This design comes from an exercise in tuning for small area and a short achievable clock period on the open sky130 flow, not from production work.
Where RTL was checked, it was by simulation tests only, not by an equivalence proof against the original.
Some runs may be left out. An edit can pass the tests and still lose a function that they never use.
The RTL of runs 4 to 7, 13 and 14 was laid out without a check of its function.

==> flow/config.mk <==
export PLATFORM = sky130hd
export DESIGN_NAME = addmachine
export DESIGN_NICKNAME = addmachine
export VERILOG_FILES = /design/flow/design.v
export SDC_FILE = /design/flow/constraint.sdc
export NUM_CORES = 4
export LEC_CHECK = 0
export CAP_MARGIN = 20
export CORE_MARGIN = 2
export CORE_UTILIZATION = 30
export PLACE_DENSITY = 0.5
export SETUP_SLACK_MARGIN = 0.3
export SLEW_MARGIN = 20
==> flow/constraint.sdc <==
create_clock -name core_clock -period 6.0 [get_ports {clock}]
set_input_delay 1.2000 -clock core_clock [delete_from_list [all_inputs] [get_ports {clock}]]
set_output_delay 1.2000 -clock core_clock [all_outputs]
set_load 0.01 [all_outputs]
==> flow/design.v <==
module alu
    ( input wire[7:0] a
    , input wire[7:0] b
    , output wire[7:0] y
    );
assign y = a + b;
endmodule
module id
    ( input wire reset
    , input wire[4:0] pc
    , input wire[7:0] inst
    , input wire[7:0] resreg
    , input wire[7:0] val_i
    , output reg[7:0] val1
    , output reg[7:0] val2
    , output reg wmem
    , output reg[4:0] wmemaddr
    , output reg wresreg
    , output reg wpc
    , output reg[4:0] pc_o
    , output reg rmem
    , output reg[4:0] rmemaddr
    );
always @(*) begin
    if (reset == 1) begin
        val1 <= 0;
        val2 <= 0;
        wmem <= 0;
        wmemaddr <= 0;
        wresreg <= 0;
        wpc <= 0;
        pc_o <= 0;
        rmem <= 0;
        rmemaddr <= 0;
    end else if (inst[7] == 0) begin
        case (inst[6:4])
            3'b001: begin  
                val1 <= 0;
                val2 <= {4'b0000, inst[3:0]};
                wmem <= 0;
                wmemaddr <= 0;
                wresreg <= 1;
                wpc <= 0;
                pc_o <= 0;
                rmem <= 0;
                rmemaddr <= 0;
            end
            3'b010: begin  
                val1 <= resreg;
                val2 <= {4'b0000, inst[3:0]};
                wmem <= 0;
                wmemaddr <= 0;
                wresreg <= 1;
                wpc <= 0;
                pc_o <= 0;
                rmem <= 0;
                rmemaddr <= 0;   
            end
            default: begin  
                val1 <= 0;
                val2 <= 0;
                wmem <= 0;
                wmemaddr <= 0;
                wresreg <= 0;
                wpc <= 0;
                pc_o <= 0;
                rmem <= 0;
                rmemaddr <= 0;    
            end
        endcase
    end else begin
        case (inst[6:5])
            2'b00: begin  
                val1 <= resreg;
                val2 <= val_i;
                wmem <= 0;
                wmemaddr <= 0;
                wresreg <= 1;
                wpc <= 0;
                pc_o <= 0;
                rmem <= 1;
                rmemaddr <= inst[4:0];
            end
            2'b01: begin
                val1 <= 0;
                val2 <= val_i;
                wmem <= 0;
                wmemaddr <= 0;
                wresreg <= 1;
                wpc <= 0;
                pc_o <= 0;
                rmem <= 1;
                rmemaddr <= inst[4:0]; 
            end
            2'b10: begin
                val1 <= 0;
                val2 <= resreg;
                wmem <= 1;
                wmemaddr <= inst[4:0];
                wresreg <= 0;
                wpc <= 0;
                pc_o <= 0;
                rmem <= 0;
                rmemaddr <= 0; 
            end
            2'b11: begin
                val1 <= 0;
                val2 <= 0;
                wmem <= 0;
                wmemaddr <= 0;
                wresreg <= 0;
                wpc <= 1;
                pc_o <= inst[4:0];
                rmem <= 0;
                rmemaddr <= 0; 
            end
            default: begin
                val1 <= 0;
                val2 <= 0;
                wmem <= 0;
                wmemaddr <= 0;
                wresreg <= 0;
                wpc <= 0;
                pc_o <= 0;
                rmem <= 0;
                rmemaddr <= 0;  
            end
        endcase
    end
end
endmodule
module pc
    ( input wire clock
    , input wire reset
    , input wire load
    , input wire[4:0] pc_i
    , output wire rmem
    , output wire[4:0] pc
    );
reg[7:0] q;
assign rmem = !reset;
assign pc = q;
always @(posedge clock) begin
    if (reset == 1) begin
        q <= 0;
    end else if (load == 1) begin
        q <= pc_i;
    end else begin
        q <= q + 1;
    end
end
endmodule
module pc_reg
    ( input wire clock
    , input wire reset
    , input wire[4:0] pc_i
    , input wire rmem_i
    , output wire[4:0] pc_o
    , output wire rmem_o
    );
reg[4:0] pc_q;
reg rmem_q;
assign pc_o = reset == 1 ? 0 : pc_q;
assign rmem_o = reset == 1 ? 0 : rmem_q;
always @(posedge clock) begin
    if (reset == 1) begin
        pc_q <= 0;
        rmem_q <= 0;
    end else begin
        pc_q <= pc_i;
        rmem_q <= rmem_i;
    end
end
endmodule
module ram
    ( input wire clock
    , input wire re1
    , input wire[4:0] raddr1
    , input wire re2
    , input wire[4:0] raddr2
    , input wire we
    , input wire[4:0] waddr
    , input wire[7:0] wdata
    , input wire pwe
    , input wire[4:0] paddr
    , input wire[7:0] pdata
    , output wire[7:0] rdata1
    , output wire[7:0] rdata2
    );
reg[7:0] data[0:31];
assign rdata1 = re1 == 0 ? 0 : data[raddr1];
assign rdata2 = re2 == 0 ? 0 : data[raddr2];
always @(posedge clock) begin
    if (we == 1) begin
        data[waddr] = wdata;
    end else if (pwe == 1) begin
        data[paddr] = pdata;
    end
end
endmodule
module reg8 
    ( input wire clock
    , input wire reset
    , input wire load
    , input wire[7:0] data
    , output wire[7:0] y
    );
reg[7:0] value;
assign y = reset == 1 ? 0 : value;
always @(posedge clock) begin
    if (reset == 1) begin
        value <= 0;
    end else if (load == 1) begin
        value <= data;
    end
end
endmodule
module addmachine
    ( input wire clock
    , input wire reset
    , input wire prog_we
    , input wire[4:0] prog_addr
    , input wire[7:0] prog_data
    , output wire[7:0] res
    );
wire[4:0] pc_o;
wire pc_rmem_o;
wire[4:0] pc_reg_o;
wire pc_reg_rmem_o;
wire[7:0] id_val1_o;
wire[7:0] id_val2_o;
wire id_wmem_o;
wire[4:0] id_wmemaddr_o;
wire id_wresreg_o;
wire id_wpc_o;
wire[4:0] id_pc_o;
wire id_rmem_o;
wire[4:0] id_rmemaddr_o;
wire[7:0] ram_rdata1_o;
wire[7:0] ram_rdata2_o;
wire[7:0] resreg_o;
wire[7:0] alu_o;
pc pc0 (
    .clock(clock),
    .reset(reset),
    .load(id_wpc_o),
    .pc_i(id_pc_o),
    .rmem(pc_rmem_o),
    .pc(pc_o)
);
pc_reg pc_reg0 (
    .clock(clock),
    .reset(reset),
    .pc_i(pc_o),
    .rmem_i(pc_rmem_o),
    .pc_o(pc_reg_o),
    .rmem_o(pc_reg_rmem_o)
);
ram ram0 (
    .clock(clock),
    .re1(pc_reg_rmem_o),
    .raddr1(pc_reg_o),
    .re2(id_rmem_o),
    .raddr2(id_rmemaddr_o),
    .we(id_wmem_o),
    .waddr(id_wmemaddr_o),
    .wdata(resreg_o),
    .pwe(reset & prog_we),
    .paddr(prog_addr),
    .pdata(prog_data),
    .rdata1(ram_rdata1_o),
    .rdata2(ram_rdata2_o)
);
id id0 (
    .reset(reset),
    .pc(pc_reg_o),
    .inst(ram_rdata1_o),
    .resreg(resreg_o),
    .val_i(ram_rdata2_o),
    .val1(id_val1_o),
    .val2(id_val2_o),
    .wmem(id_wmem_o),
    .wmemaddr(id_wmemaddr_o),
    .wresreg(id_wresreg_o),
    .wpc(id_wpc_o),
    .pc_o(id_pc_o),
    .rmem(id_rmem_o),
    .rmemaddr(id_rmemaddr_o)
);
reg8 resreg (
    .clock(clock),
    .reset(reset),
    .load(id_wresreg_o),
    .data(alu_o),
    .y(resreg_o)
);
alu alu0 (
    .a(id_val1_o),
    .b(id_val2_o),
    .y(alu_o)
);
assign res = resreg_o;
endmodule
==> flow/run.sh <==
#!/bin/bash
# synth_recipe.tcl (not shown) runs the flow's synth.tcl, then flattens the netlist and writes it again
# the make line also repeats each setting of config.mk as NAME=value (left out here)
make -C /OpenROAD-flow-scripts/flow DESIGN_CONFIG=/design/flow/config.mk WORK_HOME=/design/flow/orfs CLKGATE_MAP_FILE= SYNTH_SCRIPT=/design/flow/synth_recipe.tcl finish
==> run_1/layer_met1.png <==
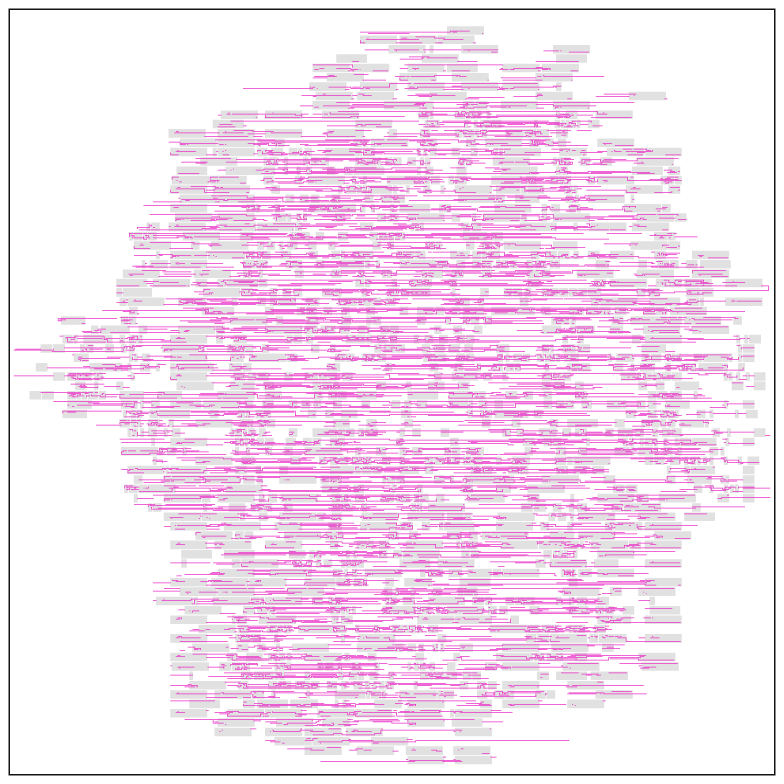
The longest straight run is 92.9 um. 1,391 nets have wire on it. The layer carries 25.8 mm of wire. The wires run mostly horizontal.

==> run_1/layer_met2.png <==
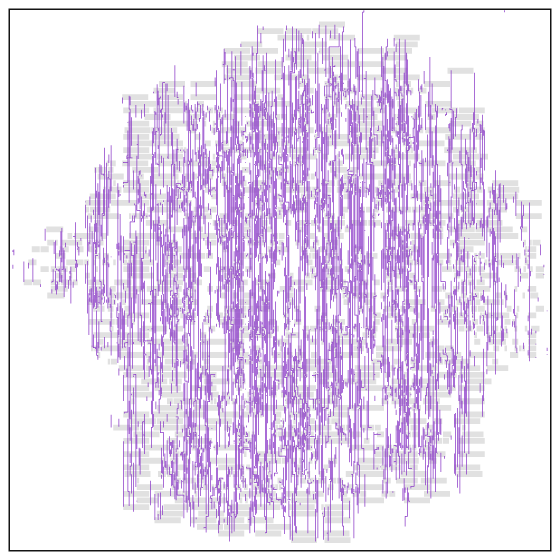
The wires run mostly vertical. The layer carries 25.5 mm of wire. The longest straight run is 97.9 um. The layer holds 44% of the routed length.

==> run_1/layer_met3.png <==
The bar under the picture is 50 um long.
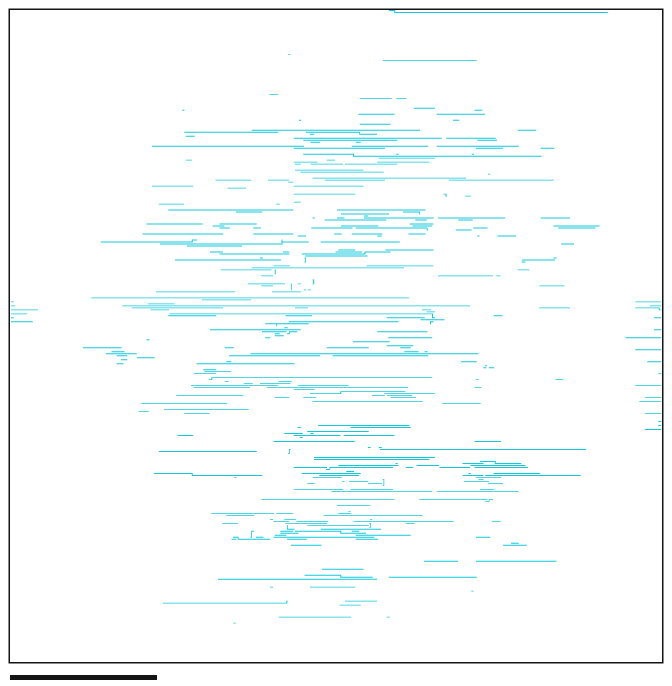
The wires run mostly horizontal. The longest straight run is 118 um. The layer carries 4,720 um of wire. The layer holds 8.2% of the routed length.

==> impl_metrics.ini, run 1 <==
[outcome]
outcome = timing/DRC/antenna clean

[worst_setup_path]
startpoint = reset
r2r_end = resreg.value[7]
critPathMaxFanout = 18
cp.depth = 24
r2r_setup_slack_ns = 0.59
critPathCapture = resreg.value[7]
critPathKind = input port to register

[timing]
finalWorstSetupSlack_ns = 0.455
drv_slew = 0
min_period_ns = 5.54

[detailed_routing]
drc_errors = 0
drt_pre_antenna_iters = 7
dr_wl_met3_um = 4720
wl_per_cell_um = 28.0

[synth]
synthSimpleGateAreaFrac_pct = 12.5
synthFlopType = edfxtp_1
synth_mux_area_share_pct = 8.88
synth_top_area_share_pct = 53.8
synthXorXnorAreaFrac_pct = 0.613
synth_compound_area_share_pct = 16.1
synth_cell_type_count = 88
synthTopCellsByCount = 256 x edfxtp_1, 141 x nand2_1, 84 x mux2i_1, 83 x nor2_1, 72 x nand3_1
synth_most_common_cell = edfxtp_1

[cells_and_area]
syn_to_final_growth_pct = 26.9
seq_cells = 275
buffers = 283
final_cell_mix = 256 x edfxtp_1, 243 x buf_4, 136 x nand2_1

[die]
ios = 24
taps = 607
die_y_um = 222
placementRows = 79

[place]
dp_cells = 1997
portBuffers = 23
placed_cell_area_um2 = 16800

[worst_hold_path]
min_from = pc0.q[1]

[clocking]
cts-root-buf = clkbuf_16
cts_setup_buffers = 1

[grt]
use_met3_pct = 3.45
grt_overflow = 0
==> run_1/layer_met4.png <==
The bar under the picture is 50 um long.
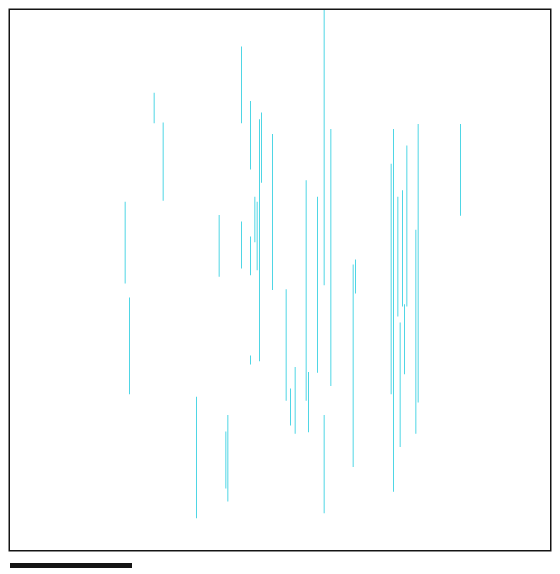

==> inputs of run 2 (changes only) <==
==> flow/design.v (replaced) <==
module addmachine
    ( input wire clock
    , input wire reset
    , input wire prog_we
    , input wire[4:0] prog_addr
    , input wire[7:0] prog_data
    , output wire[7:0] res
    );
reg [7:0] acc;    
reg [7:0] ir;     
reg [4:0] pc;     
wire is_loadi = ir[7:4] == 4'b0001;
wire is_addi  = ir[7:4] == 4'b0010;
wire is_add   = ir[7:5] == 3'b100;
wire is_load  = ir[7:5] == 3'b101;
wire is_store = ir[7:5] == 3'b110;
wire is_jump  = ir[7:5] == 3'b111;
wire [4:0] waddr = reset ? prog_addr : ir[4:0];
wire [7:0] wdata = reset ? prog_data : acc;
wire       we    = reset ? prog_we : is_store;
wire [7:0] rd [0:31];
genvar i;
generate
    for (i = 0; i < 32; i = i + 1) begin : m
        reg [7:0] b;
        always @(posedge clock)
            if (we && waddr == i)
                b <= wdata;
        assign rd[i] = b;
    end
endgenerate
wire [7:0] opnd  = rd[ir[4:0]];
wire [7:0] fetch = (is_store && ir[4:0] == pc) ? acc : rd[pc];
always @(posedge clock) begin
    if (reset) begin
        ir <= 8'd0;
        pc <= 5'd0;
        acc <= 8'd0;
    end else begin
        ir <= fetch;
        pc <= is_jump ? ir[4:0] : pc + 5'd1;
        if (is_loadi)
            acc <= {4'b0000, ir[3:0]};
        else if (is_addi)
            acc <= acc + {4'b0000, ir[3:0]};
        else if (is_add)
            acc <= acc + opnd;
        else if (is_load)
            acc <= opnd;
    end
end
assign res = reset ? 8'd0 : acc;
endmodule
--- a/flow/config.mk
+++ b/flow/config.mk
@@ -7,7 +7,8 @@
 export LEC_CHECK = 0
+export ABC_CLOCK_PERIOD_IN_PS = 3000
 export CAP_MARGIN = 20
 export CORE_MARGIN = 2
-export CORE_UTILIZATION = 30
-export PLACE_DENSITY = 0.5
-export SETUP_SLACK_MARGIN = 0.3
+export CORE_UTILIZATION = 50
+export PLACE_DENSITY = 0.6
+export SETUP_SLACK_MARGIN = 3.0
 export SLEW_MARGIN = 20
==> run_2/layer_met4.png <==
The bar under the picture is 50 um long.
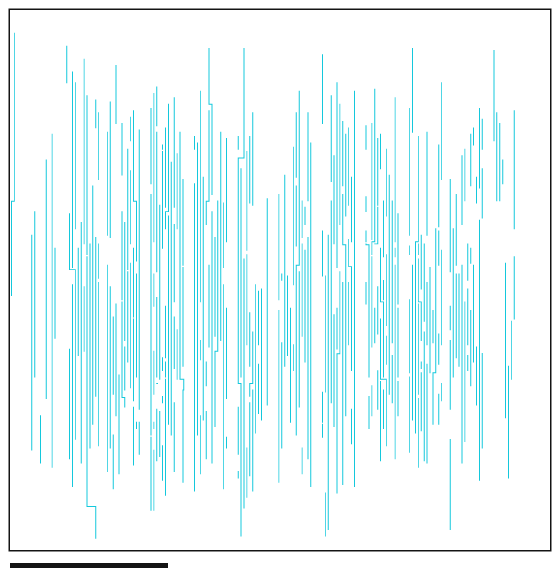
The wires run mostly vertical. 207 nets have wire on it. The layer holds 11% of the routed length. The layer carries 8,990 um of wire.

==> run_2/layer_met2.png <==
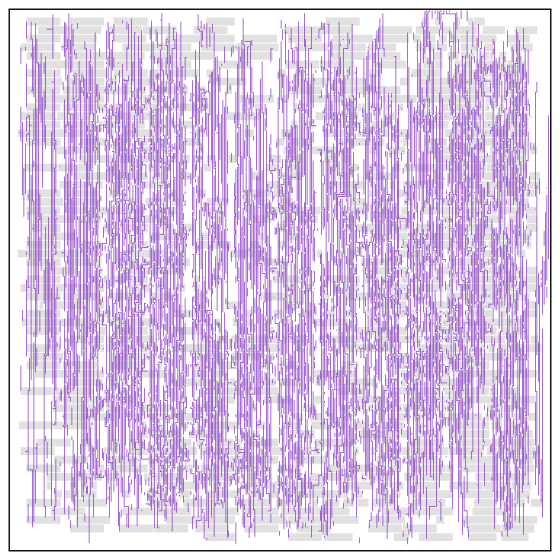
The layer carries 29.9 mm of wire. The layer holds 38% of the routed length. 1,183 nets have wire on it. The wires run mostly vertical.
vias after detailed routing: 13,757
Global Route met2 Usage: 72.3%
final WL: 78,700 um

==> impl_metrics.ini, run 2 <==
[worst_setup_path]
r2r_end = acc[7]
cp.depth = 16
critPathMaxFanout = 6

[synth]
synth_cell_type_count = 77
synth_top_area_share_pct = 55.2
synthTopCellsByCount = 256 x edfxtp_1, 112 x nor2_1, 89 x a22oi_1, 64 x nand2_1, 42 x nand3_1
synth_mux_area_share_pct = 3.69
synthFlopType = edfxtp_1
synthXorXnorAreaFrac_pct = 1.01

[die]
die_y_um = 171
taps = 378
ios = 24
placementRows = 61

[clocking]
cts-root-buf = clkbuf_16
cts_setup_buffers = 36

[outcome]
outcome = timing/DRC/antenna clean

[place]
dp_cells = 1550
portBuffers = 23
placed_cell_area_um2 = 14700

[cells_and_area]
buffers = 135
final_cell_mix = 256 x edfxtp_1, 87 x buf_4, 84 x nor2_1
syn_to_final_growth_pct = 22.7

[timing]
min_period_ns = 3.87
finalWorstSetupSlack_ns = 2.13

[detailed_routing]
drt_pre_antenna_iters = 9
drc_errors = 0

[grt]
grt_overflow = 0
use_met3_pct = 28.2
==> inputs of run 3 (changes only) <==
--- a/flow/config.mk
+++ b/flow/config.mk
@@ -7,8 +7,7 @@
 export LEC_CHECK = 0
-export ABC_CLOCK_PERIOD_IN_PS = 3000
 export CAP_MARGIN = 20
 export CORE_MARGIN = 2
-export CORE_UTILIZATION = 50
-export PLACE_DENSITY = 0.6
-export SETUP_SLACK_MARGIN = 3.0
+export CORE_UTILIZATION = 30
+export PLACE_DENSITY = 0.5
+export SETUP_SLACK_MARGIN = 0.3
 export SLEW_MARGIN = 20
==> run_3/layer_met1.png <==
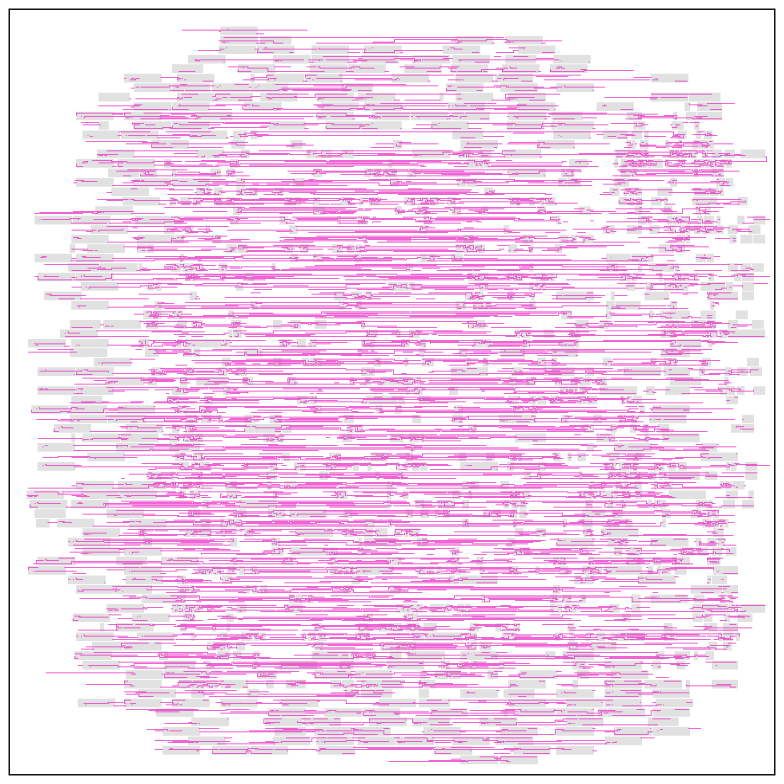
The wires run mostly horizontal. The layer holds 40% of the routed length. The layer carries 34.8 mm of wire.
vias after detailed routing: 12,427
final WL: 87,400 um
met1 usage: 47.7%

==> run_3/layer_met3.png <==
The bar under the picture is 50 um long.
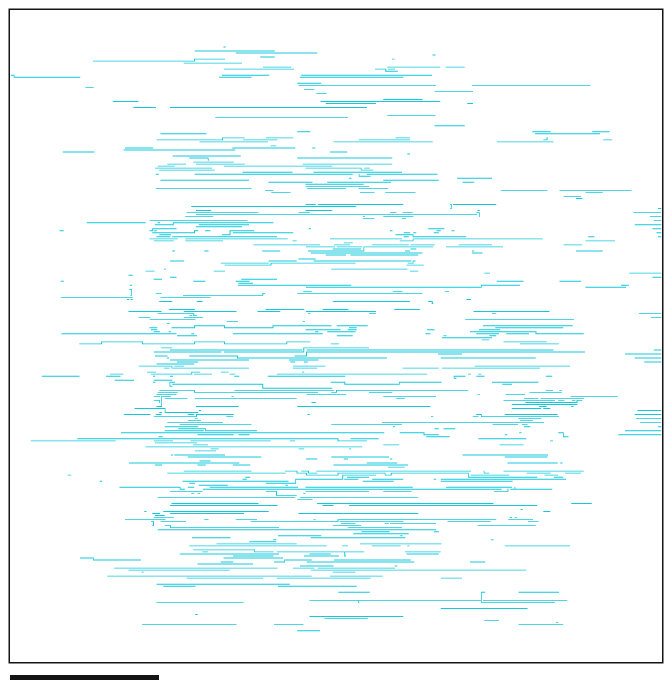
The layer carries 8,810 um of wire. The wires run mostly horizontal.

==> impl_metrics.ini, run 3 <==
[outcome]
outcome = timing/DRC/antenna clean

[timing]
finalWorstSetupSlack_ns = 0.604
min_period_ns = 5.40

[cells_and_area]
nClkBuffers = 33
largest_reg_flops = 256
buffers = 82
final_cell_area_um2 = 16200
final_cell_mix = 256 x edfxtp_1, 99 x nor2_1, 89 x a22oi_1
syn_to_final_growth_pct = 16.1

[clocking]
cts-root-buf = clkbuf_16
cts_setup_buffers = 0
cts_tree = built
cts_hold_buf = 0

[synth]
synthXorXnorAreaFrac_pct = 1.01
synth_mux_area_share_pct = 3.69
synthFlopType = edfxtp_1
synthTopCellsByCount = 256 x edfxtp_1, 112 x nor2_1, 89 x a22oi_1, 64 x nand2_1, 42 x nand3_1
synth_cell_type_count = 77
synth_top_area_share_pct = 55.2

[place]
portBuffers = 23
hpwl_um = 66400
placed_cell_area_um2 = 15100
dp_cells = 1776

[grt]
grt_use_met2_pct = 54.6
use_met3_pct = 8.49
grt_overflow = 0

[die]
placementRows = 78
ios = 24
taps = 600
die_y_um = 220

[detailed_routing]
topRoutingLayerUsed = met5
drt_pre_antenna_iters = 6
drc_errors = 0
viasPerCell = 6.78
wl_met1_um = 34800

[worst_setup_path]
critPathMaxFanout = 23
cp.depth = 16
critical_path.cell_chain = buf_4 > nor3b_4 > and2_1 > a222oi_1 > and3_1 > a31oi_1 > ha_1 > inv_1 > fa_1 > nor2b_1 > o21ai_0 > nand2b_1 > a31oi_1 > xnor2_1 > a22oi_1 > a21oi_1
r2r_end = acc[6]

[worst_hold_path]
min_from = acc[3]
hp-class = register to register

[flow_run]
maxCapViolations = 0
==> inputs of run 4 (changes only) <==
--- a/flow/design.v
+++ b/flow/design.v
@@ -1 +1,34 @@
+module ao3n
+    ( input wire a0, input wire s0
+    , input wire a1, input wire s1
+    , input wire a2, input wire s2
+    , output wire yn
+    );
+assign yn = ~((a0 & s0) | (a1 & s1) | (a2 & s2));
+endmodule
+module rdbit
+    ( input wire[31:0] a
+    , input wire[31:0] s
+    , output wire y
+    );
+wire [10:0] t;
+genvar i;
+generate
+    for (i = 0; i < 10; i = i + 1) begin : g
+        ao3n u (.a0(a[3*i]), .s0(s[3*i]), .a1(a[3*i+1]), .s1(s[3*i+1]),
+                .a2(a[3*i+2]), .s2(s[3*i+2]), .yn(t[i]));
+    end
+endgenerate
+assign t[10] = ~((a[30] & s[30]) | (a[31] & s[31]));
+assign y = ~&t;
+endmodule
+module wbit
+    ( input wire q
+    , input wire d
+    , input wire we
+    , input wire hold
+    , output wire y
+    );
+assign y = (we & d) | (hold & q);
+endmodule
 module addmachine
@@ -17,18 +50,36 @@
 wire is_jump  = ir[7:5] == 3'b111;
-wire [4:0] waddr = reset ? prog_addr : ir[4:0];
+reg [31:0] sel_op, sel_f;
+integer k;
+always @(*)
+    for (k = 0; k < 32; k = k + 1) begin
+        sel_op[k] = ir[4:0] == k;
+        sel_f[k]  = pc == k;
+    end
 wire [7:0] wdata = reset ? prog_data : acc;
-wire       we    = reset ? prog_we : is_store;
-wire [7:0] rd [0:31];
-genvar i;
+reg [31:0] we;
+always @(*)
+    for (k = 0; k < 32; k = k + 1)
+        we[k] = reset ? (prog_we && prog_addr == k) : (is_store && sel_op[k]);
+reg [7:0] mem [0:31];
+wire [7:0] opnd, fetch_m;
+genvar i, j;
 generate
     for (i = 0; i < 32; i = i + 1) begin : m
-        reg [7:0] b;
+        wire [7:0] nxt;
+        for (j = 0; j < 8; j = j + 1) begin : b
+            wbit w (.q(mem[i][j]), .d(wdata[j]), .we(we[i]), .hold(~we[i]), .y(nxt[j]));
+        end
         always @(posedge clock)
-            if (we && waddr == i)
-                b <= wdata;
-        assign rd[i] = b;
+            mem[i] <= nxt;
+    end
+    for (j = 0; j < 8; j = j + 1) begin : r
+        wire [31:0] col;
+        for (i = 0; i < 32; i = i + 1) begin : c
+            assign col[i] = mem[i][j];
+        end
+        rdbit rop (.a(col), .s(sel_op), .y(opnd[j]));
+        rdbit rf  (.a(col), .s(sel_f),  .y(fetch_m[j]));
     end
 endgenerate
-wire [7:0] opnd  = rd[ir[4:0]];
-wire [7:0] fetch = (is_store && ir[4:0] == pc) ? acc : rd[pc];
+wire [7:0] fetch = (is_store && ir[4:0] == pc) ? acc : fetch_m;
 always @(posedge clock) begin
--- a/flow/config.mk
+++ b/flow/config.mk
@@ -7,7 +7,10 @@
 export LEC_CHECK = 0
+export ABC_CLOCK_PERIOD_IN_PS = 3000
 export CAP_MARGIN = 20
 export CORE_MARGIN = 2
-export CORE_UTILIZATION = 30
-export PLACE_DENSITY = 0.5
-export SETUP_SLACK_MARGIN = 0.3
+export CORE_UTILIZATION = 50
+export PLACE_DENSITY = 0.6
+export SETUP_SLACK_MARGIN = 3.0
 export SLEW_MARGIN = 20
+export SYNTH_HIERARCHICAL = 1
+export SYNTH_MINIMUM_KEEP_SIZE = 0
==> impl_metrics.ini, run 4 <==
[timing]
min_period_ns = 3.77
slew-limit-headroom_pct = 21.6
finalWorstSetupSlack_ns = 2.23
finalSetupTns_ns = 0

[detailed_routing]
wl_met1_um = 20800
viasPerCell = 7.69
drt_pre_antenna_iters = 17
topRoutingLayerUsed = met4
drc_errors = 0
vias = 12427

[place]
hpwl_um = 33600
dp_cells = 1518
placed_cell_area_um2 = 13200
place_ws_ns = 1.81
portBuffers = 23

[die]
taps = 324
die_y_um = 162
placementRows = 57
core-area_um2 = 24300

[worst_hold_path]
hold_path_depth = 1
min_from = mem[8][0]
hp-class = register to register

[worst_setup_path]
r2r_end = acc[7]
critPathMaxFanout = 8
cp.depth = 13
critPathCapture = acc[7]
critical_path.cell_chain = buf_4 > nor2_2 > nand2_2 > nor2_2 > a222oi_1 > nand4_1 > or4_4 > ha_4 > a211oi_4 > o2111ai_2 > nand2_1 > and4b_1 > or4_1

[cells_and_area]
seq_cells = 277
buffers = 80
largest_reg_flops = 256
nClkBuffers = 38
buf_share_pct = 4.73
final_cell_mix = 277 x a22o_1, 268 x dfxtp_1, 160 x a222oi_1
syn_to_final_growth_pct = 20.5
final_cell_area_um2 = 14900

[synth]
synth_mux_area_share_pct = 0.807
synthFlopType = dfxtp_1
synth_top_area_share_pct = 44.7
synthXorXnorAreaFrac_pct = 0.989
synth_cell_type_count = 60

[clocking]
cts_setup_buffers = 29
cts_hold_buf = 0
cts_tree = built
cts-root-buf = clkbuf_16

[outcome]
outcome = timing/DRC/antenna clean

[flow_run]
maxCapViolations = 0

[grt]
use_met3_pct = 5.57
grt_overflow = 0
grt_use_met2_pct = 53.6
==> run_4/layer_met4.png <==
The bar under the picture is 50 um long.
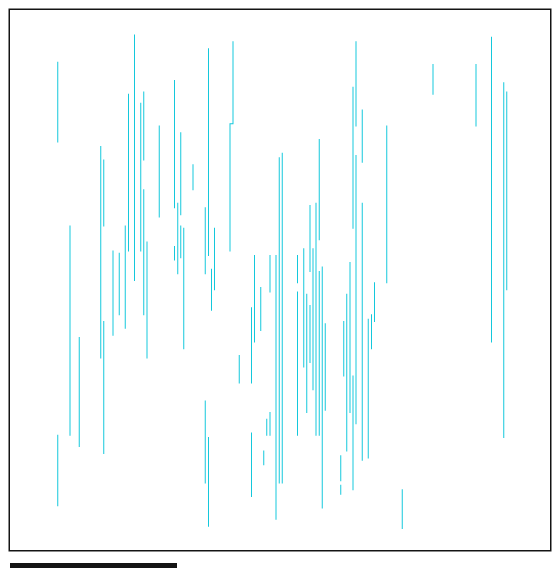
60 nets have wire on it. The longest straight run is 106 um.
final WL: 49,200 um

==> run_4/layer_met1.png <==
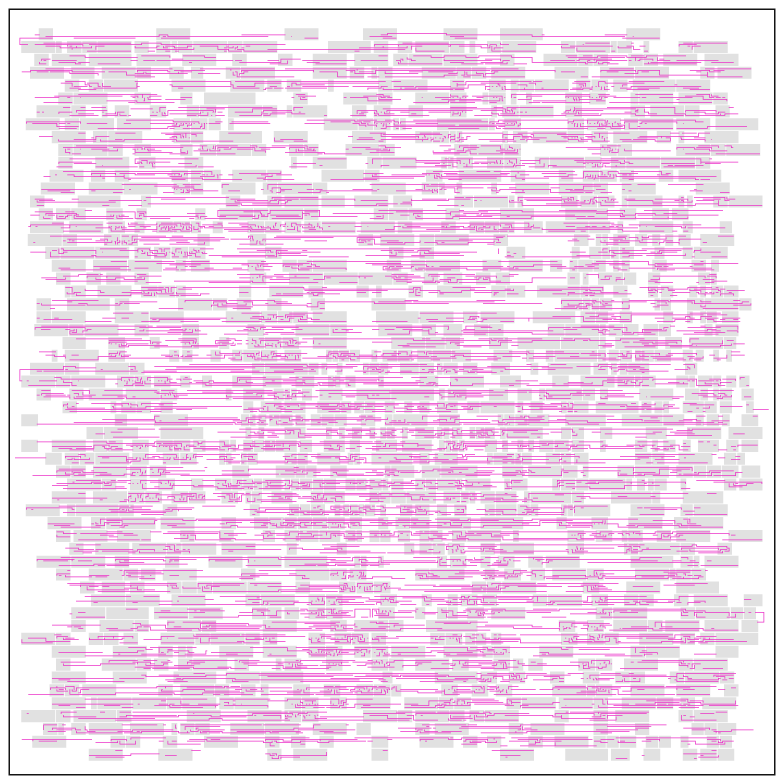
The wires run mostly horizontal. The layer carries 20.8 mm of wire. The longest straight run is 61.6 um. The layer holds 42% of the routed length. 1,253 nets have wire on it.
met1 usage: 53.6%

==> run_4/layer_met2.png <==
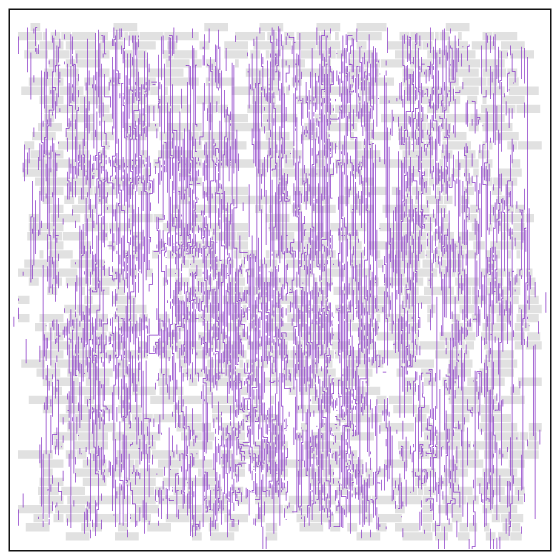

==> inputs of run 5 (changes only) <==
--- a/flow/design.v
+++ b/flow/design.v
@@ -41,25 +41,37 @@
     );
-reg [7:0] acc;    
-reg [7:0] ir;     
-reg [4:0] pc;     
-wire is_loadi = ir[7:4] == 4'b0001;
-wire is_addi  = ir[7:4] == 4'b0010;
-wire is_add   = ir[7:5] == 3'b100;
-wire is_load  = ir[7:5] == 3'b101;
-wire is_store = ir[7:5] == 3'b110;
-wire is_jump  = ir[7:5] == 3'b111;
-reg [31:0] sel_op, sel_f;
+reg [7:0] acc;
+reg [7:0] ex;
+reg [7:0] opr;
+reg [7:0] fi;
+reg       fwd;
+reg       jmp;
+reg [4:0] fa1;
+wire is_loadi = ex[7:4] == 4'b0001;
+wire is_addi  = ex[7:4] == 4'b0010;
+wire is_load  = ex[7:5] == 3'b101;
+wire is_store = ex[7:5] == 3'b110;
+wire rd_mem   = ex[7:6] == 2'b10;            
+wire keep_acc = ~(is_loadi | is_load);       
+wire [7:0] wdata = reset ? prog_data : acc;
+wire [4:0] waddr = reset ? prog_addr : ex[4:0];
+wire       wen   = reset ? prog_we : is_store;
+reg [31:0] we;
 integer k;
 always @(*)
+    for (k = 0; k < 32; k = k + 1)
+        we[k] = wen && waddr == k;
+wire [7:0] nx    = fwd ? acc : fi;
+wire [4:0] oaddr = nx[4:0];
+wire [4:0] faddr = jmp ? ex[4:0] : fa1;
+wire       fwd_o = is_store && ex[4:0] == oaddr;
+wire       fwd_f = is_store && ex[4:0] == fa1;
+reg [31:0] sel_op, sel_f;
+always @(*)
     for (k = 0; k < 32; k = k + 1) begin
-        sel_op[k] = ir[4:0] == k;
-        sel_f[k]  = pc == k;
+        sel_op[k] = oaddr == k;
+        sel_f[k]  = faddr == k;
     end
-wire [7:0] wdata = reset ? prog_data : acc;
-reg [31:0] we;
-always @(*)
-    for (k = 0; k < 32; k = k + 1)
-        we[k] = reset ? (prog_we && prog_addr == k) : (is_store && sel_op[k]);
 reg [7:0] mem [0:31];
-wire [7:0] opnd, fetch_m;
+wire [7:0] mem0_nxt;
+wire [7:0] rd_o, rd_f;
 genvar i, j;
@@ -79,23 +91,27 @@
         end
-        rdbit rop (.a(col), .s(sel_op), .y(opnd[j]));
-        rdbit rf  (.a(col), .s(sel_f),  .y(fetch_m[j]));
+        rdbit rop (.a(col), .s(sel_op), .y(rd_o[j]));
+        rdbit rf  (.a(col), .s(sel_f),  .y(rd_f[j]));
     end
 endgenerate
-wire [7:0] fetch = (is_store && ir[4:0] == pc) ? acc : fetch_m;
+assign mem0_nxt = m[0].nxt;
+wire [7:0] imm = (is_loadi | is_addi) ? {4'b0000, ex[3:0]} : 8'd0;
+wire [7:0] opv = rd_mem ? opr : 8'd0;
+wire [7:0] sum = (keep_acc ? acc : 8'd0) + (opv | imm);
+wire [7:0] fi_nxt = fwd_f ? acc : rd_f;
 always @(posedge clock) begin
+    opr <= fwd_o ? acc : rd_o;
     if (reset) begin
-        ir <= 8'd0;
-        pc <= 5'd0;
+        ex  <= 8'd0;
         acc <= 8'd0;
+        fi  <= mem0_nxt;
+        fwd <= 1'b0;
+        jmp <= 1'b0;
+        fa1 <= 5'd1;
     end else begin
-        ir <= fetch;
-        pc <= is_jump ? ir[4:0] : pc + 5'd1;
-        if (is_loadi)
-            acc <= {4'b0000, ir[3:0]};
-        else if (is_addi)
-            acc <= acc + {4'b0000, ir[3:0]};
-        else if (is_add)
-            acc <= acc + opnd;
-        else if (is_load)
-            acc <= opnd;
+        ex  <= nx;
+        acc <= sum;
+        fi  <= fi_nxt;
+        fwd <= nx[7:5] == 3'b110 && nx[4:0] == faddr;
+        jmp <= nx[7:5] == 3'b111;
+        fa1 <= faddr + 5'd1;
     end
--- a/flow/config.mk
+++ b/flow/config.mk
@@ -7,8 +7,9 @@
 export LEC_CHECK = 0
-export ABC_CLOCK_PERIOD_IN_PS = 3000
+export ABC_CLOCK_PERIOD_IN_PS = 2800
 export CAP_MARGIN = 20
 export CORE_MARGIN = 2
-export CORE_UTILIZATION = 50
-export PLACE_DENSITY = 0.6
-export SETUP_SLACK_MARGIN = 3.0
+export CORE_UTILIZATION = 35
+export CTS_BUF_LIST = sky130_fd_sc_hd__clkbuf_4 sky130_fd_sc_hd__clkbuf_8
+export PLACE_DENSITY = 0.5
+export SETUP_SLACK_MARGIN = 3.2
 export SLEW_MARGIN = 20
==> run_5/layer_met2.png <==
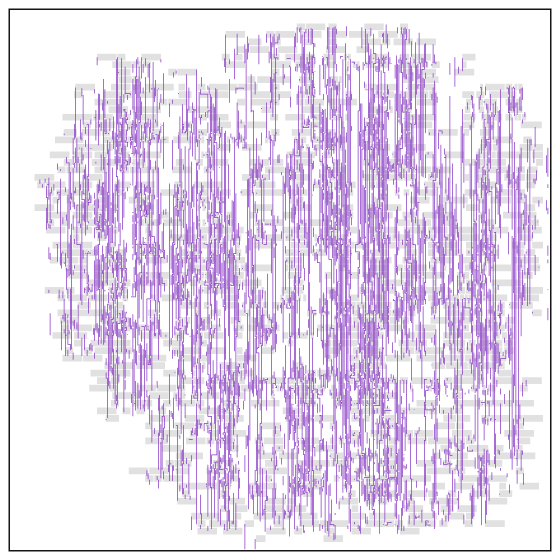
The layer holds 43% of the routed length. The wires run mostly vertical. 1,192 nets have wire on it.
Global Route met2 Usage: 39.8%
vias after detailed routing: 12,361
final WL: 53,100 um

==> impl_metrics.ini, run 5 <==
[outcome]
outcome = timing/DRC/antenna clean

[synth]
postSynthCellCount = 1222
synthXorXnorAreaFrac_pct = 1.37
synthSimpleGateAreaFrac_pct = 12.8
synth_most_common_cell = dfxtp_1
synth_top_area_share_pct = 46.2
synth_cell_type_count = 44
synth_edf_count = 0
synthFlopType = dfxtp_1
synth_mux_area_share_pct = 3.17

[cells_and_area]
drive_above_1_share_pct = 22.9
buffers = 80
final_core_util_pct = 43.8
syn_to_final_growth_pct = 24.2
nClkBuffers = 80
final_cell_area_um2 = 15900
multi_input_cells = 893
final_cell_mix = 283 x dfxtp_1, 272 x a22o_1, 160 x a222oi_1
largest_reg_flops = 256
buf_share_pct = 4.94
seq_cells = 295

[grt]
grt_overflow = 0

[worst_hold_path]
min_from = fi[6]
hp-class = register to register

[timing]
finalSetupTns_ns = 0
finalWorstSetupSlack_ns = 2.82
slew-limit-headroom_pct = 28.4
drv_slew = 0

[detailed_routing]
viasPerCell = 6.71
wl_met1_um = 23200
dr_wl_met3_um = 5150
drc_errors = 0
drt_pre_antenna_iters = 14
topRoutingLayerUsed = met4

[die]
taps = 468
placementRows = 70
die_y_um = 195
core-area_um2 = 36300

[clocking]
cts-root-buf = clkbuf_8
cts_hold_buf = 0
cts_setup_buffers = 34
cts-buffers-inserted = 52

[worst_setup_path]
critPathCapture = fi[3]
cp.depth = 12
worstPathRequired_ns = 6.51
r2r_end = fi[3]
critPathMaxFanout = 8
critical_path.cell_chain = mux2i_4 > buf_4 > buf_4 > ha_4 > nand2_4 > buf_4 > nor2_2 > a222oi_1 > nand4_1 > or4_4 > mux2i_1 > o21ai_1

[place]
portBuffers = 23
place_ws_ns = 1.94
dp_cells = 1695
hpwl_um = 35300
==> run_5/congestion.png <==
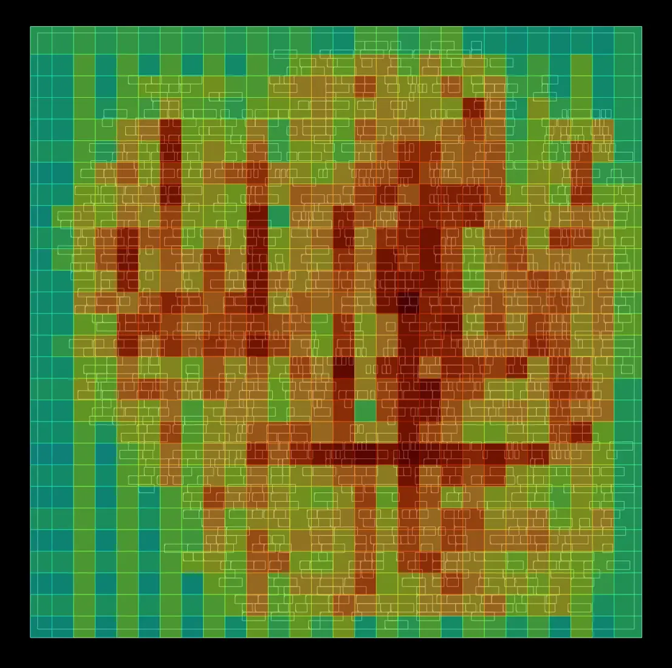
met3 Resource Use GR: 6.27%
global route hottest layer: met2

==> run 6: a larger rewrite; changed files in full <==
removed: flow/run.sh
==> flow/design.v <==
module ao3n
    ( input wire a0, input wire s0
    , input wire a1, input wire s1
    , input wire a2, input wire s2
    , output wire yn
    );
assign yn = ~((a0 & s0) | (a1 & s1) | (a2 & s2));
endmodule
module wbit
    ( input wire q
    , input wire d
    , input wire we
    , input wire hold
    , output wire y
    );
assign y = (we & d) | (hold & q);
endmodule
module predec #(parameter W = 2)
    ( input wire[W-1:0] a
    , input wire en
    , output reg[(1<<W)-1:0] p
    , output reg[(1<<W)-1:0] pn
    );
integer k;
always @(*)
    for (k = 0; k < (1 << W); k = k + 1) begin
        p[k]  = en && a == k;
        pn[k] = !(en && a == k);
    end
endmodule
module nor2m (input wire a, input wire b, output wire y);
assign y = ~(a | b);
endmodule
module nand2m (input wire a, input wire b, output wire y);
assign y = ~(a & b);
endmodule
module dec5
    ( input wire[4:0] a
    , input wire en
    , output reg[31:0] y
    );
integer k;
always @(*)
    for (k = 0; k < 32; k = k + 1)
        y[k] = en && a == k;
endmodule
module dec5c
    ( input wire[4:0] a
    , input wire en
    , output wire[31:0] y
    , output wire[31:0] yn
    );
wire [3:0] lo, lon;
wire [7:0] hi, hin;
predec #(.W(2)) pl (.a(a[1:0]), .en(en), .p(lo), .pn(lon));
predec #(.W(3)) ph (.a(a[4:2]), .en(1'b1), .p(hi), .pn(hin));
genvar k;
generate
    for (k = 0; k < 32; k = k + 1) begin : g
        nor2m  u (.a(lon[k % 4]), .b(hin[k / 4]), .y(y[k]));
        nand2m v (.a(lo[k % 4]), .b(hi[k / 4]), .y(yn[k]));
    end
endgenerate
endmodule
module or11n
    ( input wire[10:0] tn
    , output wire y
    );
assign y = ~&tn;
endmodule
module addmachine
    ( input wire clock
    , input wire reset
    , input wire prog_we
    , input wire[4:0] prog_addr
    , input wire[7:0] prog_data
    , output wire[7:0] res
    );
reg [7:0] acc;
reg [7:0] ex;
reg [7:0] opr;
reg       opf;
reg [7:0] fi;
reg       fwd;
reg [4:0] fad;
wire is_loadi = ex[7:4] == 4'b0001;
wire is_addi  = ex[7:4] == 4'b0010;
wire is_load  = ex[7:5] == 3'b101;
wire is_store = ex[7:5] == 3'b110;
wire rd_mem   = ex[7:6] == 2'b10;            
wire keep_acc = ~(is_loadi | is_load);       
wire [7:0] wdata = reset ? prog_data : acc;
wire [4:0] waddr = reset ? prog_addr : ex[4:0];
wire       wen   = reset ? prog_we : is_store;
wire [31:0] we, hold;
dec5c dw (.a(waddr), .en(wen), .y(we), .yn(hold));
wire [7:0] nx    = fwd ? acc : fi;
wire [4:0] oaddr = nx[4:0];
wire       fwd_o = is_store && ex[4:0] == oaddr;
wire       fwd_f = is_store && ex[4:0] == fad;
wire [31:0] sel_op, sel_f;
dec5 dop (.a(oaddr), .en(1'b1), .y(sel_op));
dec5 df  (.a(fad), .en(!reset), .y(sel_f));
reg [7:0] mem [0:31];
wire [7:0] mem0_nxt;
wire [7:0] opr_nxt, fi_nxt;
genvar i, j;
generate
    for (i = 0; i < 32; i = i + 1) begin : m
        wire [7:0] nxt;
        for (j = 0; j < 8; j = j + 1) begin : b
            wbit w (.q(mem[i][j]), .d(wdata[j]), .we(we[i]), .hold(hold[i]), .y(nxt[j]));
        end
        always @(posedge clock)
            mem[i] <= nxt;
    end
    for (j = 0; j < 8; j = j + 1) begin : r
        wire [10:0] to, tf;
        for (i = 0; i < 10; i = i + 1) begin : g
            ao3n uo (.a0(mem[3*i][j]), .s0(sel_op[3*i]), .a1(mem[3*i+1][j]), .s1(sel_op[3*i+1]),
                     .a2(mem[3*i+2][j]), .s2(sel_op[3*i+2]), .yn(to[i]));
            ao3n uf (.a0(mem[3*i][j]), .s0(sel_f[3*i]), .a1(mem[3*i+1][j]), .s1(sel_f[3*i+1]),
                     .a2(mem[3*i+2][j]), .s2(sel_f[3*i+2]), .yn(tf[i]));
        end
        assign to[10] = ~((mem[30][j] & sel_op[30]) | (mem[31][j] & sel_op[31]));
        assign tf[10] = ~((mem[30][j] & sel_f[30]) | (mem[31][j] & sel_f[31])
                          | (reset & mem0_nxt[j]));
        or11n co (.tn(to), .y(opr_nxt[j]));
        or11n cf (.tn(tf), .y(fi_nxt[j]));
    end
endgenerate
assign mem0_nxt = m[0].nxt;
wire [7:0] imm = (is_loadi | is_addi) ? {4'b0000, ex[3:0]} : 8'd0;
wire [7:0] opv = rd_mem ? (opf ? acc : opr) : 8'd0;
wire [7:0] sum = (keep_acc ? acc : 8'd0) + (opv | imm);
always @(posedge clock) begin
    opr <= opr_nxt;
    opf <= fwd_o;
    fi  <= fi_nxt;
    if (reset) begin
        ex  <= 8'd0;
        acc <= 8'd0;
        fwd <= 1'b0;
        fad <= 5'd1;
    end else begin
        ex  <= nx;
        acc <= sum;
        fwd <= (nx[7:5] == 3'b110 && nx[4:0] == fad) || fwd_f;
        fad <= nx[7:5] == 3'b111 ? nx[4:0] : fad + 5'd1;
    end
end
assign res = reset ? 8'd0 : acc;
endmodule
==> flow/flow/run.sh <==
#!/bin/bash
# The standard layout, with two changes: the ports get plain buf_2 buffers
# (which timing repair may resize), and clock tree synthesis adds no dummy
# loads and clusters more flip-flops per leaf buffer.
set -euo pipefail
export BUFFER_PORTS_ARGS="-buffer_cell sky130_fd_sc_hd__buf_2"
export CTS_ARGS="-sink_clustering_enable -repair_clock_nets -buf_list {sky130_fd_sc_hd__clkbuf_4 sky130_fd_sc_hd__clkbuf_8} -sink_clustering_size 14 -sink_clustering_max_diameter 60 -dont_use_dummy_load"
bash standard.sh > standard.log 2>&1
==> flow/standard.sh <==
#!/bin/bash
# synth_recipe.tcl (not shown) runs the flow's synth.tcl, then flattens the netlist and writes it again
# the make line also repeats each setting of config.mk as NAME=value (left out here)
make -C /OpenROAD-flow-scripts/flow DESIGN_CONFIG=/design/flow/config.mk WORK_HOME=/design/flow/orfs CLKGATE_MAP_FILE= SYNTH_SCRIPT=/design/flow/synth_recipe.tcl "${@:-finish}"
==> flow/config.mk <==
export PLATFORM = sky130hd
export DESIGN_NAME = addmachine
export DESIGN_NICKNAME = addmachine
export VERILOG_FILES = /design/flow/design.v
export SDC_FILE = /design/flow/constraint.sdc
export NUM_CORES = 4
export LEC_CHECK = 0
export ABC_CLOCK_PERIOD_IN_PS = 2800
export CAP_MARGIN = 20
export CELL_PAD_IN_SITES_DETAIL_PLACEMENT = 1
export CELL_PAD_IN_SITES_GLOBAL_PLACEMENT = 2
export CORE_MARGIN = 2
export CORE_UTILIZATION = 30
export PLACE_DENSITY = 0.5
export SETUP_SLACK_MARGIN = 3.2
export SLEW_MARGIN = 20
export SYNTH_HIERARCHICAL = 1
export SYNTH_MINIMUM_KEEP_SIZE = 0
export TNS_END_PERCENT = 5
==> run_6/layer_met1.png <==
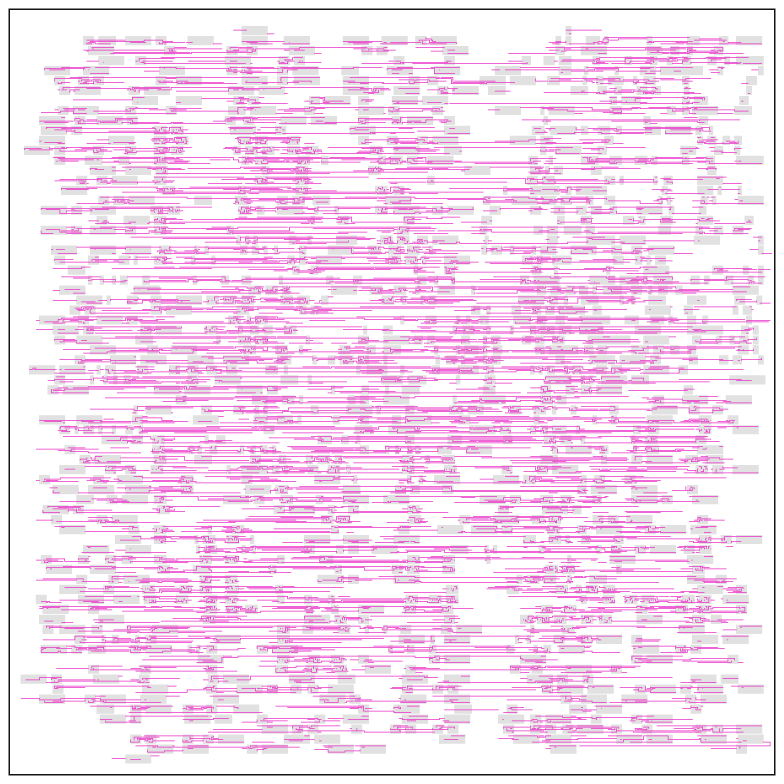
1,266 nets have wire on it. The longest straight run is 94.3 um. The wires run mostly horizontal. The layer holds 46% of the routed length.
final WL: 62,600 um
vias after detailed routing: 12,086
met1 usage: 40.4%

==> impl_metrics.ini, run 6 <==
[synth]
synthSimpleGateAreaFrac_pct = 13.3
synth_top_area_share_pct = 47.2
synth_most_common_cell = dfxtp_1
synth_cell_type_count = 58
postSynthCellCount = 1164
synthXorXnorAreaFrac_pct = 1.33
synth_mux_area_share_pct = 2.00
synth_edf_count = 0

[outcome]
outcome = timing/DRC/antenna clean

[cells_and_area]
final_cell_area_um2 = 14600
syn_to_final_growth_pct = 16.2
sh_seq_area_pct = 40.6
buf_share_pct = 4.62
seq_cells = 295
nClkBuffers = 34
multi_input_cells = 849
final_core_util_pct = 35.5
final_cell_mix = 292 x dfxtp_1, 256 x a22o_1, 168 x a222oi_1
buffers = 81
largest_reg_flops = 256
drive_above_1_share_pct = 14.9

[place]
hpwl_um = 43700
dp_cells = 1717
portBuffers = 23

[die]
placementRows = 74
die_y_um = 208
taps = 532

[worst_setup_path]
critical_path.cell_chain = buf_16 > buf_6 > mux2_4 > buf_4 > nand3_1 > nor2_1 > a22o_1
worstPathRequired_ns = 6.49
cp.depth = 7
r2r_end = opr[7]
critPathCapture = mem[27][0]
cp_num_buf_inv = 3

[worst_hold_path]
hp-class = register to register
min_from = mem[1][7]

[grt]
grt_overflow = 0
use_met3_pct = 4.02
grt_busiest_layer = met2
grt_use_met2_pct = 44.0

[clocking]
cts-root-buf = clkbuf_8
cts-buffers-inserted = 34
cts_setup_buffers = 42

[detailed_routing]
dr_wl_met3_um = 4510
wl_met1_um = 28900
drt_pre_antenna_iters = 14
drc_errors = 0
viasPerCell = 6.71
topRoutingLayerUsed = met5

[timing]
slew-limit-headroom_pct = 37.9
drv_slew = 0
hold_viol_final = 0
finalWorstSetupSlack_ns = 2.94
finalSetupTns_ns = 0
min_period_ns = 3.06
==> run_6/layer_met4.png <==
The bar under the picture is 50 um long.
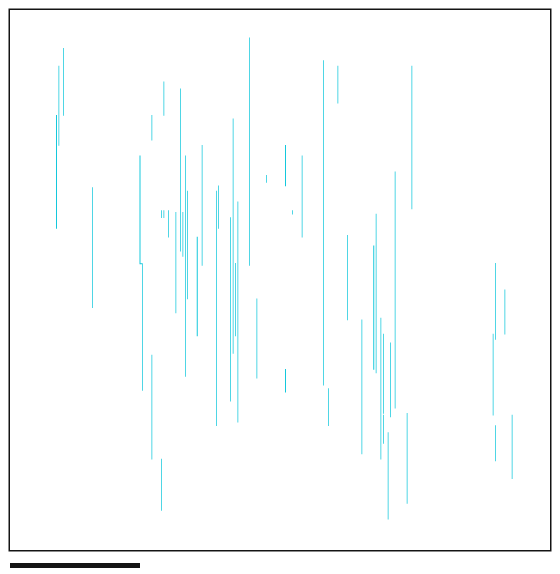
36 nets have wire on it. The longest straight run is 125 um. The layer carries 2,020 um of wire. The layer holds 3.2% of the routed length.

==> inputs of run 7 (changes only) <==
--- a/flow/config.mk
+++ b/flow/config.mk
@@ -14,3 +14,3 @@
 export PLACE_DENSITY = 0.5
-export SETUP_SLACK_MARGIN = 3.2
+export SETUP_SLACK_MARGIN = 3.4
 export SLEW_MARGIN = 20
@@ -18,2 +18,2 @@
 export SYNTH_MINIMUM_KEEP_SIZE = 0
-export TNS_END_PERCENT = 5
+export TNS_END_PERCENT = 20
==> run_7/layer_met4.png <==
The bar under the picture is 50 um long.
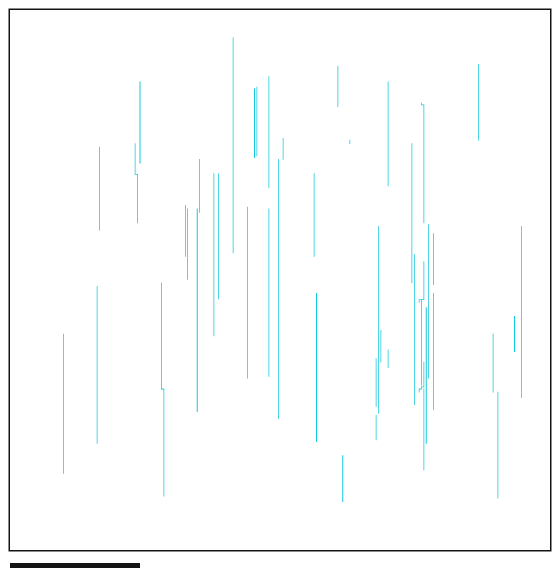
35 nets have wire on it. The layer carries 1,850 um of wire. The wires run mostly vertical.
vias after detailed routing: 12,253
final WL: 63,600 um

==> run_7/congestion.png <==
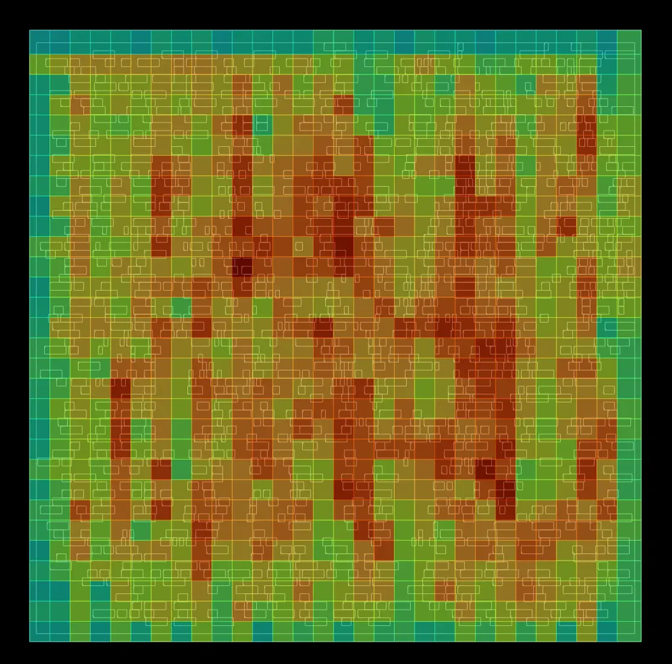
Total GRT Usage: 28.8%
met1 usage: 39.5%

==> impl_metrics.ini, run 7 <==
[outcome]
outcome = timing/DRC/antenna clean

[die]
taps = 532
placementRows = 74
die_y_um = 208

[clocking]
cts-buffers-inserted = 35
cts_setup_buffers = 46

[cells_and_area]
drive_above_1_share_pct = 18.6
final_core_util_pct = 36.7
buf_share_pct = 5.94
final_cell_area_um2 = 15000
sh_seq_area_pct = 39.3
syn_to_final_growth_pct = 20.2
largest_reg_flops = 256
buffers = 94

[detailed_routing]
drt_pre_antenna_iters = 14
drc_errors = 0
viasPerCell = 6.75

[timing]
finalWorstSetupSlack_ns = 2.94
hold_viol_final = 0
min_period_ns = 3.06
drv_slew = 0

[synth]
synth_mux_area_share_pct = 2.00
synthSimpleGateAreaFrac_pct = 13.3
synth_top_area_share_pct = 47.2
synth_cell_type_count = 58

[worst_setup_path]
cp.depth = 8

[grt]
grt_busiest_layer = met2
grt_overflow = 0

[worst_hold_path]
min_from = mem[24][2]
hp-class = register to register

[place]
portBuffers = 23
==> inputs of run 8 (changes only) <==
--- a/flow/design.v
+++ b/flow/design.v
@@ -17,7 +17,7 @@
 endmodule
-module predec #(parameter W = 2)
-    ( input wire[W-1:0] a
+module predec2
+    ( input wire[1:0] a
     , input wire en
-    , output reg[(1<<W)-1:0] p
-    , output reg[(1<<W)-1:0] pn
+    , output reg[3:0] p
+    , output reg[3:0] pn
     );
@@ -25,5 +25,17 @@
 always @(*)
-    for (k = 0; k < (1 << W); k = k + 1) begin
+    for (k = 0; k < 4; k = k + 1) begin
         p[k]  = en && a == k;
         pn[k] = !(en && a == k);
+    end
+endmodule
+module predec3
+    ( input wire[2:0] a
+    , output reg[7:0] p
+    , output reg[7:0] pn
+    );
+integer k;
+always @(*)
+    for (k = 0; k < 8; k = k + 1) begin
+        p[k]  = a == k;
+        pn[k] = a != k;
     end
@@ -37,2 +49,11 @@
 module dec5
+    ( input wire[4:0] a
+    , output reg[31:0] y
+    );
+integer k;
+always @(*)
+    for (k = 0; k < 32; k = k + 1)
+        y[k] = a == k;
+endmodule
+module dec5e
     ( input wire[4:0] a
@@ -54,4 +75,4 @@
 wire [7:0] hi, hin;
-predec #(.W(2)) pl (.a(a[1:0]), .en(en), .p(lo), .pn(lon));
-predec #(.W(3)) ph (.a(a[4:2]), .en(1'b1), .p(hi), .pn(hin));
+predec2 pl (.a(a[1:0]), .en(en), .p(lo), .pn(lon));
+predec3 ph (.a(a[4:2]), .p(hi), .pn(hin));
 genvar k;
@@ -101,4 +122,4 @@
 wire [31:0] sel_op, sel_f;
-dec5 dop (.a(oaddr), .en(1'b1), .y(sel_op));
-dec5 df  (.a(fad), .en(!reset), .y(sel_f));
+dec5  dop (.a(oaddr), .y(sel_op));
+dec5e df  (.a(fad), .en(!reset), .y(sel_f));
 reg [7:0] mem [0:31];
--- a/flow/config.mk
+++ b/flow/config.mk
@@ -12,5 +12,5 @@
 export CORE_MARGIN = 2
-export CORE_UTILIZATION = 30
-export PLACE_DENSITY = 0.5
-export SETUP_SLACK_MARGIN = 3.4
+export CORE_UTILIZATION = 45
+export PLACE_DENSITY = 0.65
+export SETUP_SLACK_MARGIN = 3.2
 export SLEW_MARGIN = 20
@@ -18,2 +18,2 @@
 export SYNTH_MINIMUM_KEEP_SIZE = 0
-export TNS_END_PERCENT = 20
+export TNS_END_PERCENT = 5
==> run_8/layer_met2.png <==
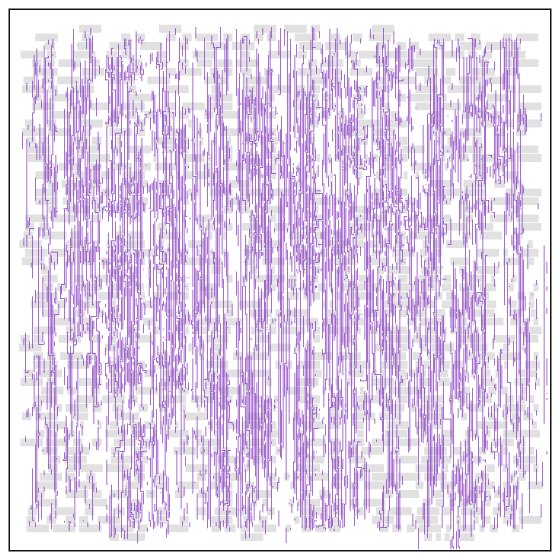
The layer carries 22.8 mm of wire. The wires run mostly vertical. 1,151 nets have wire on it.

==> run_8/layer_met3.png <==
The bar under the picture is 50 um long.
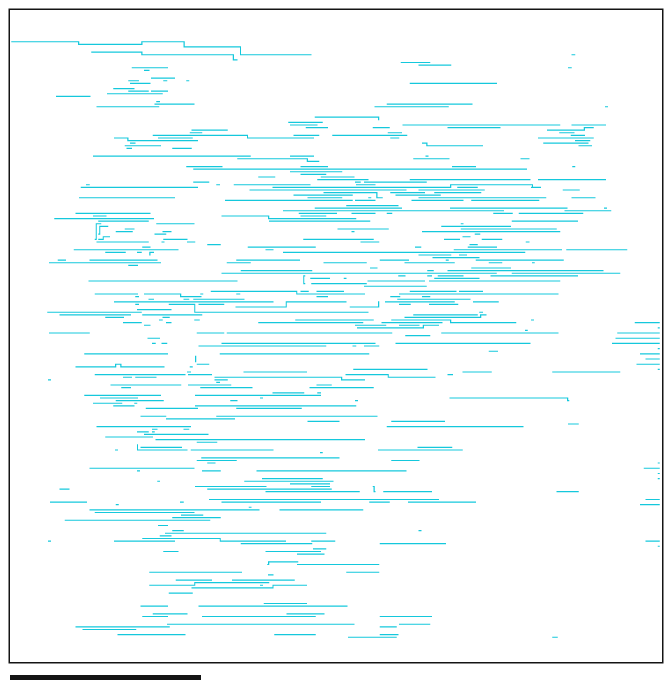
The wires run mostly horizontal. The longest straight run is 86.9 um.
final WL: 52,800 um
vias after detailed routing: 11,960

==> impl_metrics.ini, run 8 <==
[timing]
min_period_ns = 3.02
hold_viol_final = 0
finalWorstSetupSlack_ns = 2.98
drv_slew = 0

[grt]
use_met1_pct = 50.4
grt_usage_pct = 35.8
grt_busiest_layer = met2
grt_overflow = 0

[worst_setup_path]
r2r_end = fi[1]
r2r_cells = 5
cp.depth = 7

[cells_and_area]
syn_to_final_growth_pct = 11.7
nClkBuffers = 28
sh_seq_area_pct = 42.4
drive_above_1_share_pct = 10.9
largest_reg_flops = 256
final_cell_area_um2 = 13900
buf_share_pct = 3.42

[synth]
synth_mux_area_share_pct = 2.01
synth_cell_type_count = 56
synth_top_area_share_pct = 47.4
synthSimpleGateAreaFrac_pct = 13.1
synth_most_common_cell = dfxtp_1

[die]
ios = 24
placementRows = 60

[clocking]
cts-buffers-inserted = 28
cts_setup_buffers = 17

[outcome]
outcome = timing/DRC/antenna clean

[detailed_routing]
drt_pre_antenna_iters = 13
drc_errors = 0

[worst_hold_path]
min_from = mem[3][1]
==> inputs of run 9 (changes only) <==
--- a/flow/config.mk
+++ b/flow/config.mk
@@ -12,4 +12,4 @@
 export CORE_MARGIN = 2
-export CORE_UTILIZATION = 45
-export PLACE_DENSITY = 0.65
+export CORE_UTILIZATION = 30
+export PLACE_DENSITY = 0.5
 export SETUP_SLACK_MARGIN = 3.2
==> run_9/layer_met4.png <==
The bar under the picture is 50 um long.
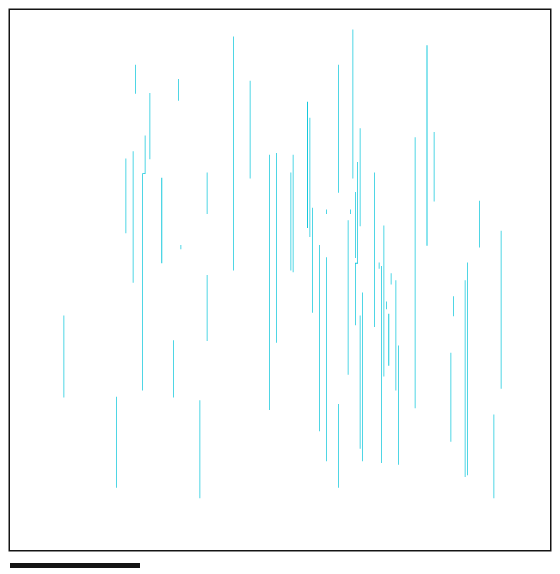
The layer carries 2,350 um of wire. The layer holds 3.9% of the routed length. 39 nets have wire on it.
vias after detailed routing: 11,831
final WL: 60,700 um

==> impl_metrics.ini, run 9 <==
[outcome]
outcome = timing/DRC/antenna clean

[timing]
hold_viol_final = 0
finalWorstSetupSlack_ns = 3.03
min_period_ns = 2.97

[worst_hold_path]
min_from = mem[1][2]

[synth]
synth_cell_type_count = 56
synthSimpleGateAreaFrac_pct = 13.1
synth_mux_area_share_pct = 2.01
synth_top_area_share_pct = 47.4

[cells_and_area]
largest_reg_flops = 256
buf_share_pct = 5.10
final_common_cell = dfxtp_1
sh_seq_area_pct = 40.4
final_cell_area_um2 = 14600
syn_to_final_growth_pct = 17.4

[grt]
grt_usage_pct = 27.3
grt_overflow = 0
use_met1_pct = 38.1
grt_busiest_layer = met2

[worst_setup_path]
r2r_cells = 5
r2r_end = fi[6]
cp.depth = 6

[die]
ios = 24
placementRows = 74

[detailed_routing]
drt_pre_antenna_iters = 12
dr_wl_met3_um = 4280
drc_errors = 0

[clocking]
cts-buffers-inserted = 35
cts_setup_buffers = 40
==> run_9/layer_met2.png <==
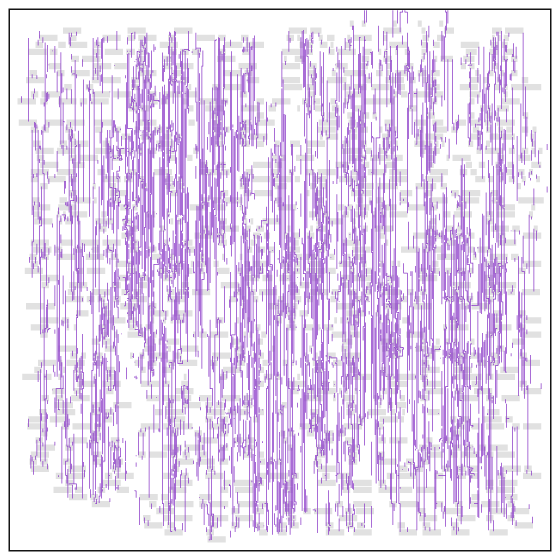
The wires run mostly vertical. 1,169 nets have wire on it. The layer holds 44% of the routed length. The layer carries 26.5 mm of wire. The longest straight run is 90.4 um.

==> run_9/congestion.png <==
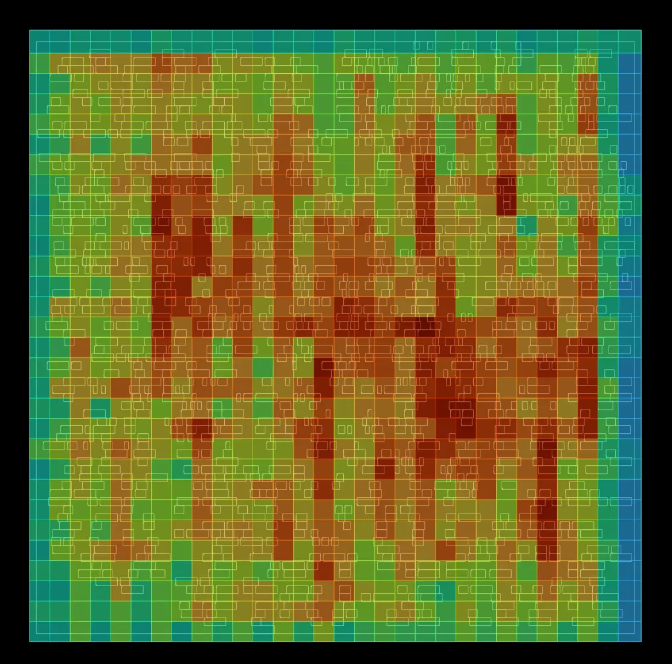

==> inputs of run 10 (changes only) <==
--- a/flow/design.v
+++ b/flow/design.v
@@ -57,12 +57,2 @@
 endmodule
-module dec5e
-    ( input wire[4:0] a
-    , input wire en
-    , output reg[31:0] y
-    );
-integer k;
-always @(*)
-    for (k = 0; k < 32; k = k + 1)
-        y[k] = en && a == k;
-endmodule
 module dec5c
@@ -104,3 +94,3 @@
 reg [7:0] fi;
-reg       fwd;
+reg       nfi, nacc, nm0;
 reg [4:0] fad;
@@ -117,3 +107,3 @@
 dec5c dw (.a(waddr), .en(wen), .y(we), .yn(hold));
-wire [7:0] nx    = fwd ? acc : fi;
+wire [7:0] nx    = ({8{nfi}} & fi) | ({8{nacc}} & acc) | ({8{nm0}} & mem[0]);
 wire [4:0] oaddr = nx[4:0];
@@ -122,6 +112,5 @@
 wire [31:0] sel_op, sel_f;
-dec5  dop (.a(oaddr), .y(sel_op));
-dec5e df  (.a(fad), .en(!reset), .y(sel_f));
+dec5 dop (.a(oaddr), .y(sel_op));
+dec5 df  (.a(fad), .y(sel_f));
 reg [7:0] mem [0:31];
-wire [7:0] mem0_nxt;
 wire [7:0] opr_nxt, fi_nxt;
@@ -146,4 +135,3 @@
         assign to[10] = ~((mem[30][j] & sel_op[30]) | (mem[31][j] & sel_op[31]));
-        assign tf[10] = ~((mem[30][j] & sel_f[30]) | (mem[31][j] & sel_f[31])
-                          | (reset & mem0_nxt[j]));
+        assign tf[10] = ~((mem[30][j] & sel_f[30]) | (mem[31][j] & sel_f[31]));
         or11n co (.tn(to), .y(opr_nxt[j]));
@@ -152,3 +140,2 @@
 endgenerate
-assign mem0_nxt = m[0].nxt;
 wire [7:0] imm = (is_loadi | is_addi) ? {4'b0000, ex[3:0]} : 8'd0;
@@ -161,11 +148,15 @@
     if (reset) begin
-        ex  <= 8'd0;
-        acc <= 8'd0;
-        fwd <= 1'b0;
-        fad <= 5'd1;
+        ex   <= 8'd0;
+        acc  <= 8'd0;
+        nfi  <= 1'b0;
+        nacc <= 1'b0;
+        nm0  <= 1'b1;
+        fad  <= 5'd1;
     end else begin
-        ex  <= nx;
-        acc <= sum;
-        fwd <= (nx[7:5] == 3'b110 && nx[4:0] == fad) || fwd_f;
-        fad <= nx[7:5] == 3'b111 ? nx[4:0] : fad + 5'd1;
+        ex   <= nx;
+        acc  <= sum;
+        nacc <= (nx[7:5] == 3'b110 && nx[4:0] == fad) || fwd_f;
+        nfi  <= !((nx[7:5] == 3'b110 && nx[4:0] == fad) || fwd_f);
+        nm0  <= 1'b0;
+        fad  <= nx[7:5] == 3'b111 ? nx[4:0] : fad + 5'd1;
     end
--- a/flow/config.mk
+++ b/flow/config.mk
@@ -12,4 +12,4 @@
 export CORE_MARGIN = 2
-export CORE_UTILIZATION = 30
-export PLACE_DENSITY = 0.5
+export CORE_UTILIZATION = 45
+export PLACE_DENSITY = 0.65
 export SETUP_SLACK_MARGIN = 3.2
==> run_10/congestion.png <==
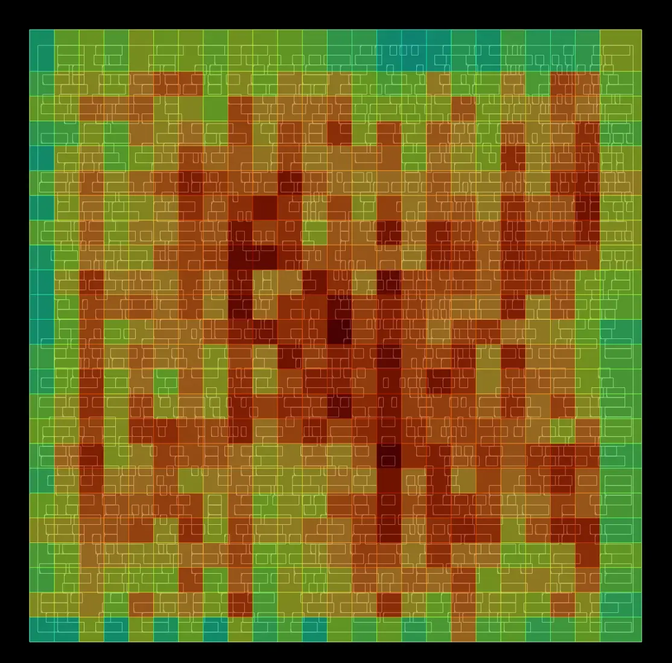
Total GRT Usage: 37.0%
Finished Core Util: 52.0%
met3 Resource Use GR: 7.26%
Global Route met2 Usage: 57.1%

==> impl_metrics.ini, run 10 <==
[outcome]
outcome = timing/DRC/antenna clean

[timing]
hold_viol_final = 0
min_period_ns = 3.00
drv_slew = 0
finalWorstSetupSlack_ns = 3.00
worst_pin_slew_ns = 1.07

[cells_and_area]
multi_input_cells = 832
final_common_cell = dfxtp_1
multi_input_area_share_pct = 47.6
largest_reg_flops = 256
seqCellArea_um2 = 5960
final_cell_area_um2 = 14000
fillers = 2888
buf_share_pct = 3.85
sh_seq_area_pct = 42.4

[grt]
grt_busiest_layer = met2
grt_overflow = 0

[synth]
synth_top_area_share_pct = 47.8
synth_mux_area_share_pct = 1.11
synthTopCellsByCount = 297 x dfxtp_1, 256 x a22o_1, 168 x a222oi_1, 119 x nor2_1, 41 x nand2_1
synth_area_um2 = 12400
synth_compound_area_share_pct = 34.4
synthSimpleGateAreaFrac_pct = 13.0
synth_cell_type_count = 45
synthFlopType = dfxtp_1

[detailed_routing]
drt_pre_antenna_iters = 11
drc_errors = 0
dr_wl_met3_um = 5220

[worst_setup_path]
r2r_end = opr[7]
r2r_cells = 8
crit_path_start_kind = register
cp.depth = 8

[place]
place_congestion = 1.08

[worst_hold_path]
hold_path_depth = 1
min_from = mem[10][2]

[die]
placementRows = 60
ios = 24
taps = 341

[clocking]
cts_setup_buffers = 21
cts-buffers-inserted = 29
==> run_10/layer_met1.png <==
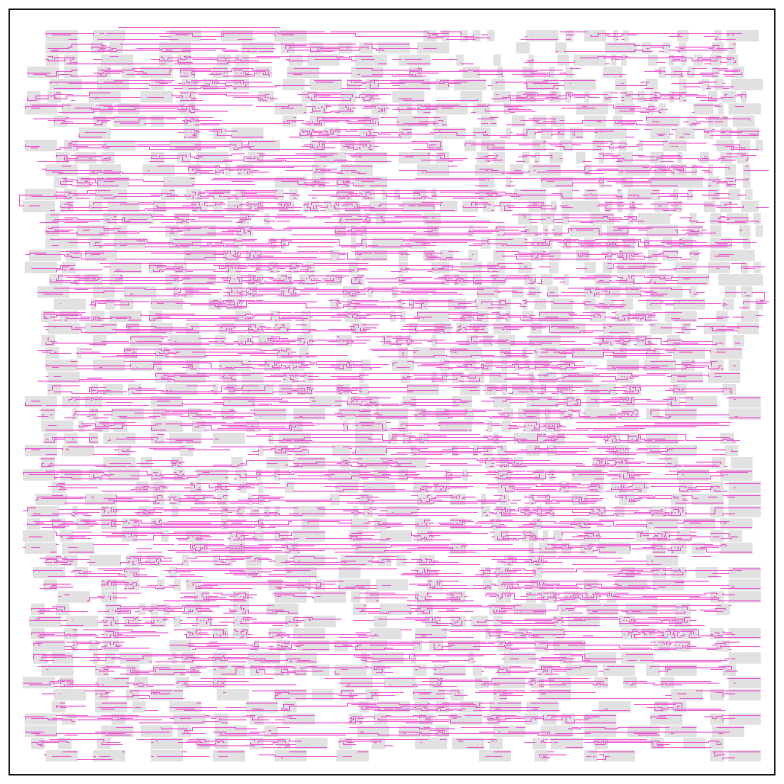
1,230 nets have wire on it. The wires run mostly horizontal. The longest straight run is 89.7 um. The layer carries 22.8 mm of wire. The layer holds 42% of the routed length.
met1 usage: 50.4%
final WL: 54,600 um
vias after detailed routing: 12,146

==> inputs of run 11 (changes only) <==
--- a/flow/config.mk
+++ b/flow/config.mk
@@ -14,3 +14,3 @@
 export PLACE_DENSITY = 0.65
-export SETUP_SLACK_MARGIN = 3.2
+export SETUP_SLACK_MARGIN = 3.05
 export SLEW_MARGIN = 20
@@ -18,2 +18,2 @@
 export SYNTH_MINIMUM_KEEP_SIZE = 0
-export TNS_END_PERCENT = 5
+export TNS_END_PERCENT = 100
==> run_11/layer_met3.png <==
The bar under the picture is 50 um long.
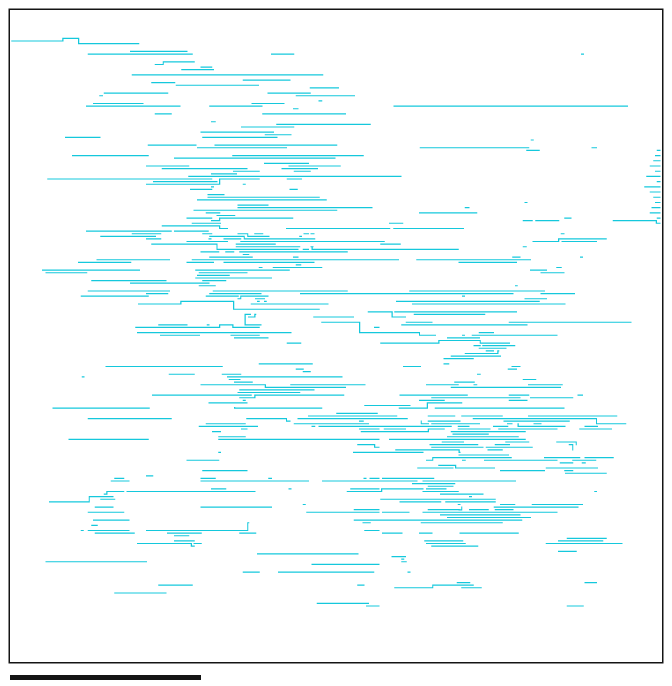
The longest straight run is 60.9 um. The layer carries 4,960 um of wire.
vias after detailed routing: 11,993
final WL: 54,200 um
met3 Resource Use GR: 6.07%

==> run_11/layer_met2.png <==
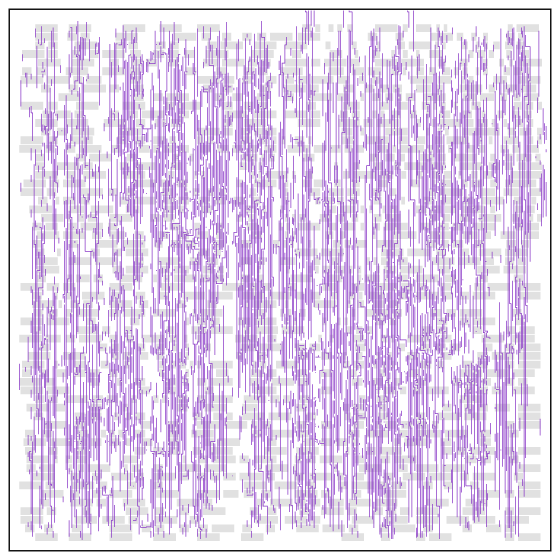
The wires run mostly vertical. The layer holds 44% of the routed length. The layer carries 23.9 mm of wire. 1,182 nets have wire on it. The longest straight run is 76.2 um.
Global Route met2 Usage: 57.3%

==> impl_metrics.ini, run 11 <==
[worst_hold_path]
min_from = mem[10][2]
hold_path_depth = 1

[detailed_routing]
drt_pre_antenna_iters = 14
dr_wl_met3_um = 4960
drc_errors = 0

[worst_setup_path]
cp.depth = 8
r2r_end = opr[4]
crit_path_start_kind = register

[cells_and_area]
seqCellArea_um2 = 5950
final_core_util_pct = 51.4
fillers = 2897
multi_input_area_share_pct = 47.6
buf_share_pct = 3.36
sh_seq_area_pct = 42.8
final_common_cell = dfxtp_1
final_cell_area_um2 = 13900
largest_reg_flops = 256

[die]
placementRows = 60
ios = 24

[synth]
synth_compound_area_share_pct = 34.4
synthFlopType = dfxtp_1
synthSimpleGateAreaFrac_pct = 13.0
synth_cell_type_count = 45
synth_area_um2 = 12400
synth_mux_area_share_pct = 1.11
synth_top_area_share_pct = 47.8
synthXorXnorAreaFrac_pct = 1.41

[grt]
use_met1_pct = 50.8
grt_usage_pct = 36.8
grt_overflow = 0
grt_pass1_wl_um = 79500
grt_busiest_layer = met2

[outcome]
outcome = timing/DRC/antenna clean

[timing]
hold_viol_final = 0
worst_pin_slew_ns = 1.06
min_period_ns = 2.96
drv_slew = 0

[place]
place_congestion = 1.08

[clocking]
cts-buffers-inserted = 29
path_clk_slew_ns = 0.09
==> inputs of run 12 (changes only) <==
--- a/flow/config.mk
+++ b/flow/config.mk
@@ -12,5 +12,5 @@
 export CORE_MARGIN = 2
-export CORE_UTILIZATION = 45
-export PLACE_DENSITY = 0.65
-export SETUP_SLACK_MARGIN = 3.05
+export CORE_UTILIZATION = 30
+export PLACE_DENSITY = 0.5
+export SETUP_SLACK_MARGIN = 3.2
 export SLEW_MARGIN = 20
@@ -18,2 +18,2 @@
 export SYNTH_MINIMUM_KEEP_SIZE = 0
-export TNS_END_PERCENT = 100
+export TNS_END_PERCENT = 5
==> impl_metrics.ini, run 12 <==
[cells_and_area]
sh_seq_area_pct = 41.5
largest_reg_flops = 256
final_cell_area_um2 = 14300
multi_input_area_share_pct = 46.5
final_core_util_pct = 35.0
seqCellArea_um2 = 5960
buf_share_pct = 3.71
seq_cells = 297
fillers = 4542

[timing]
hold_viol_final = 0
worst_pin_slew_ns = 1.04
min_period_ns = 3.12
drv_slew = 0

[detailed_routing]
vias = 11662
drt_pre_antenna_iters = 13
drt-total-wl_um = 60200
drc_errors = 0
dr_wl_met3_um = 3930

[synth]
synth_cell_type_count = 45
synthXorXnorAreaFrac_pct = 1.41
synth_mux_area_share_pct = 1.11
synth_top_area_share_pct = 47.8
synth_area_um2 = 12400
synth_compound_area_share_pct = 34.4

[grt]
grt_usage_pct = 27.4
grt_overflow = 0
grt_use_met2_pct = 43.1
grt_busiest_layer = met2
use_met1_pct = 38.1

[worst_setup_path]
r2r_setup_slack_ns = 2.88
cp.depth = 5
cp_num_buf_inv = 0
r2r_end = fi[3]
crit_path_start_kind = register

[worst_hold_path]
min_from = mem[13][5]
hold_path_depth = 1

[clocking]
cts-buffers-inserted = 35

[die]
placementRows = 74
ios = 24

[outcome]
outcome = timing/DRC/antenna clean
==> run_12/layer_met3.png <==
The bar under the picture is 50 um long.
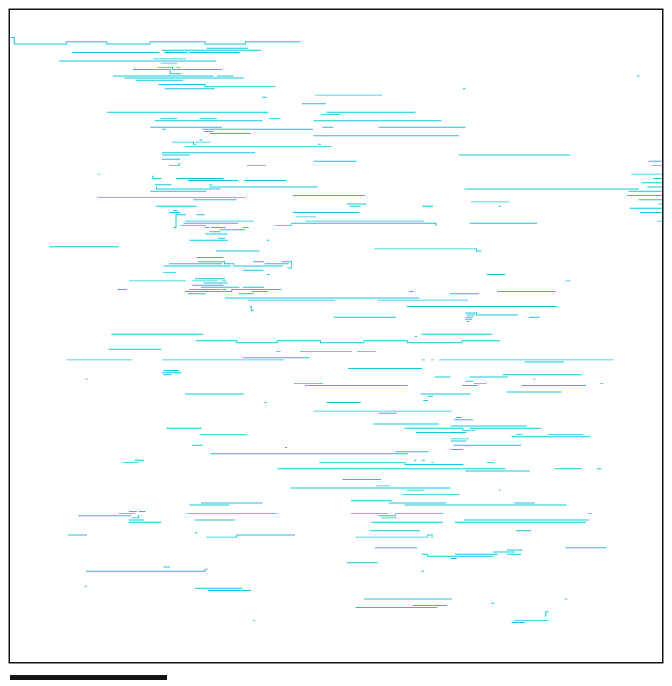
The wires run mostly horizontal. 190 nets have wire on it.

==> run_12/layer_met2.png <==
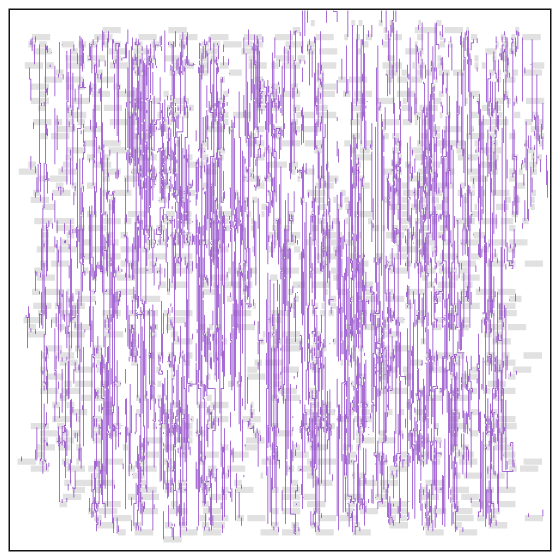
The longest straight run is 100 um. The layer carries 26.9 mm of wire. 1,155 nets have wire on it.

==> inputs of run 13 (changes only) <==
--- a/flow/design.v
+++ b/flow/design.v
@@ -81,2 +81,5 @@
 endmodule
+module resgate (input wire a, input wire r, input wire b, output wire y);
+assign y = a & ~r & ~b;
+endmodule
 module addmachine
@@ -94,3 +97,3 @@
 reg [7:0] fi;
-reg       nfi, nacc, nm0;
+reg       nfi, nacc, bub;
 reg [4:0] fad;
@@ -99,3 +102,3 @@
 wire is_load  = ex[7:5] == 3'b101;
-wire is_store = ex[7:5] == 3'b110;
+wire is_store = ex[7:5] == 3'b110 && !bub;
 wire rd_mem   = ex[7:6] == 2'b10;            
@@ -107,3 +110,3 @@
 dec5c dw (.a(waddr), .en(wen), .y(we), .yn(hold));
-wire [7:0] nx    = ({8{nfi}} & fi) | ({8{nacc}} & acc) | ({8{nm0}} & mem[0]);
+wire [7:0] nx    = ({8{nfi}} & fi) | ({8{nacc}} & acc) | ({8{bub}} & mem[0]);
 wire [4:0] oaddr = nx[4:0];
@@ -147,15 +150,12 @@
     fi  <= fi_nxt;
+    ex  <= nx;
+    acc <= bub ? 8'd0 : sum;
+    bub <= reset;
     if (reset) begin
-        ex   <= 8'd0;
-        acc  <= 8'd0;
         nfi  <= 1'b0;
         nacc <= 1'b0;
-        nm0  <= 1'b1;
         fad  <= 5'd1;
     end else begin
-        ex   <= nx;
-        acc  <= sum;
         nacc <= (nx[7:5] == 3'b110 && nx[4:0] == fad) || fwd_f;
         nfi  <= !((nx[7:5] == 3'b110 && nx[4:0] == fad) || fwd_f);
-        nm0  <= 1'b0;
         fad  <= nx[7:5] == 3'b111 ? nx[4:0] : fad + 5'd1;
@@ -163,3 +163,8 @@
 end
-assign res = reset ? 8'd0 : acc;
+genvar q;
+generate
+    for (q = 0; q < 8; q = q + 1) begin : o
+        resgate g (.a(acc[q]), .r(reset), .b(bub), .y(res[q]));
+    end
+endgenerate
 endmodule
--- a/flow/config.mk
+++ b/flow/config.mk
@@ -12,4 +12,4 @@
 export CORE_MARGIN = 2
-export CORE_UTILIZATION = 30
-export PLACE_DENSITY = 0.5
+export CORE_UTILIZATION = 45
+export PLACE_DENSITY = 0.65
 export SETUP_SLACK_MARGIN = 3.2
==> run_13/layer_met1.png <==
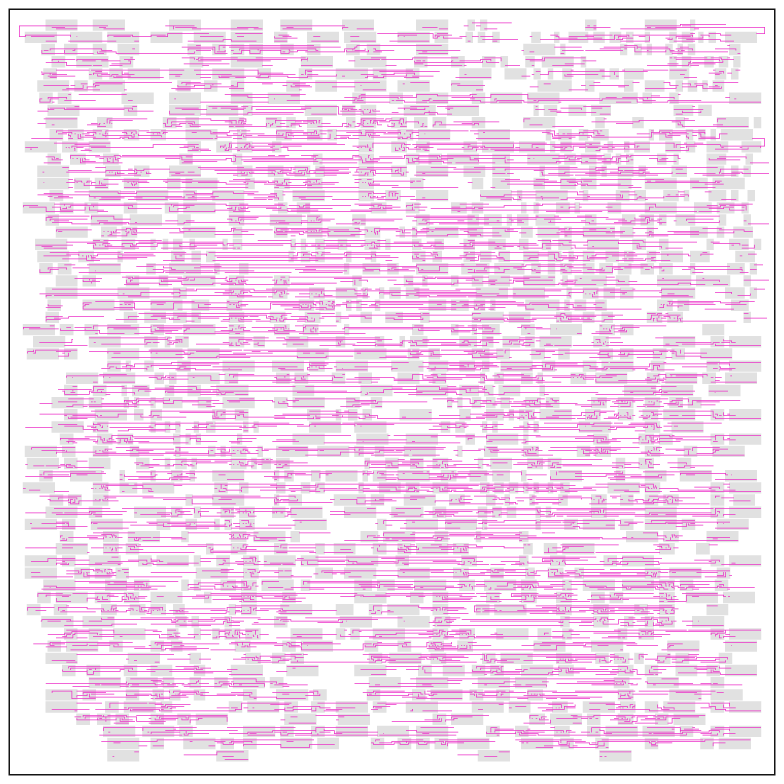
The wires run mostly horizontal. The layer holds 42% of the routed length.
vias after detailed routing: 11,850
final WL: 52,200 um
met1 usage: 47.6%

==> impl_metrics.ini, run 13 <==
[synth]
synthXorXnorAreaFrac_pct = 1.40
synth_top_area_share_pct = 47.6
synth_cell_type_count = 48
synth_area_um2 = 12500

[cells_and_area]
fillers = 2969
largest_reg_flops = 256
fin_cells = 1587
sh_seq_area_pct = 43.0
buf_share_pct = 2.25
nClkBuffers = 29
multi_input_area_share_pct = 48.1
final_cell_area_um2 = 13900
seq_cells = 297
seqCellArea_um2 = 5960

[worst_setup_path]
r2r_end = opr[4]
cp.depth = 8
cp_num_buf_inv = 2

[clocking]
cts-buffers-inserted = 29

[die]
ios = 24
placementRows = 61
die_y_um = 171

[detailed_routing]
wl_met2_um = 22900
drt_pre_antenna_iters = 11
dr_wl_met3_um = 4610
drc_errors = 0

[grt]
grt_busiest_layer = met2
grt_usage_pct = 35.2
grt_overflow = 0
grt_use_met2_pct = 54.8

[worst_hold_path]
min_from = mem[13][4]
hold_path_depth = 1

[timing]
worst_pin_slew_ns = 1.15
holdWs_ns = 0.506
drv_slew = 0
hold_viol_final = 0
min_period_ns = 2.96

[outcome]
outcome = timing/DRC/antenna clean
==> run_13/layer_met4.png <==
The bar under the picture is 50 um long.
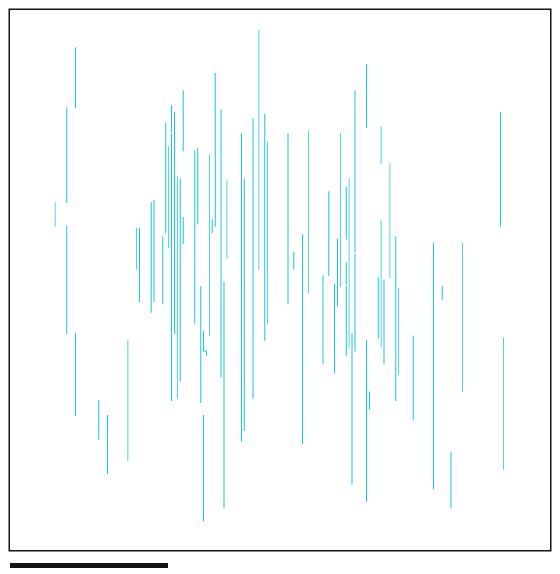
52 nets have wire on it. The layer holds 5.2% of the routed length.

==> run_13/congestion.png <==
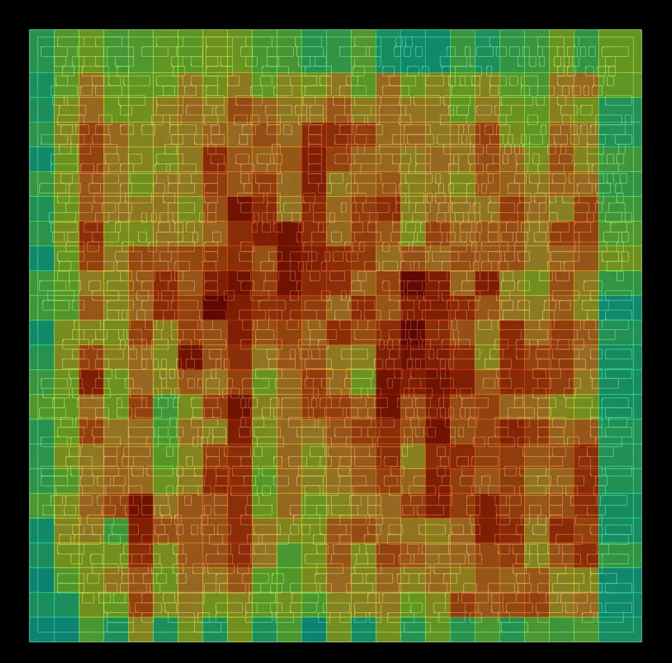

==> inputs of run 14 (changes only) <==
--- a/flow/config.mk
+++ b/flow/config.mk
@@ -14,3 +14,3 @@
 export PLACE_DENSITY = 0.65
-export SETUP_SLACK_MARGIN = 3.2
+export SETUP_SLACK_MARGIN = 3.05
 export SLEW_MARGIN = 20
@@ -18,2 +18,2 @@
 export SYNTH_MINIMUM_KEEP_SIZE = 0
-export TNS_END_PERCENT = 5
+export TNS_END_PERCENT = 100
==> run_14/congestion.png <==
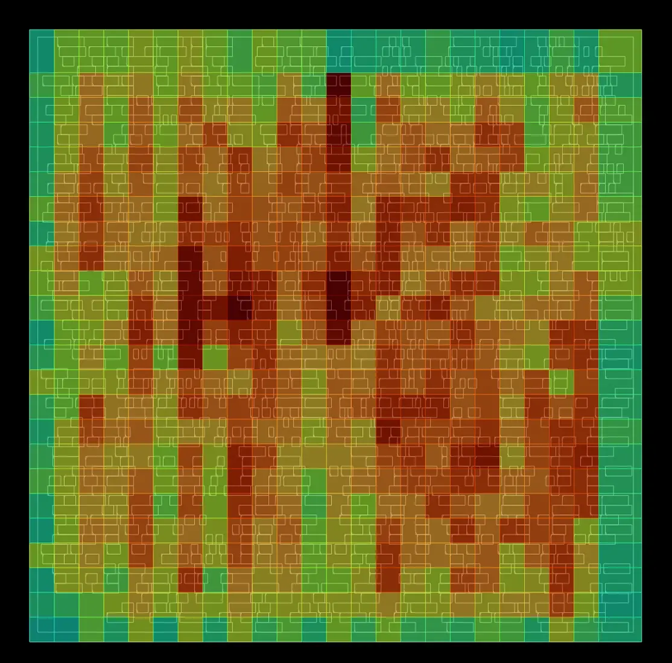
Finished Core Util: 50.1%
wire per inst: 32.6 um
met1 usage: 47.5%
met3 Resource Use GR: 5.14%

==> impl_metrics.ini, run 14 <==
[outcome]
outcome = timing/DRC/antenna clean

[cells_and_area]
multi_input_area_share_pct = 47.7
seq_cells = 297
seqCellArea_um2 = 5960
fin_cells = 1588

[timing]
holdWs_ns = 0.509
min_period_ns = 3.11
hold_viol_final = 0

[grt]
grt_usage_pct = 34.5
grt_overflow = 0
grt_busiest_layer = met2

[detailed_routing]
drt_pre_antenna_iters = 17
drc_errors = 0
vias = 11595

[synth]
synth_top_area_share_pct = 47.6
synth_area_um2 = 12500
synth_cell_type_count = 48
synthXorXnorAreaFrac_pct = 1.40

[worst_hold_path]
hold_path_depth = 1
min_from = mem[21][1]

[worst_setup_path]
r2r_end = opr[0]

[die]
die_y_um = 171
==> run_14/layer_met2.png <==
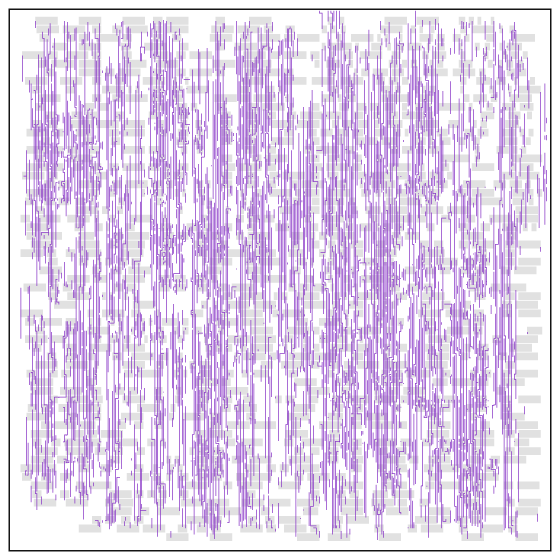
The layer holds 45% of the routed length. 1,130 nets have wire on it. The wires run mostly vertical.
final WL: 51,700 um
Global Route met2 Usage: 54.6%

==> inputs of run 15 (changes only) <==
--- a/flow/design.v
+++ b/flow/design.v
@@ -75,2 +75,11 @@
 endmodule
+module and4m (input wire a, input wire b, input wire c, input wire d, output wire y);
+assign y = a & b & c & d;
+endmodule
+module and3m (input wire a, input wire b, input wire c, output wire y);
+assign y = a & b & c;
+endmodule
+module nand3m (input wire a, input wire b, input wire c, output wire y);
+assign y = ~(a & b & c);
+endmodule
 module or11n
@@ -79,3 +88,7 @@
     );
-assign y = ~&tn;
+wire p0, p1, p2;
+and4m  g0 (.a(tn[0]), .b(tn[1]), .c(tn[2]), .d(tn[3]), .y(p0));
+and4m  g1 (.a(tn[4]), .b(tn[5]), .c(tn[6]), .d(tn[7]), .y(p1));
+and3m  g2 (.a(tn[8]), .b(tn[9]), .c(tn[10]), .y(p2));
+nand3m g3 (.a(p0), .b(p1), .c(p2), .y(y));
 endmodule
--- a/flow/config.mk
+++ b/flow/config.mk
@@ -12,5 +12,5 @@
 export CORE_MARGIN = 2
-export CORE_UTILIZATION = 45
-export PLACE_DENSITY = 0.65
-export SETUP_SLACK_MARGIN = 3.05
+export CORE_UTILIZATION = 55
+export PLACE_DENSITY = 0.75
+export SETUP_SLACK_MARGIN = 3.1
 export SLEW_MARGIN = 20
==> run_15/layer_met2.png <==
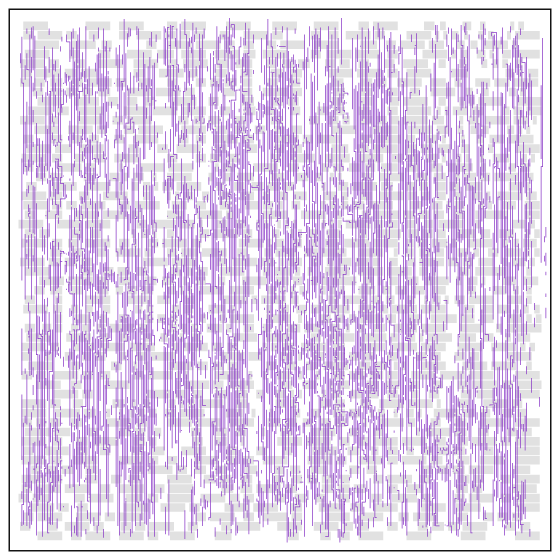
The layer carries 21.8 mm of wire. The wires run mostly vertical. The layer holds 43% of the routed length.

==> impl_metrics.ini, run 15 <==
[outcome]
outcome = timing/DRC/antenna clean

[synth]
synthXorXnorAreaFrac_pct = 1.45
ys_seq_area_share_pct = 47.1
synth_top_area_share_pct = 47.1
synth_area_um2 = 12600
synth_cell_type_count = 55
synthFlopType = dfxtp_1
synth_compound_area_share_pct = 33.5

[detailed_routing]
wl_met1_um = 20200
drt_pre_antenna_iters = 14
drc_errors = 0
vias = 12202
wl_per_cell_um = 34.1

[clocking]
cts.htree.levels = 1
ctsResizeCount = 37

[cells_and_area]
final_cell_mix = 296 x dfxtp_1, 256 x a22o_1, 167 x a222oi_1
top_area_cell_class = multi-input gates
seq_cells = 297
seqCellArea_um2 = 5950
multi_input_area_share_pct = 48.8
final_cell_area_um2 = 13900
buf_share_pct = 2.62
final_core_util_pct = 61.6
diodes = 0
inverters = 12
sh_seq_area_pct = 42.8
fin_cells = 1497

[grt]
grt_usage_pct = 40.6
grt_overflow = 0
grt_busiest_layer = met2
use_met3_pct = 8.77
grt_use_met2_pct = 60.8

[worst_setup_path]
r2r_end = opr[2]
r2r_setup_slack_ns = 3.08
critPathMaxFanout = 27
critical_path.cell_chain = buf_6 > a222oi_1 > buf_4 > inv_1 > nand2b_2 > nor2_2 > a222oi_1 > and3_1 > nand3_1

[die]
die_y_um = 156
taps = 285

[place]
hpwl_um = 34100

[timing]
hold_viol_final = 0
worst_pin_slew_ns = 1.10
finalClockSkew_ns = 0.0760
holdWs_ns = 0.505
min_period_ns = 2.92

[worst_hold_path]
hold_path_depth = 1
min_from = mem[31][0]
==> run_15/layer_met1.png <==
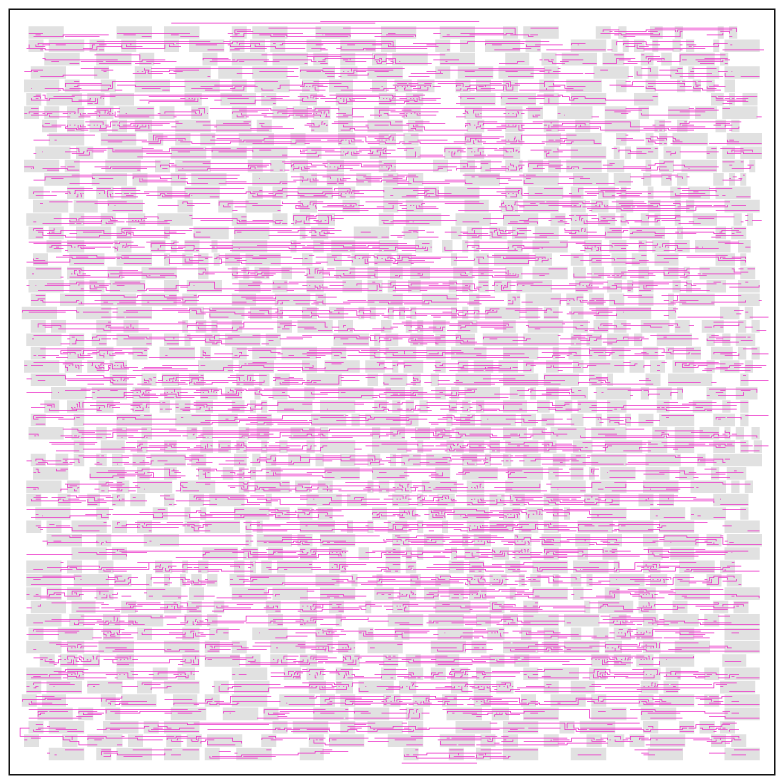
The wires run mostly horizontal. The layer holds 40% of the routed length.
met1 usage: 57.3%
final WL: 51,000 um

==> inputs of run 16 (changes only) <==
--- a/flow/config.mk
+++ b/flow/config.mk
@@ -12,5 +12,5 @@
 export CORE_MARGIN = 2
-export CORE_UTILIZATION = 55
-export PLACE_DENSITY = 0.75
-export SETUP_SLACK_MARGIN = 3.1
+export CORE_UTILIZATION = 45
+export PLACE_DENSITY = 0.65
+export SETUP_SLACK_MARGIN = 3.25
 export SLEW_MARGIN = 20
==> impl_metrics.ini, run 16 <==
[cells_and_area]
diodes = 0
sh_seq_area_pct = 42.2
top_area_cell_class = multi-input gates
buffers = 48
final_core_util_pct = 50.9
buf_share_pct = 3.01
final_cell_mix = 295 x dfxtp_1, 256 x a22o_1, 167 x a222oi_1
seqCellArea_um2 = 5950
inverters = 13
final_cell_area_um2 = 14100
fin_cells = 1591
multi_input_area_share_pct = 48.3
seq_cells = 297

[die]
die_y_um = 172
start_util_pct = 45.6
taps = 378

[timing]
holdWs_ns = 0.507
min_period_ns = 2.97
finalClockSkew_ns = 0.0254
worst_pin_slew_ns = 1.15

[synth]
synthArstFlopShare_pct = 0
ys_seq_area_share_pct = 47.1
synth_compound_area_share_pct = 33.5
synthXorXnorAreaFrac_pct = 1.45
synthFlopType = dfxtp_1
synth_area_um2 = 12600
synth_most_common_cell = dfxtp_1
synth_cell_type_count = 55
synth_top_area_share_pct = 47.1

[worst_setup_path]
critPathArrivalTime_ns = 3.41
r2r_end = opr[2]
r2r_setup_slack_ns = 3.03
critical_path.cell_chain = buf_12 > a222oi_1 > inv_2 > or3b_4 > nor2_4 > a222oi_1 > and4_2 > nand3_1
r2r_start = bub
critPathCaptureType = register

[clocking]
path_clk_slew_ns = 0.10
ctsResizeCount = 81

[grt]
grt_usage_pct = 34.7
grt_busiest_layer = met2
grt_overflow = 0

[worst_hold_path]
hold_path_depth = 1
min_from = mem[28][4]

[detailed_routing]
wl_per_cell_um = 32.9
wl_met1_um = 22900
drc_errors = 0
drt_pre_antenna_iters = 10
wl_met2_um = 22800

[outcome]
outcome = timing/DRC/antenna clean
==> run_16/layer_met1.png <==
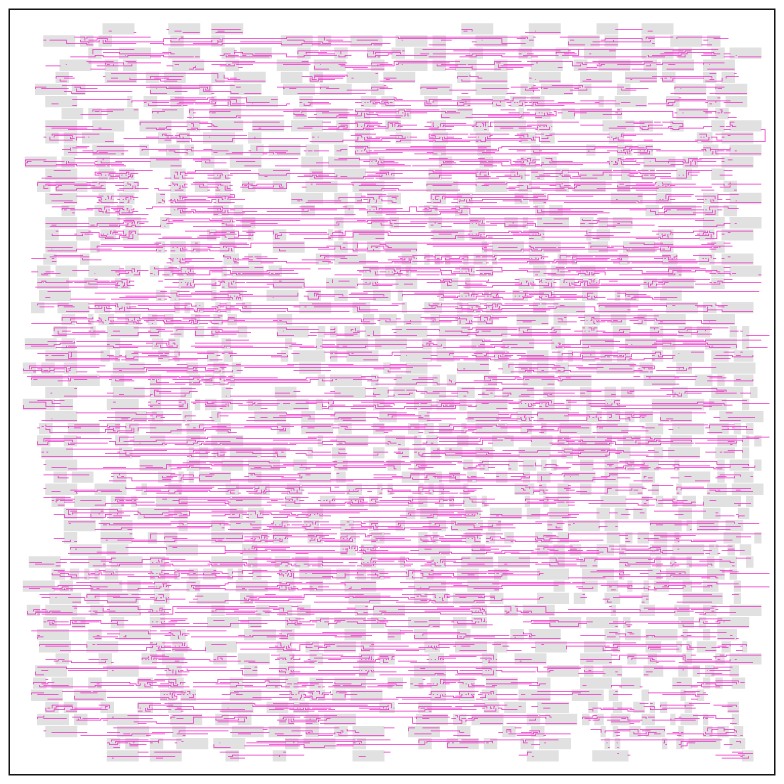
1,205 nets have wire on it. The layer carries 22.9 mm of wire.
met1 usage: 49.3%
final WL: 52,300 um
vias after detailed routing: 11,820

==> run_16/layer_met3.png <==
The bar under the picture is 50 um long.
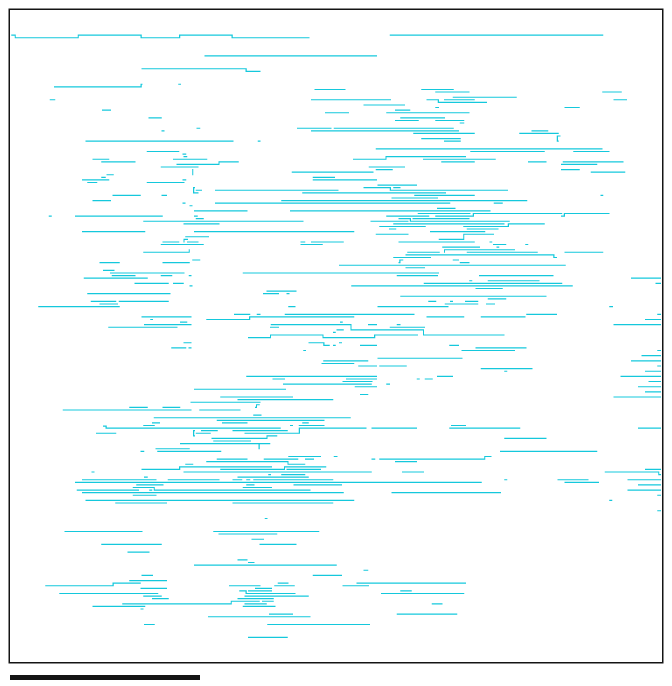
The layer carries 4,670 um of wire. The layer holds 8.9% of the routed length. The longest straight run is 107 um.
met3 Resource Use GR: 6.01%

==> inputs of run 17 (changes only) <==
--- a/flow/config.mk
+++ b/flow/config.mk
@@ -14,3 +14,3 @@
 export PLACE_DENSITY = 0.65
-export SETUP_SLACK_MARGIN = 3.25
+export SETUP_SLACK_MARGIN = 3.15
 export SLEW_MARGIN = 20
==> run_17/congestion.png <==
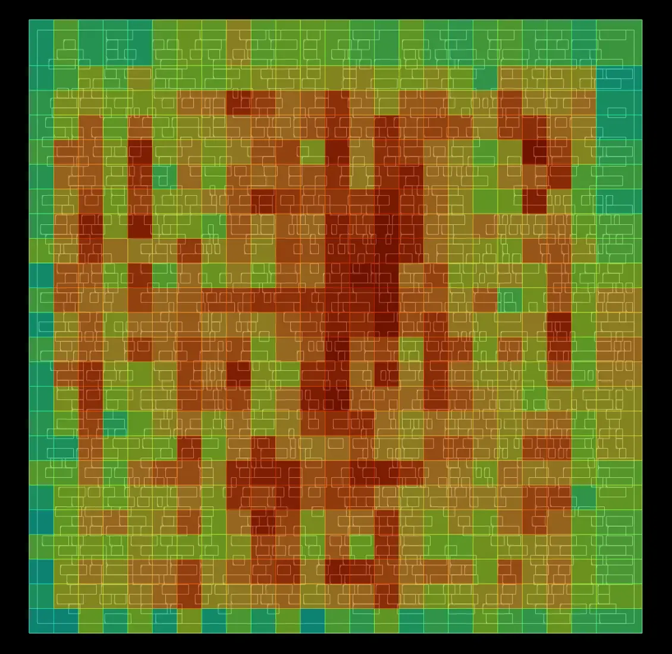
met1 usage: 49.7%
met3 Resource Use GR: 9.92%
Total GRT Usage: 34.3%
Finished Core Util: 50.0%

==> impl_metrics.ini, run 17 <==
[cells_and_area]
nClkBuffers = 30
fin_cells = 1584
final_cell_mix = 295 x dfxtp_1, 256 x a22o_1, 167 x a222oi_1
final_cell_area_um2 = 13800
seq_cells = 297
sh_seq_area_pct = 43.0
inverters = 12
seqCellArea_um2 = 5950
multi_input_area_share_pct = 48.1
top_area_cell_class = multi-input gates
largest_reg_flops = 256
buf_share_pct = 2.25
diodes = 0
buffers = 40

[detailed_routing]
wl_met2_um = 21500
wl_per_cell_um = 32.7
drt-total-wl_um = 51800
drt_pre_antenna_iters = 10
wl_met1_um = 22700
vias = 11791
drc_errors = 0

[timing]
worst_pin_slew_ns = 1.16
finalClockSkew_ns = 0.0475
fin_crit_sh_pct = 47.6
holdWs_ns = 0.506

[clocking]
cts.sink_count = 297
ctsResizeCount = 35

[synth]
synthArstFlopShare_pct = 0
ys_seq_area_share_pct = 47.1
synth_compound_area_share_pct = 33.5
synthXorXnorAreaFrac_pct = 1.45
synth_top_area_share_pct = 47.1
synth_most_common_cell = dfxtp_1
synth_cell_type_count = 55
synthFlopType = dfxtp_1

[grt]
grt_busiest_layer = met1
grt_overflow = 0

[worst_setup_path]
critPathArrivalTime_ns = 3.33
critical_path.cell_chain = a222oi_1 > buf_4 > inv_1 > or3b_4 > nor2_2 > a222oi_1 > and4_1 > nand3_1
r2r_setup_slack_ns = 3.15
critPathCaptureType = register

[die]
start_util_pct = 45.6
die_y_um = 172

[worst_hold_path]
hold_path_depth = 1
min_from = mem[4][1]

[outcome]
outcome = timing/DRC/antenna clean
==> run_17/layer_met4.png <==
The bar under the picture is 50 um long.
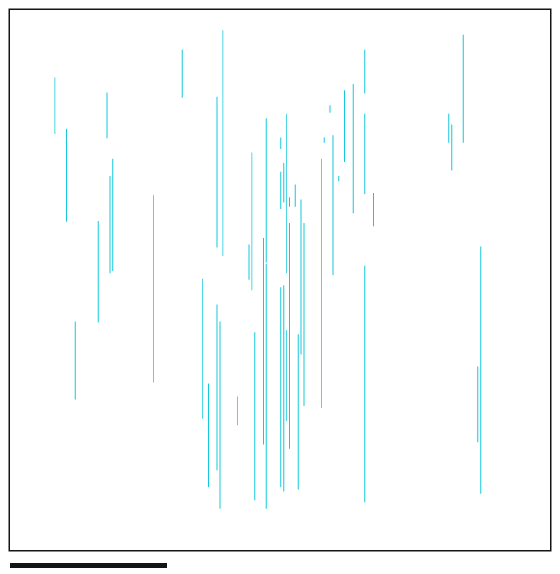
37 nets have wire on it. The wires run mostly vertical. The layer carries 1,810 um of wire.

==> inputs of run 18 (changes only) <==
--- a/flow/config.mk
+++ b/flow/config.mk
@@ -13,4 +13,4 @@
 export CORE_UTILIZATION = 45
-export PLACE_DENSITY = 0.65
-export SETUP_SLACK_MARGIN = 3.15
+export PLACE_DENSITY = 0.6
+export SETUP_SLACK_MARGIN = 3.1
 export SLEW_MARGIN = 20
==> run_18/layer_met3.png <==
The bar under the picture is 50 um long.
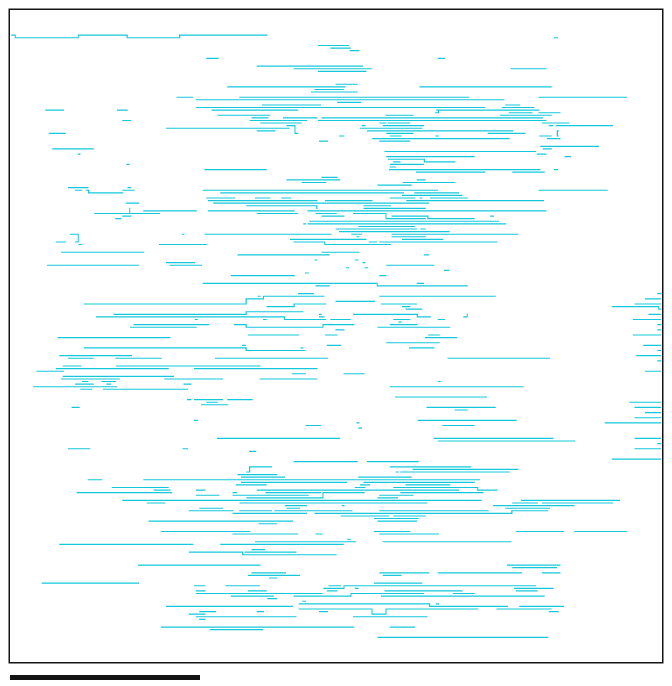
The layer holds 11% of the routed length. The wires run mostly horizontal.
vias after detailed routing: 11,735
final WL: 51,400 um

==> run_18/layer_met2.png <==
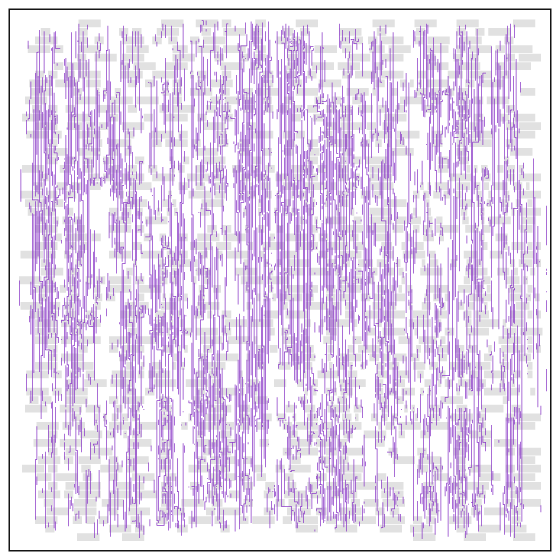
1,144 nets have wire on it. The layer holds 41% of the routed length. The layer carries 21.0 mm of wire. The longest straight run is 96.3 um. The wires run mostly vertical.
Global Route met2 Usage: 48.0%

==> impl_metrics.ini, run 18 <==
[worst_setup_path]
critPathArrivalTime_ns = 1.67
r2r_setup_slack_ns = 3.15
critPathCaptureType = output pin
critical_path.cell_chain = buf_12 > nor3b_2 > buf_2

[worst_hold_path]
min_from = mem[19][2]
hold_path_depth = 1

[grt]
grt_overflow = 0
grt_busiest_layer = met1
grt_usage_pct = 34.1
use_met3_pct = 9.92
use_met1_pct = 49.5

[cells_and_area]
final_core_util_pct = 49.6
fin_cells = 1581
buffers = 37
sh_seq_area_pct = 43.3
seq_cells = 297
diodes = 0
final_cell_mix = 295 x dfxtp_1, 256 x a22o_1, 167 x a222oi_1

[synth]
synth_compound_area_share_pct = 33.5
synthFlopType = dfxtp_1
synth_top_area_share_pct = 47.1
synthXorXnorAreaFrac_pct = 1.45

[timing]
finalClockSkew_ns = 0.0437

[detailed_routing]
wl_per_cell_um = 32.5

[outcome]
outcome = timing/DRC/antenna clean
==> inputs of run 19 (changes only) <==
--- a/flow/config.mk
+++ b/flow/config.mk
@@ -13,3 +13,4 @@
 export CORE_UTILIZATION = 45
-export PLACE_DENSITY = 0.6
+export GPL_TIMING_DRIVEN = 0
+export PLACE_DENSITY = 0.65
 export SETUP_SLACK_MARGIN = 3.1
==> run_19/layer_met4.png <==
The bar under the picture is 50 um long.
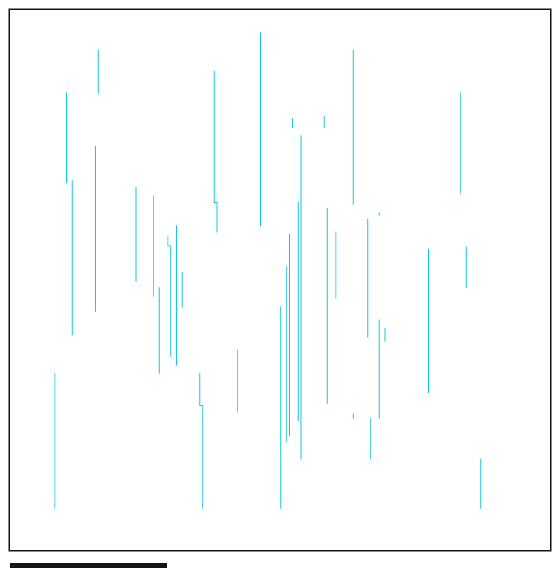
The layer carries 1,230 um of wire. The wires run mostly vertical.
final WL: 49,800 um
vias after detailed routing: 11,678

==> run_19/layer_met2.png <==
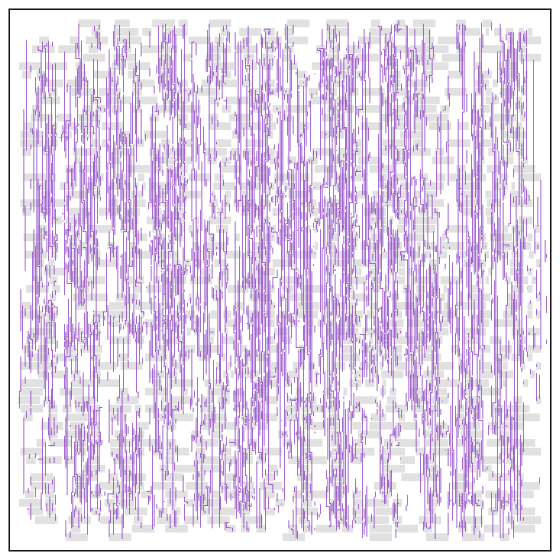
1,167 nets have wire on it. The layer carries 22.0 mm of wire. The layer holds 44% of the routed length.

==> impl_metrics.ini, run 19 <==
[detailed_routing]
dr_wl_met3_um = 4420
drc_errors = 0
wl_per_cell_um = 30.9

[grt]
grt_pass1_vias = 10977
use_met1_pct = 47.2
grt_overflow = 0
grt_use_met2_pct = 49.9
grt_usage_pct = 32.9
antenna_found_initial = 2
use_met3_pct = 6.70

[worst_setup_path]
r2r_cells = 8
r2r_setup_slack_ns = 2.91
startpoint = bub
critPathArrivalTime_ns = 3.47
critPathCaptureType = register

[die]
core-area_um2 = 27700
chipWidth_um = 172

[cells_and_area]
final_core_util_pct = 51.2
final_cell_mix = 295 x dfxtp_1, 256 x a22o_1, 167 x a222oi_1
diodes = 0
multi_input_cells = 827
buffers = 63
fin_cells = 1612
sh_seq_area_pct = 41.9

[worst_hold_path]
hold_path_depth = 2

[synth]
yosys-top-cells-area = dfxtp_1 47%, a22o_1 18%, a222oi_1 13%
synthXorXnorAreaFrac_pct = 1.45
synth_edf_count = 0
synth_compound_area_share_pct = 33.5
synth_top_area_share_pct = 47.1
synthFlopType = dfxtp_1

[timing]
drv_slew = 0
finalClockSkew_ns = 0.0646

[clocking]
ctsResizeCount = 76
cts-root-buf = clkbuf_8

[outcome]
outcome = timing/DRC/antenna clean
==> inputs of run 20 (changes only) <==
--- a/flow/config.mk
+++ b/flow/config.mk
@@ -13,3 +13,2 @@
 export CORE_UTILIZATION = 45
-export GPL_TIMING_DRIVEN = 0
 export PLACE_DENSITY = 0.65
==> impl_metrics.ini, run 20 <==
[cells_and_area]
diodes = 0
nClkBuffers = 30
fin_cells = 1581
buffers = 37
multi_input_cells = 827
sh_seq_area_pct = 43.3
multi_input_area_share_pct = 48.2
final_cell_mix = 295 x dfxtp_1, 256 x a22o_1, 167 x a222oi_1
final_common_cell = dfxtp_1

[detailed_routing]
drt-total-wl_um = 51400
vias = 11735
dr_wl_met3_um = 5700
drc_errors = 0

[synth]
synth_top_family_by_area = compound AO/OA/AOI/OAI gates
synth_compound_area_share_pct = 33.5
synth_top_area_share_pct = 47.1
synth_edf_count = 0
synthFlopType = dfxtp_1
synthXorXnorAreaFrac_pct = 1.45
yosys-top-cells-area = dfxtp_1 47%, a22o_1 18%, a222oi_1 13%
synth_cell_type_count = 55

[worst_setup_path]
critPathArrivalTime_ns = 1.67
startpoint = reset
r2r_cells = 8
r2r_setup_slack_ns = 3.15
crit_path_start_kind = input port
critPathCaptureType = output pin
path_delay_family = buffers and inverters

[clocking]
cts-root-buf = clkbuf_8
cts_hold_buf = 0
path_clk_slew_ns = 0.06
insertion_delay_ns = 0.62

[die]
chipWidth_um = 172
core-area_um2 = 27700
start_util_pct = 45.6
die_area_um2 = 29400

[grt]
grt_usage_pct = 34.1
grt_overflow = 0
antenna_found_initial = 3
grt_pass1_vias = 10859
use_met3_pct = 9.92
grt_use_met2_pct = 48.0

[worst_hold_path]
hold_path_depth = 1
hp-class = register to register
whs_endpoint = mem[19][2]

[timing]
worst_pin_slew_ns = 1.15
drv_slew = 0
finalSetupTns_ns = 0
rsz0062_at_grt = no
finalClockSkew_ns = 0.0437

[place]
portBuffers = 23

[outcome]
outcome = timing/DRC/antenna clean
==> run_20/congestion.png <==
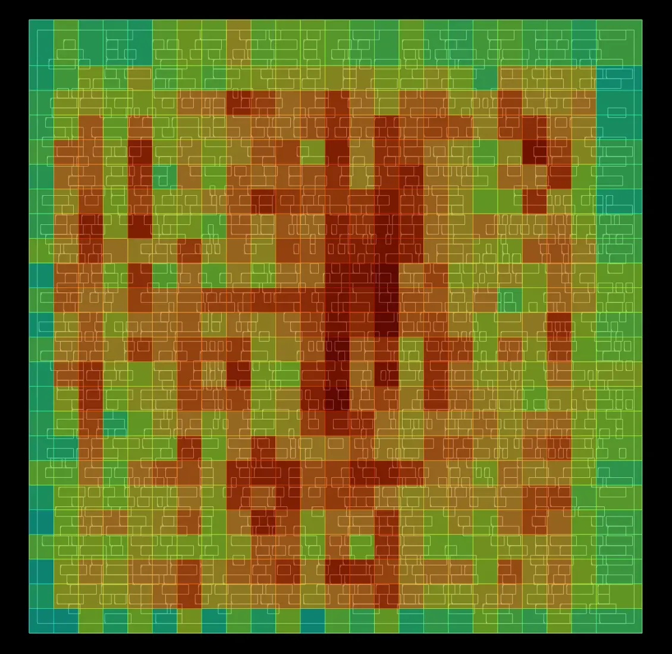
Finished Core Util: 49.6%
wire per inst: 32.5 um
global route hottest layer: met1
met1 usage: 49.5%

==> run_20/layer_met4.png <==
The bar under the picture is 50 um long.
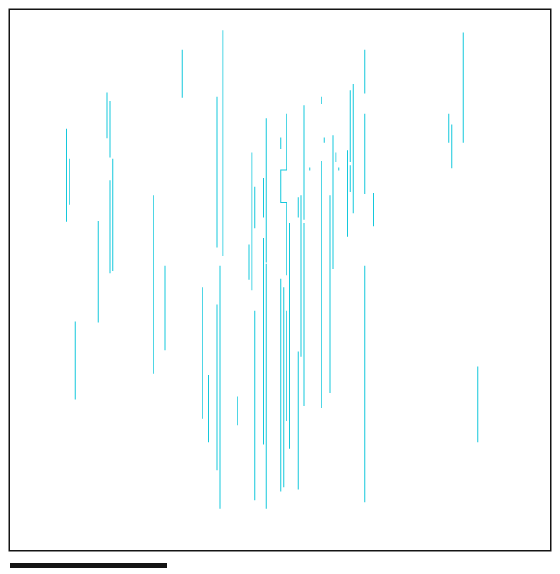
The wires run mostly vertical. The longest straight run is 78.2 um. 41 nets have wire on it.

==> run_20/layer_met1.png <==
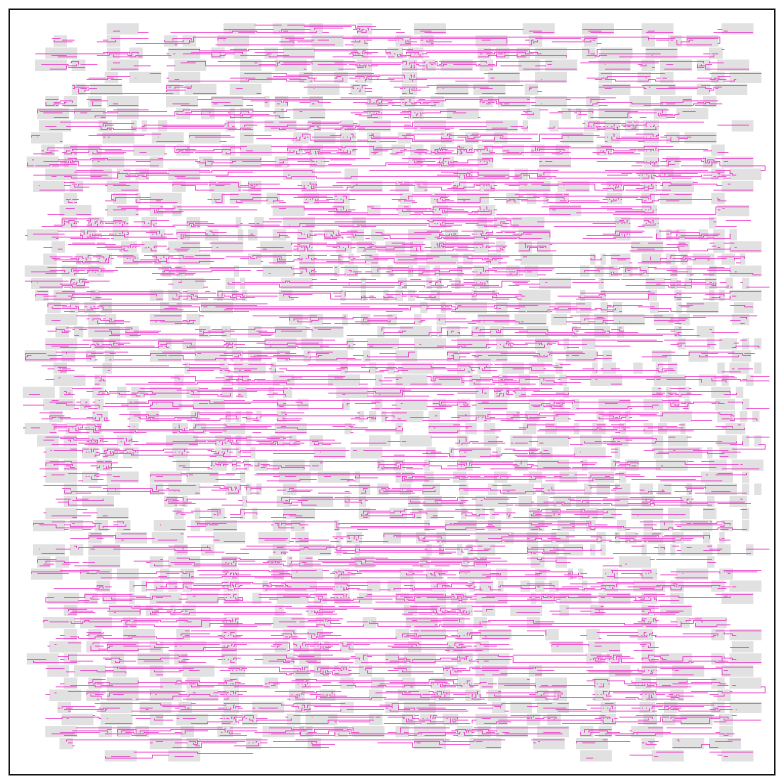

==> inputs of run 21 (changes only) <==
--- a/flow/config.mk
+++ b/flow/config.mk
@@ -12,3 +12,3 @@
 export CORE_MARGIN = 2
-export CORE_UTILIZATION = 45
+export CORE_UTILIZATION = 40
 export PLACE_DENSITY = 0.65
==> run_21/layer_met1.png <==
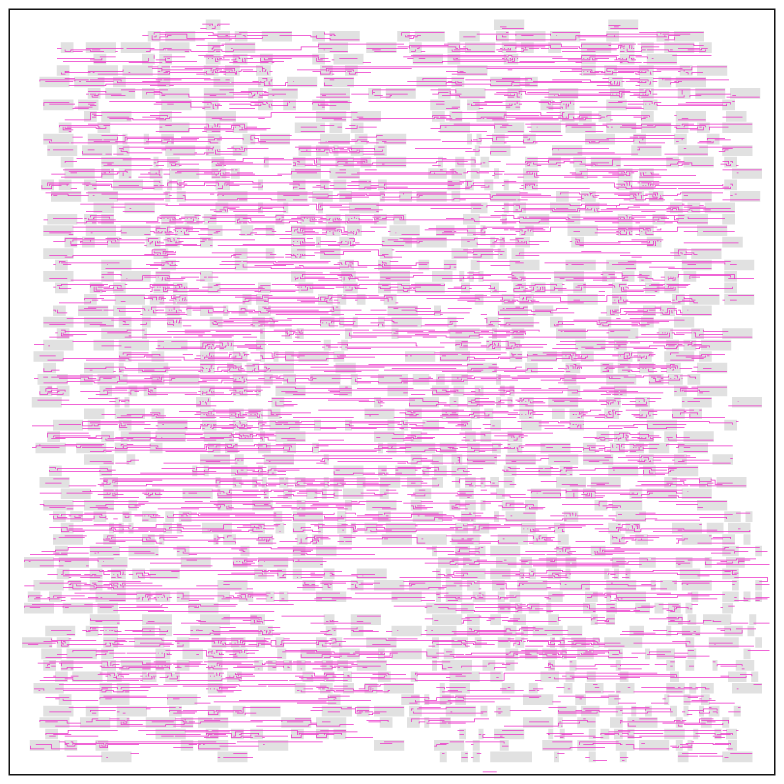
The layer holds 44% of the routed length. The layer carries 23.5 mm of wire. The longest straight run is 87.4 um. The wires run mostly horizontal.

==> run_21/layer_met2.png <==
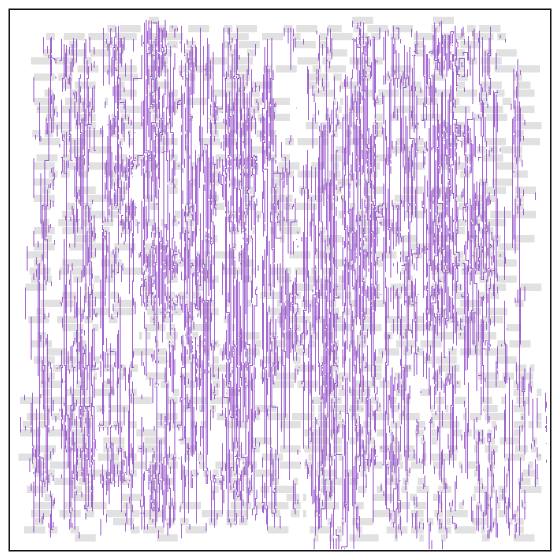
The longest straight run is 85.5 um. The layer carries 23.4 mm of wire.

==> impl_metrics.ini, run 21 <==
[cells_and_area]
nClkBuffers = 34
diodes = 0
sh_seq_area_pct = 42.4
final_core_util_pct = 44.8
buffers = 42
multi_input_area_share_pct = 48.1

[grt]
grt_overflow = 0
use_met3_pct = 4.49
grt_use_met2_pct = 47.7
use_met1_pct = 45.4
grt_busiest_layer = met2

[worst_setup_path]
critPathArrivalTime_ns = 3.30
r2r_setup_slack_ns = 3.11

[synth]
synth_top_area_share_pct = 47.1
synth_cell_type_count = 55
synthXorXnorAreaFrac_pct = 1.45

[worst_hold_path]
whs_endpoint = mem[16][6]
hold_path_depth = 1

[clocking]
insertion_delay_ns = 0.55
path_clk_slew_ns = 0.09
cts_hold_buf = 0

[detailed_routing]
dr_wl_met3_um = 4430
drt-total-wl_um = 53500
wl_per_cell_um = 33.1
drc_errors = 0

[timing]
finalClockSkew_ns = 0.0532
drv_slew = 0
worst_pin_slew_ns = 1.15
rsz0062_at_grt = yes

[outcome]
outcome = timing/DRC/antenna clean

-- separate check: timing with driven ports --
No port has a modelled driver above. Below, the same layouts with a new extraction and two added sets of constraints. Step 1 sets driving cells, clkbuf_16 on the clock port and buf_2 on the other inputs (assumed; they add their load-dependent delay and slew). Step 2 adds t to the input delays and takes it off the output delays; t is the mean of the earliest and latest rising clock arrival at the registers after step 1. Input paths then give back, and output paths get back, about the clock's delay inside the block. Three values: ideal ports, drivers, drivers and shift; two values: the first two.
run | shift t [ns] | slack for setup (ns) | clock arrival spread, ns | worst slew at a driven data input, ns
run 1 | 0.627 | 0.455 / 0.460 / -0.168 | 0.021 / 0.021 | 0.06
run 2 | 0.631 | 2.135 / 2.135 / 2.135 | 0.038 / 0.038 | 0.06
run 3 | 0.641 | 0.604 / 0.604 / 0.604 | 0.032 / 0.032 | 0.04
run 4 | 0.611 | 2.227 / 2.227 / 2.156 | 0.012 / 0.013 | 0.06
run 5 | 0.674 | 2.822 / 2.822 / 2.394 | 0.045 / 0.044 | 0.17
run 6 | 0.638 | 2.936 / 2.863 / 2.225 | 0.080 / 0.080 | 0.20
run 7 | 0.647 | 2.938 / 2.767 / 2.120 | 0.063 / 0.063 | 0.23
run 8 | 0.631 | 2.977 / 2.976 / 2.345 | 0.067 / 0.067 | 0.06
run 9 | 0.647 | 3.032 / 2.912 / 2.265 | 0.047 / 0.048 | 0.19
run 10 | 0.646 | 2.997 / 2.985 / 2.399 | 0.052 / 0.052 | 0.09
run 11 | 0.655 | 3.042 / 2.984 / 2.392 | 0.053 / 0.053 | 0.09
run 12 | 0.639 | 2.884 / 2.884 / 2.341 | 0.064 / 0.065 | 0.09
run 13 | 0.640 | 3.035 / 3.035 / 2.660 | 0.048 / 0.048 | 0.07
run 14 | 0.634 | 2.889 / 2.889 / 2.570 | 0.080 / 0.080 | 0.15
run 15 | 0.631 | 3.079 / 3.053 / 2.431 | 0.090 / 0.090 | 0.14
run 16 | 0.633 | 3.027 / 3.027 / 2.516 | 0.035 / 0.035 | 0.18
run 17 | 0.647 | 3.146 / 3.049 / 2.444 | 0.048 / 0.048 | 0.17
run 18 | 0.648 | 3.127 / 3.078 / 2.520 | 0.045 / 0.044 | 0.06
run 19 | 0.573 | 2.909 / 2.909 / 2.579 | 0.065 / 0.066 | 0.04
run 20 | 0.648 | 3.127 / 3.078 / 2.520 | 0.045 / 0.044 | 0.06
run 21 | 0.578 | 3.114 / 3.016 / 2.468 | 0.053 / 0.053 | 0.16
With both steps, setup timing fails in run 1, where it was met with ideal ports. The setup slack of run 7, which loses most, moves by -0.171 ns with the drivers and by -0.818 ns with both steps.
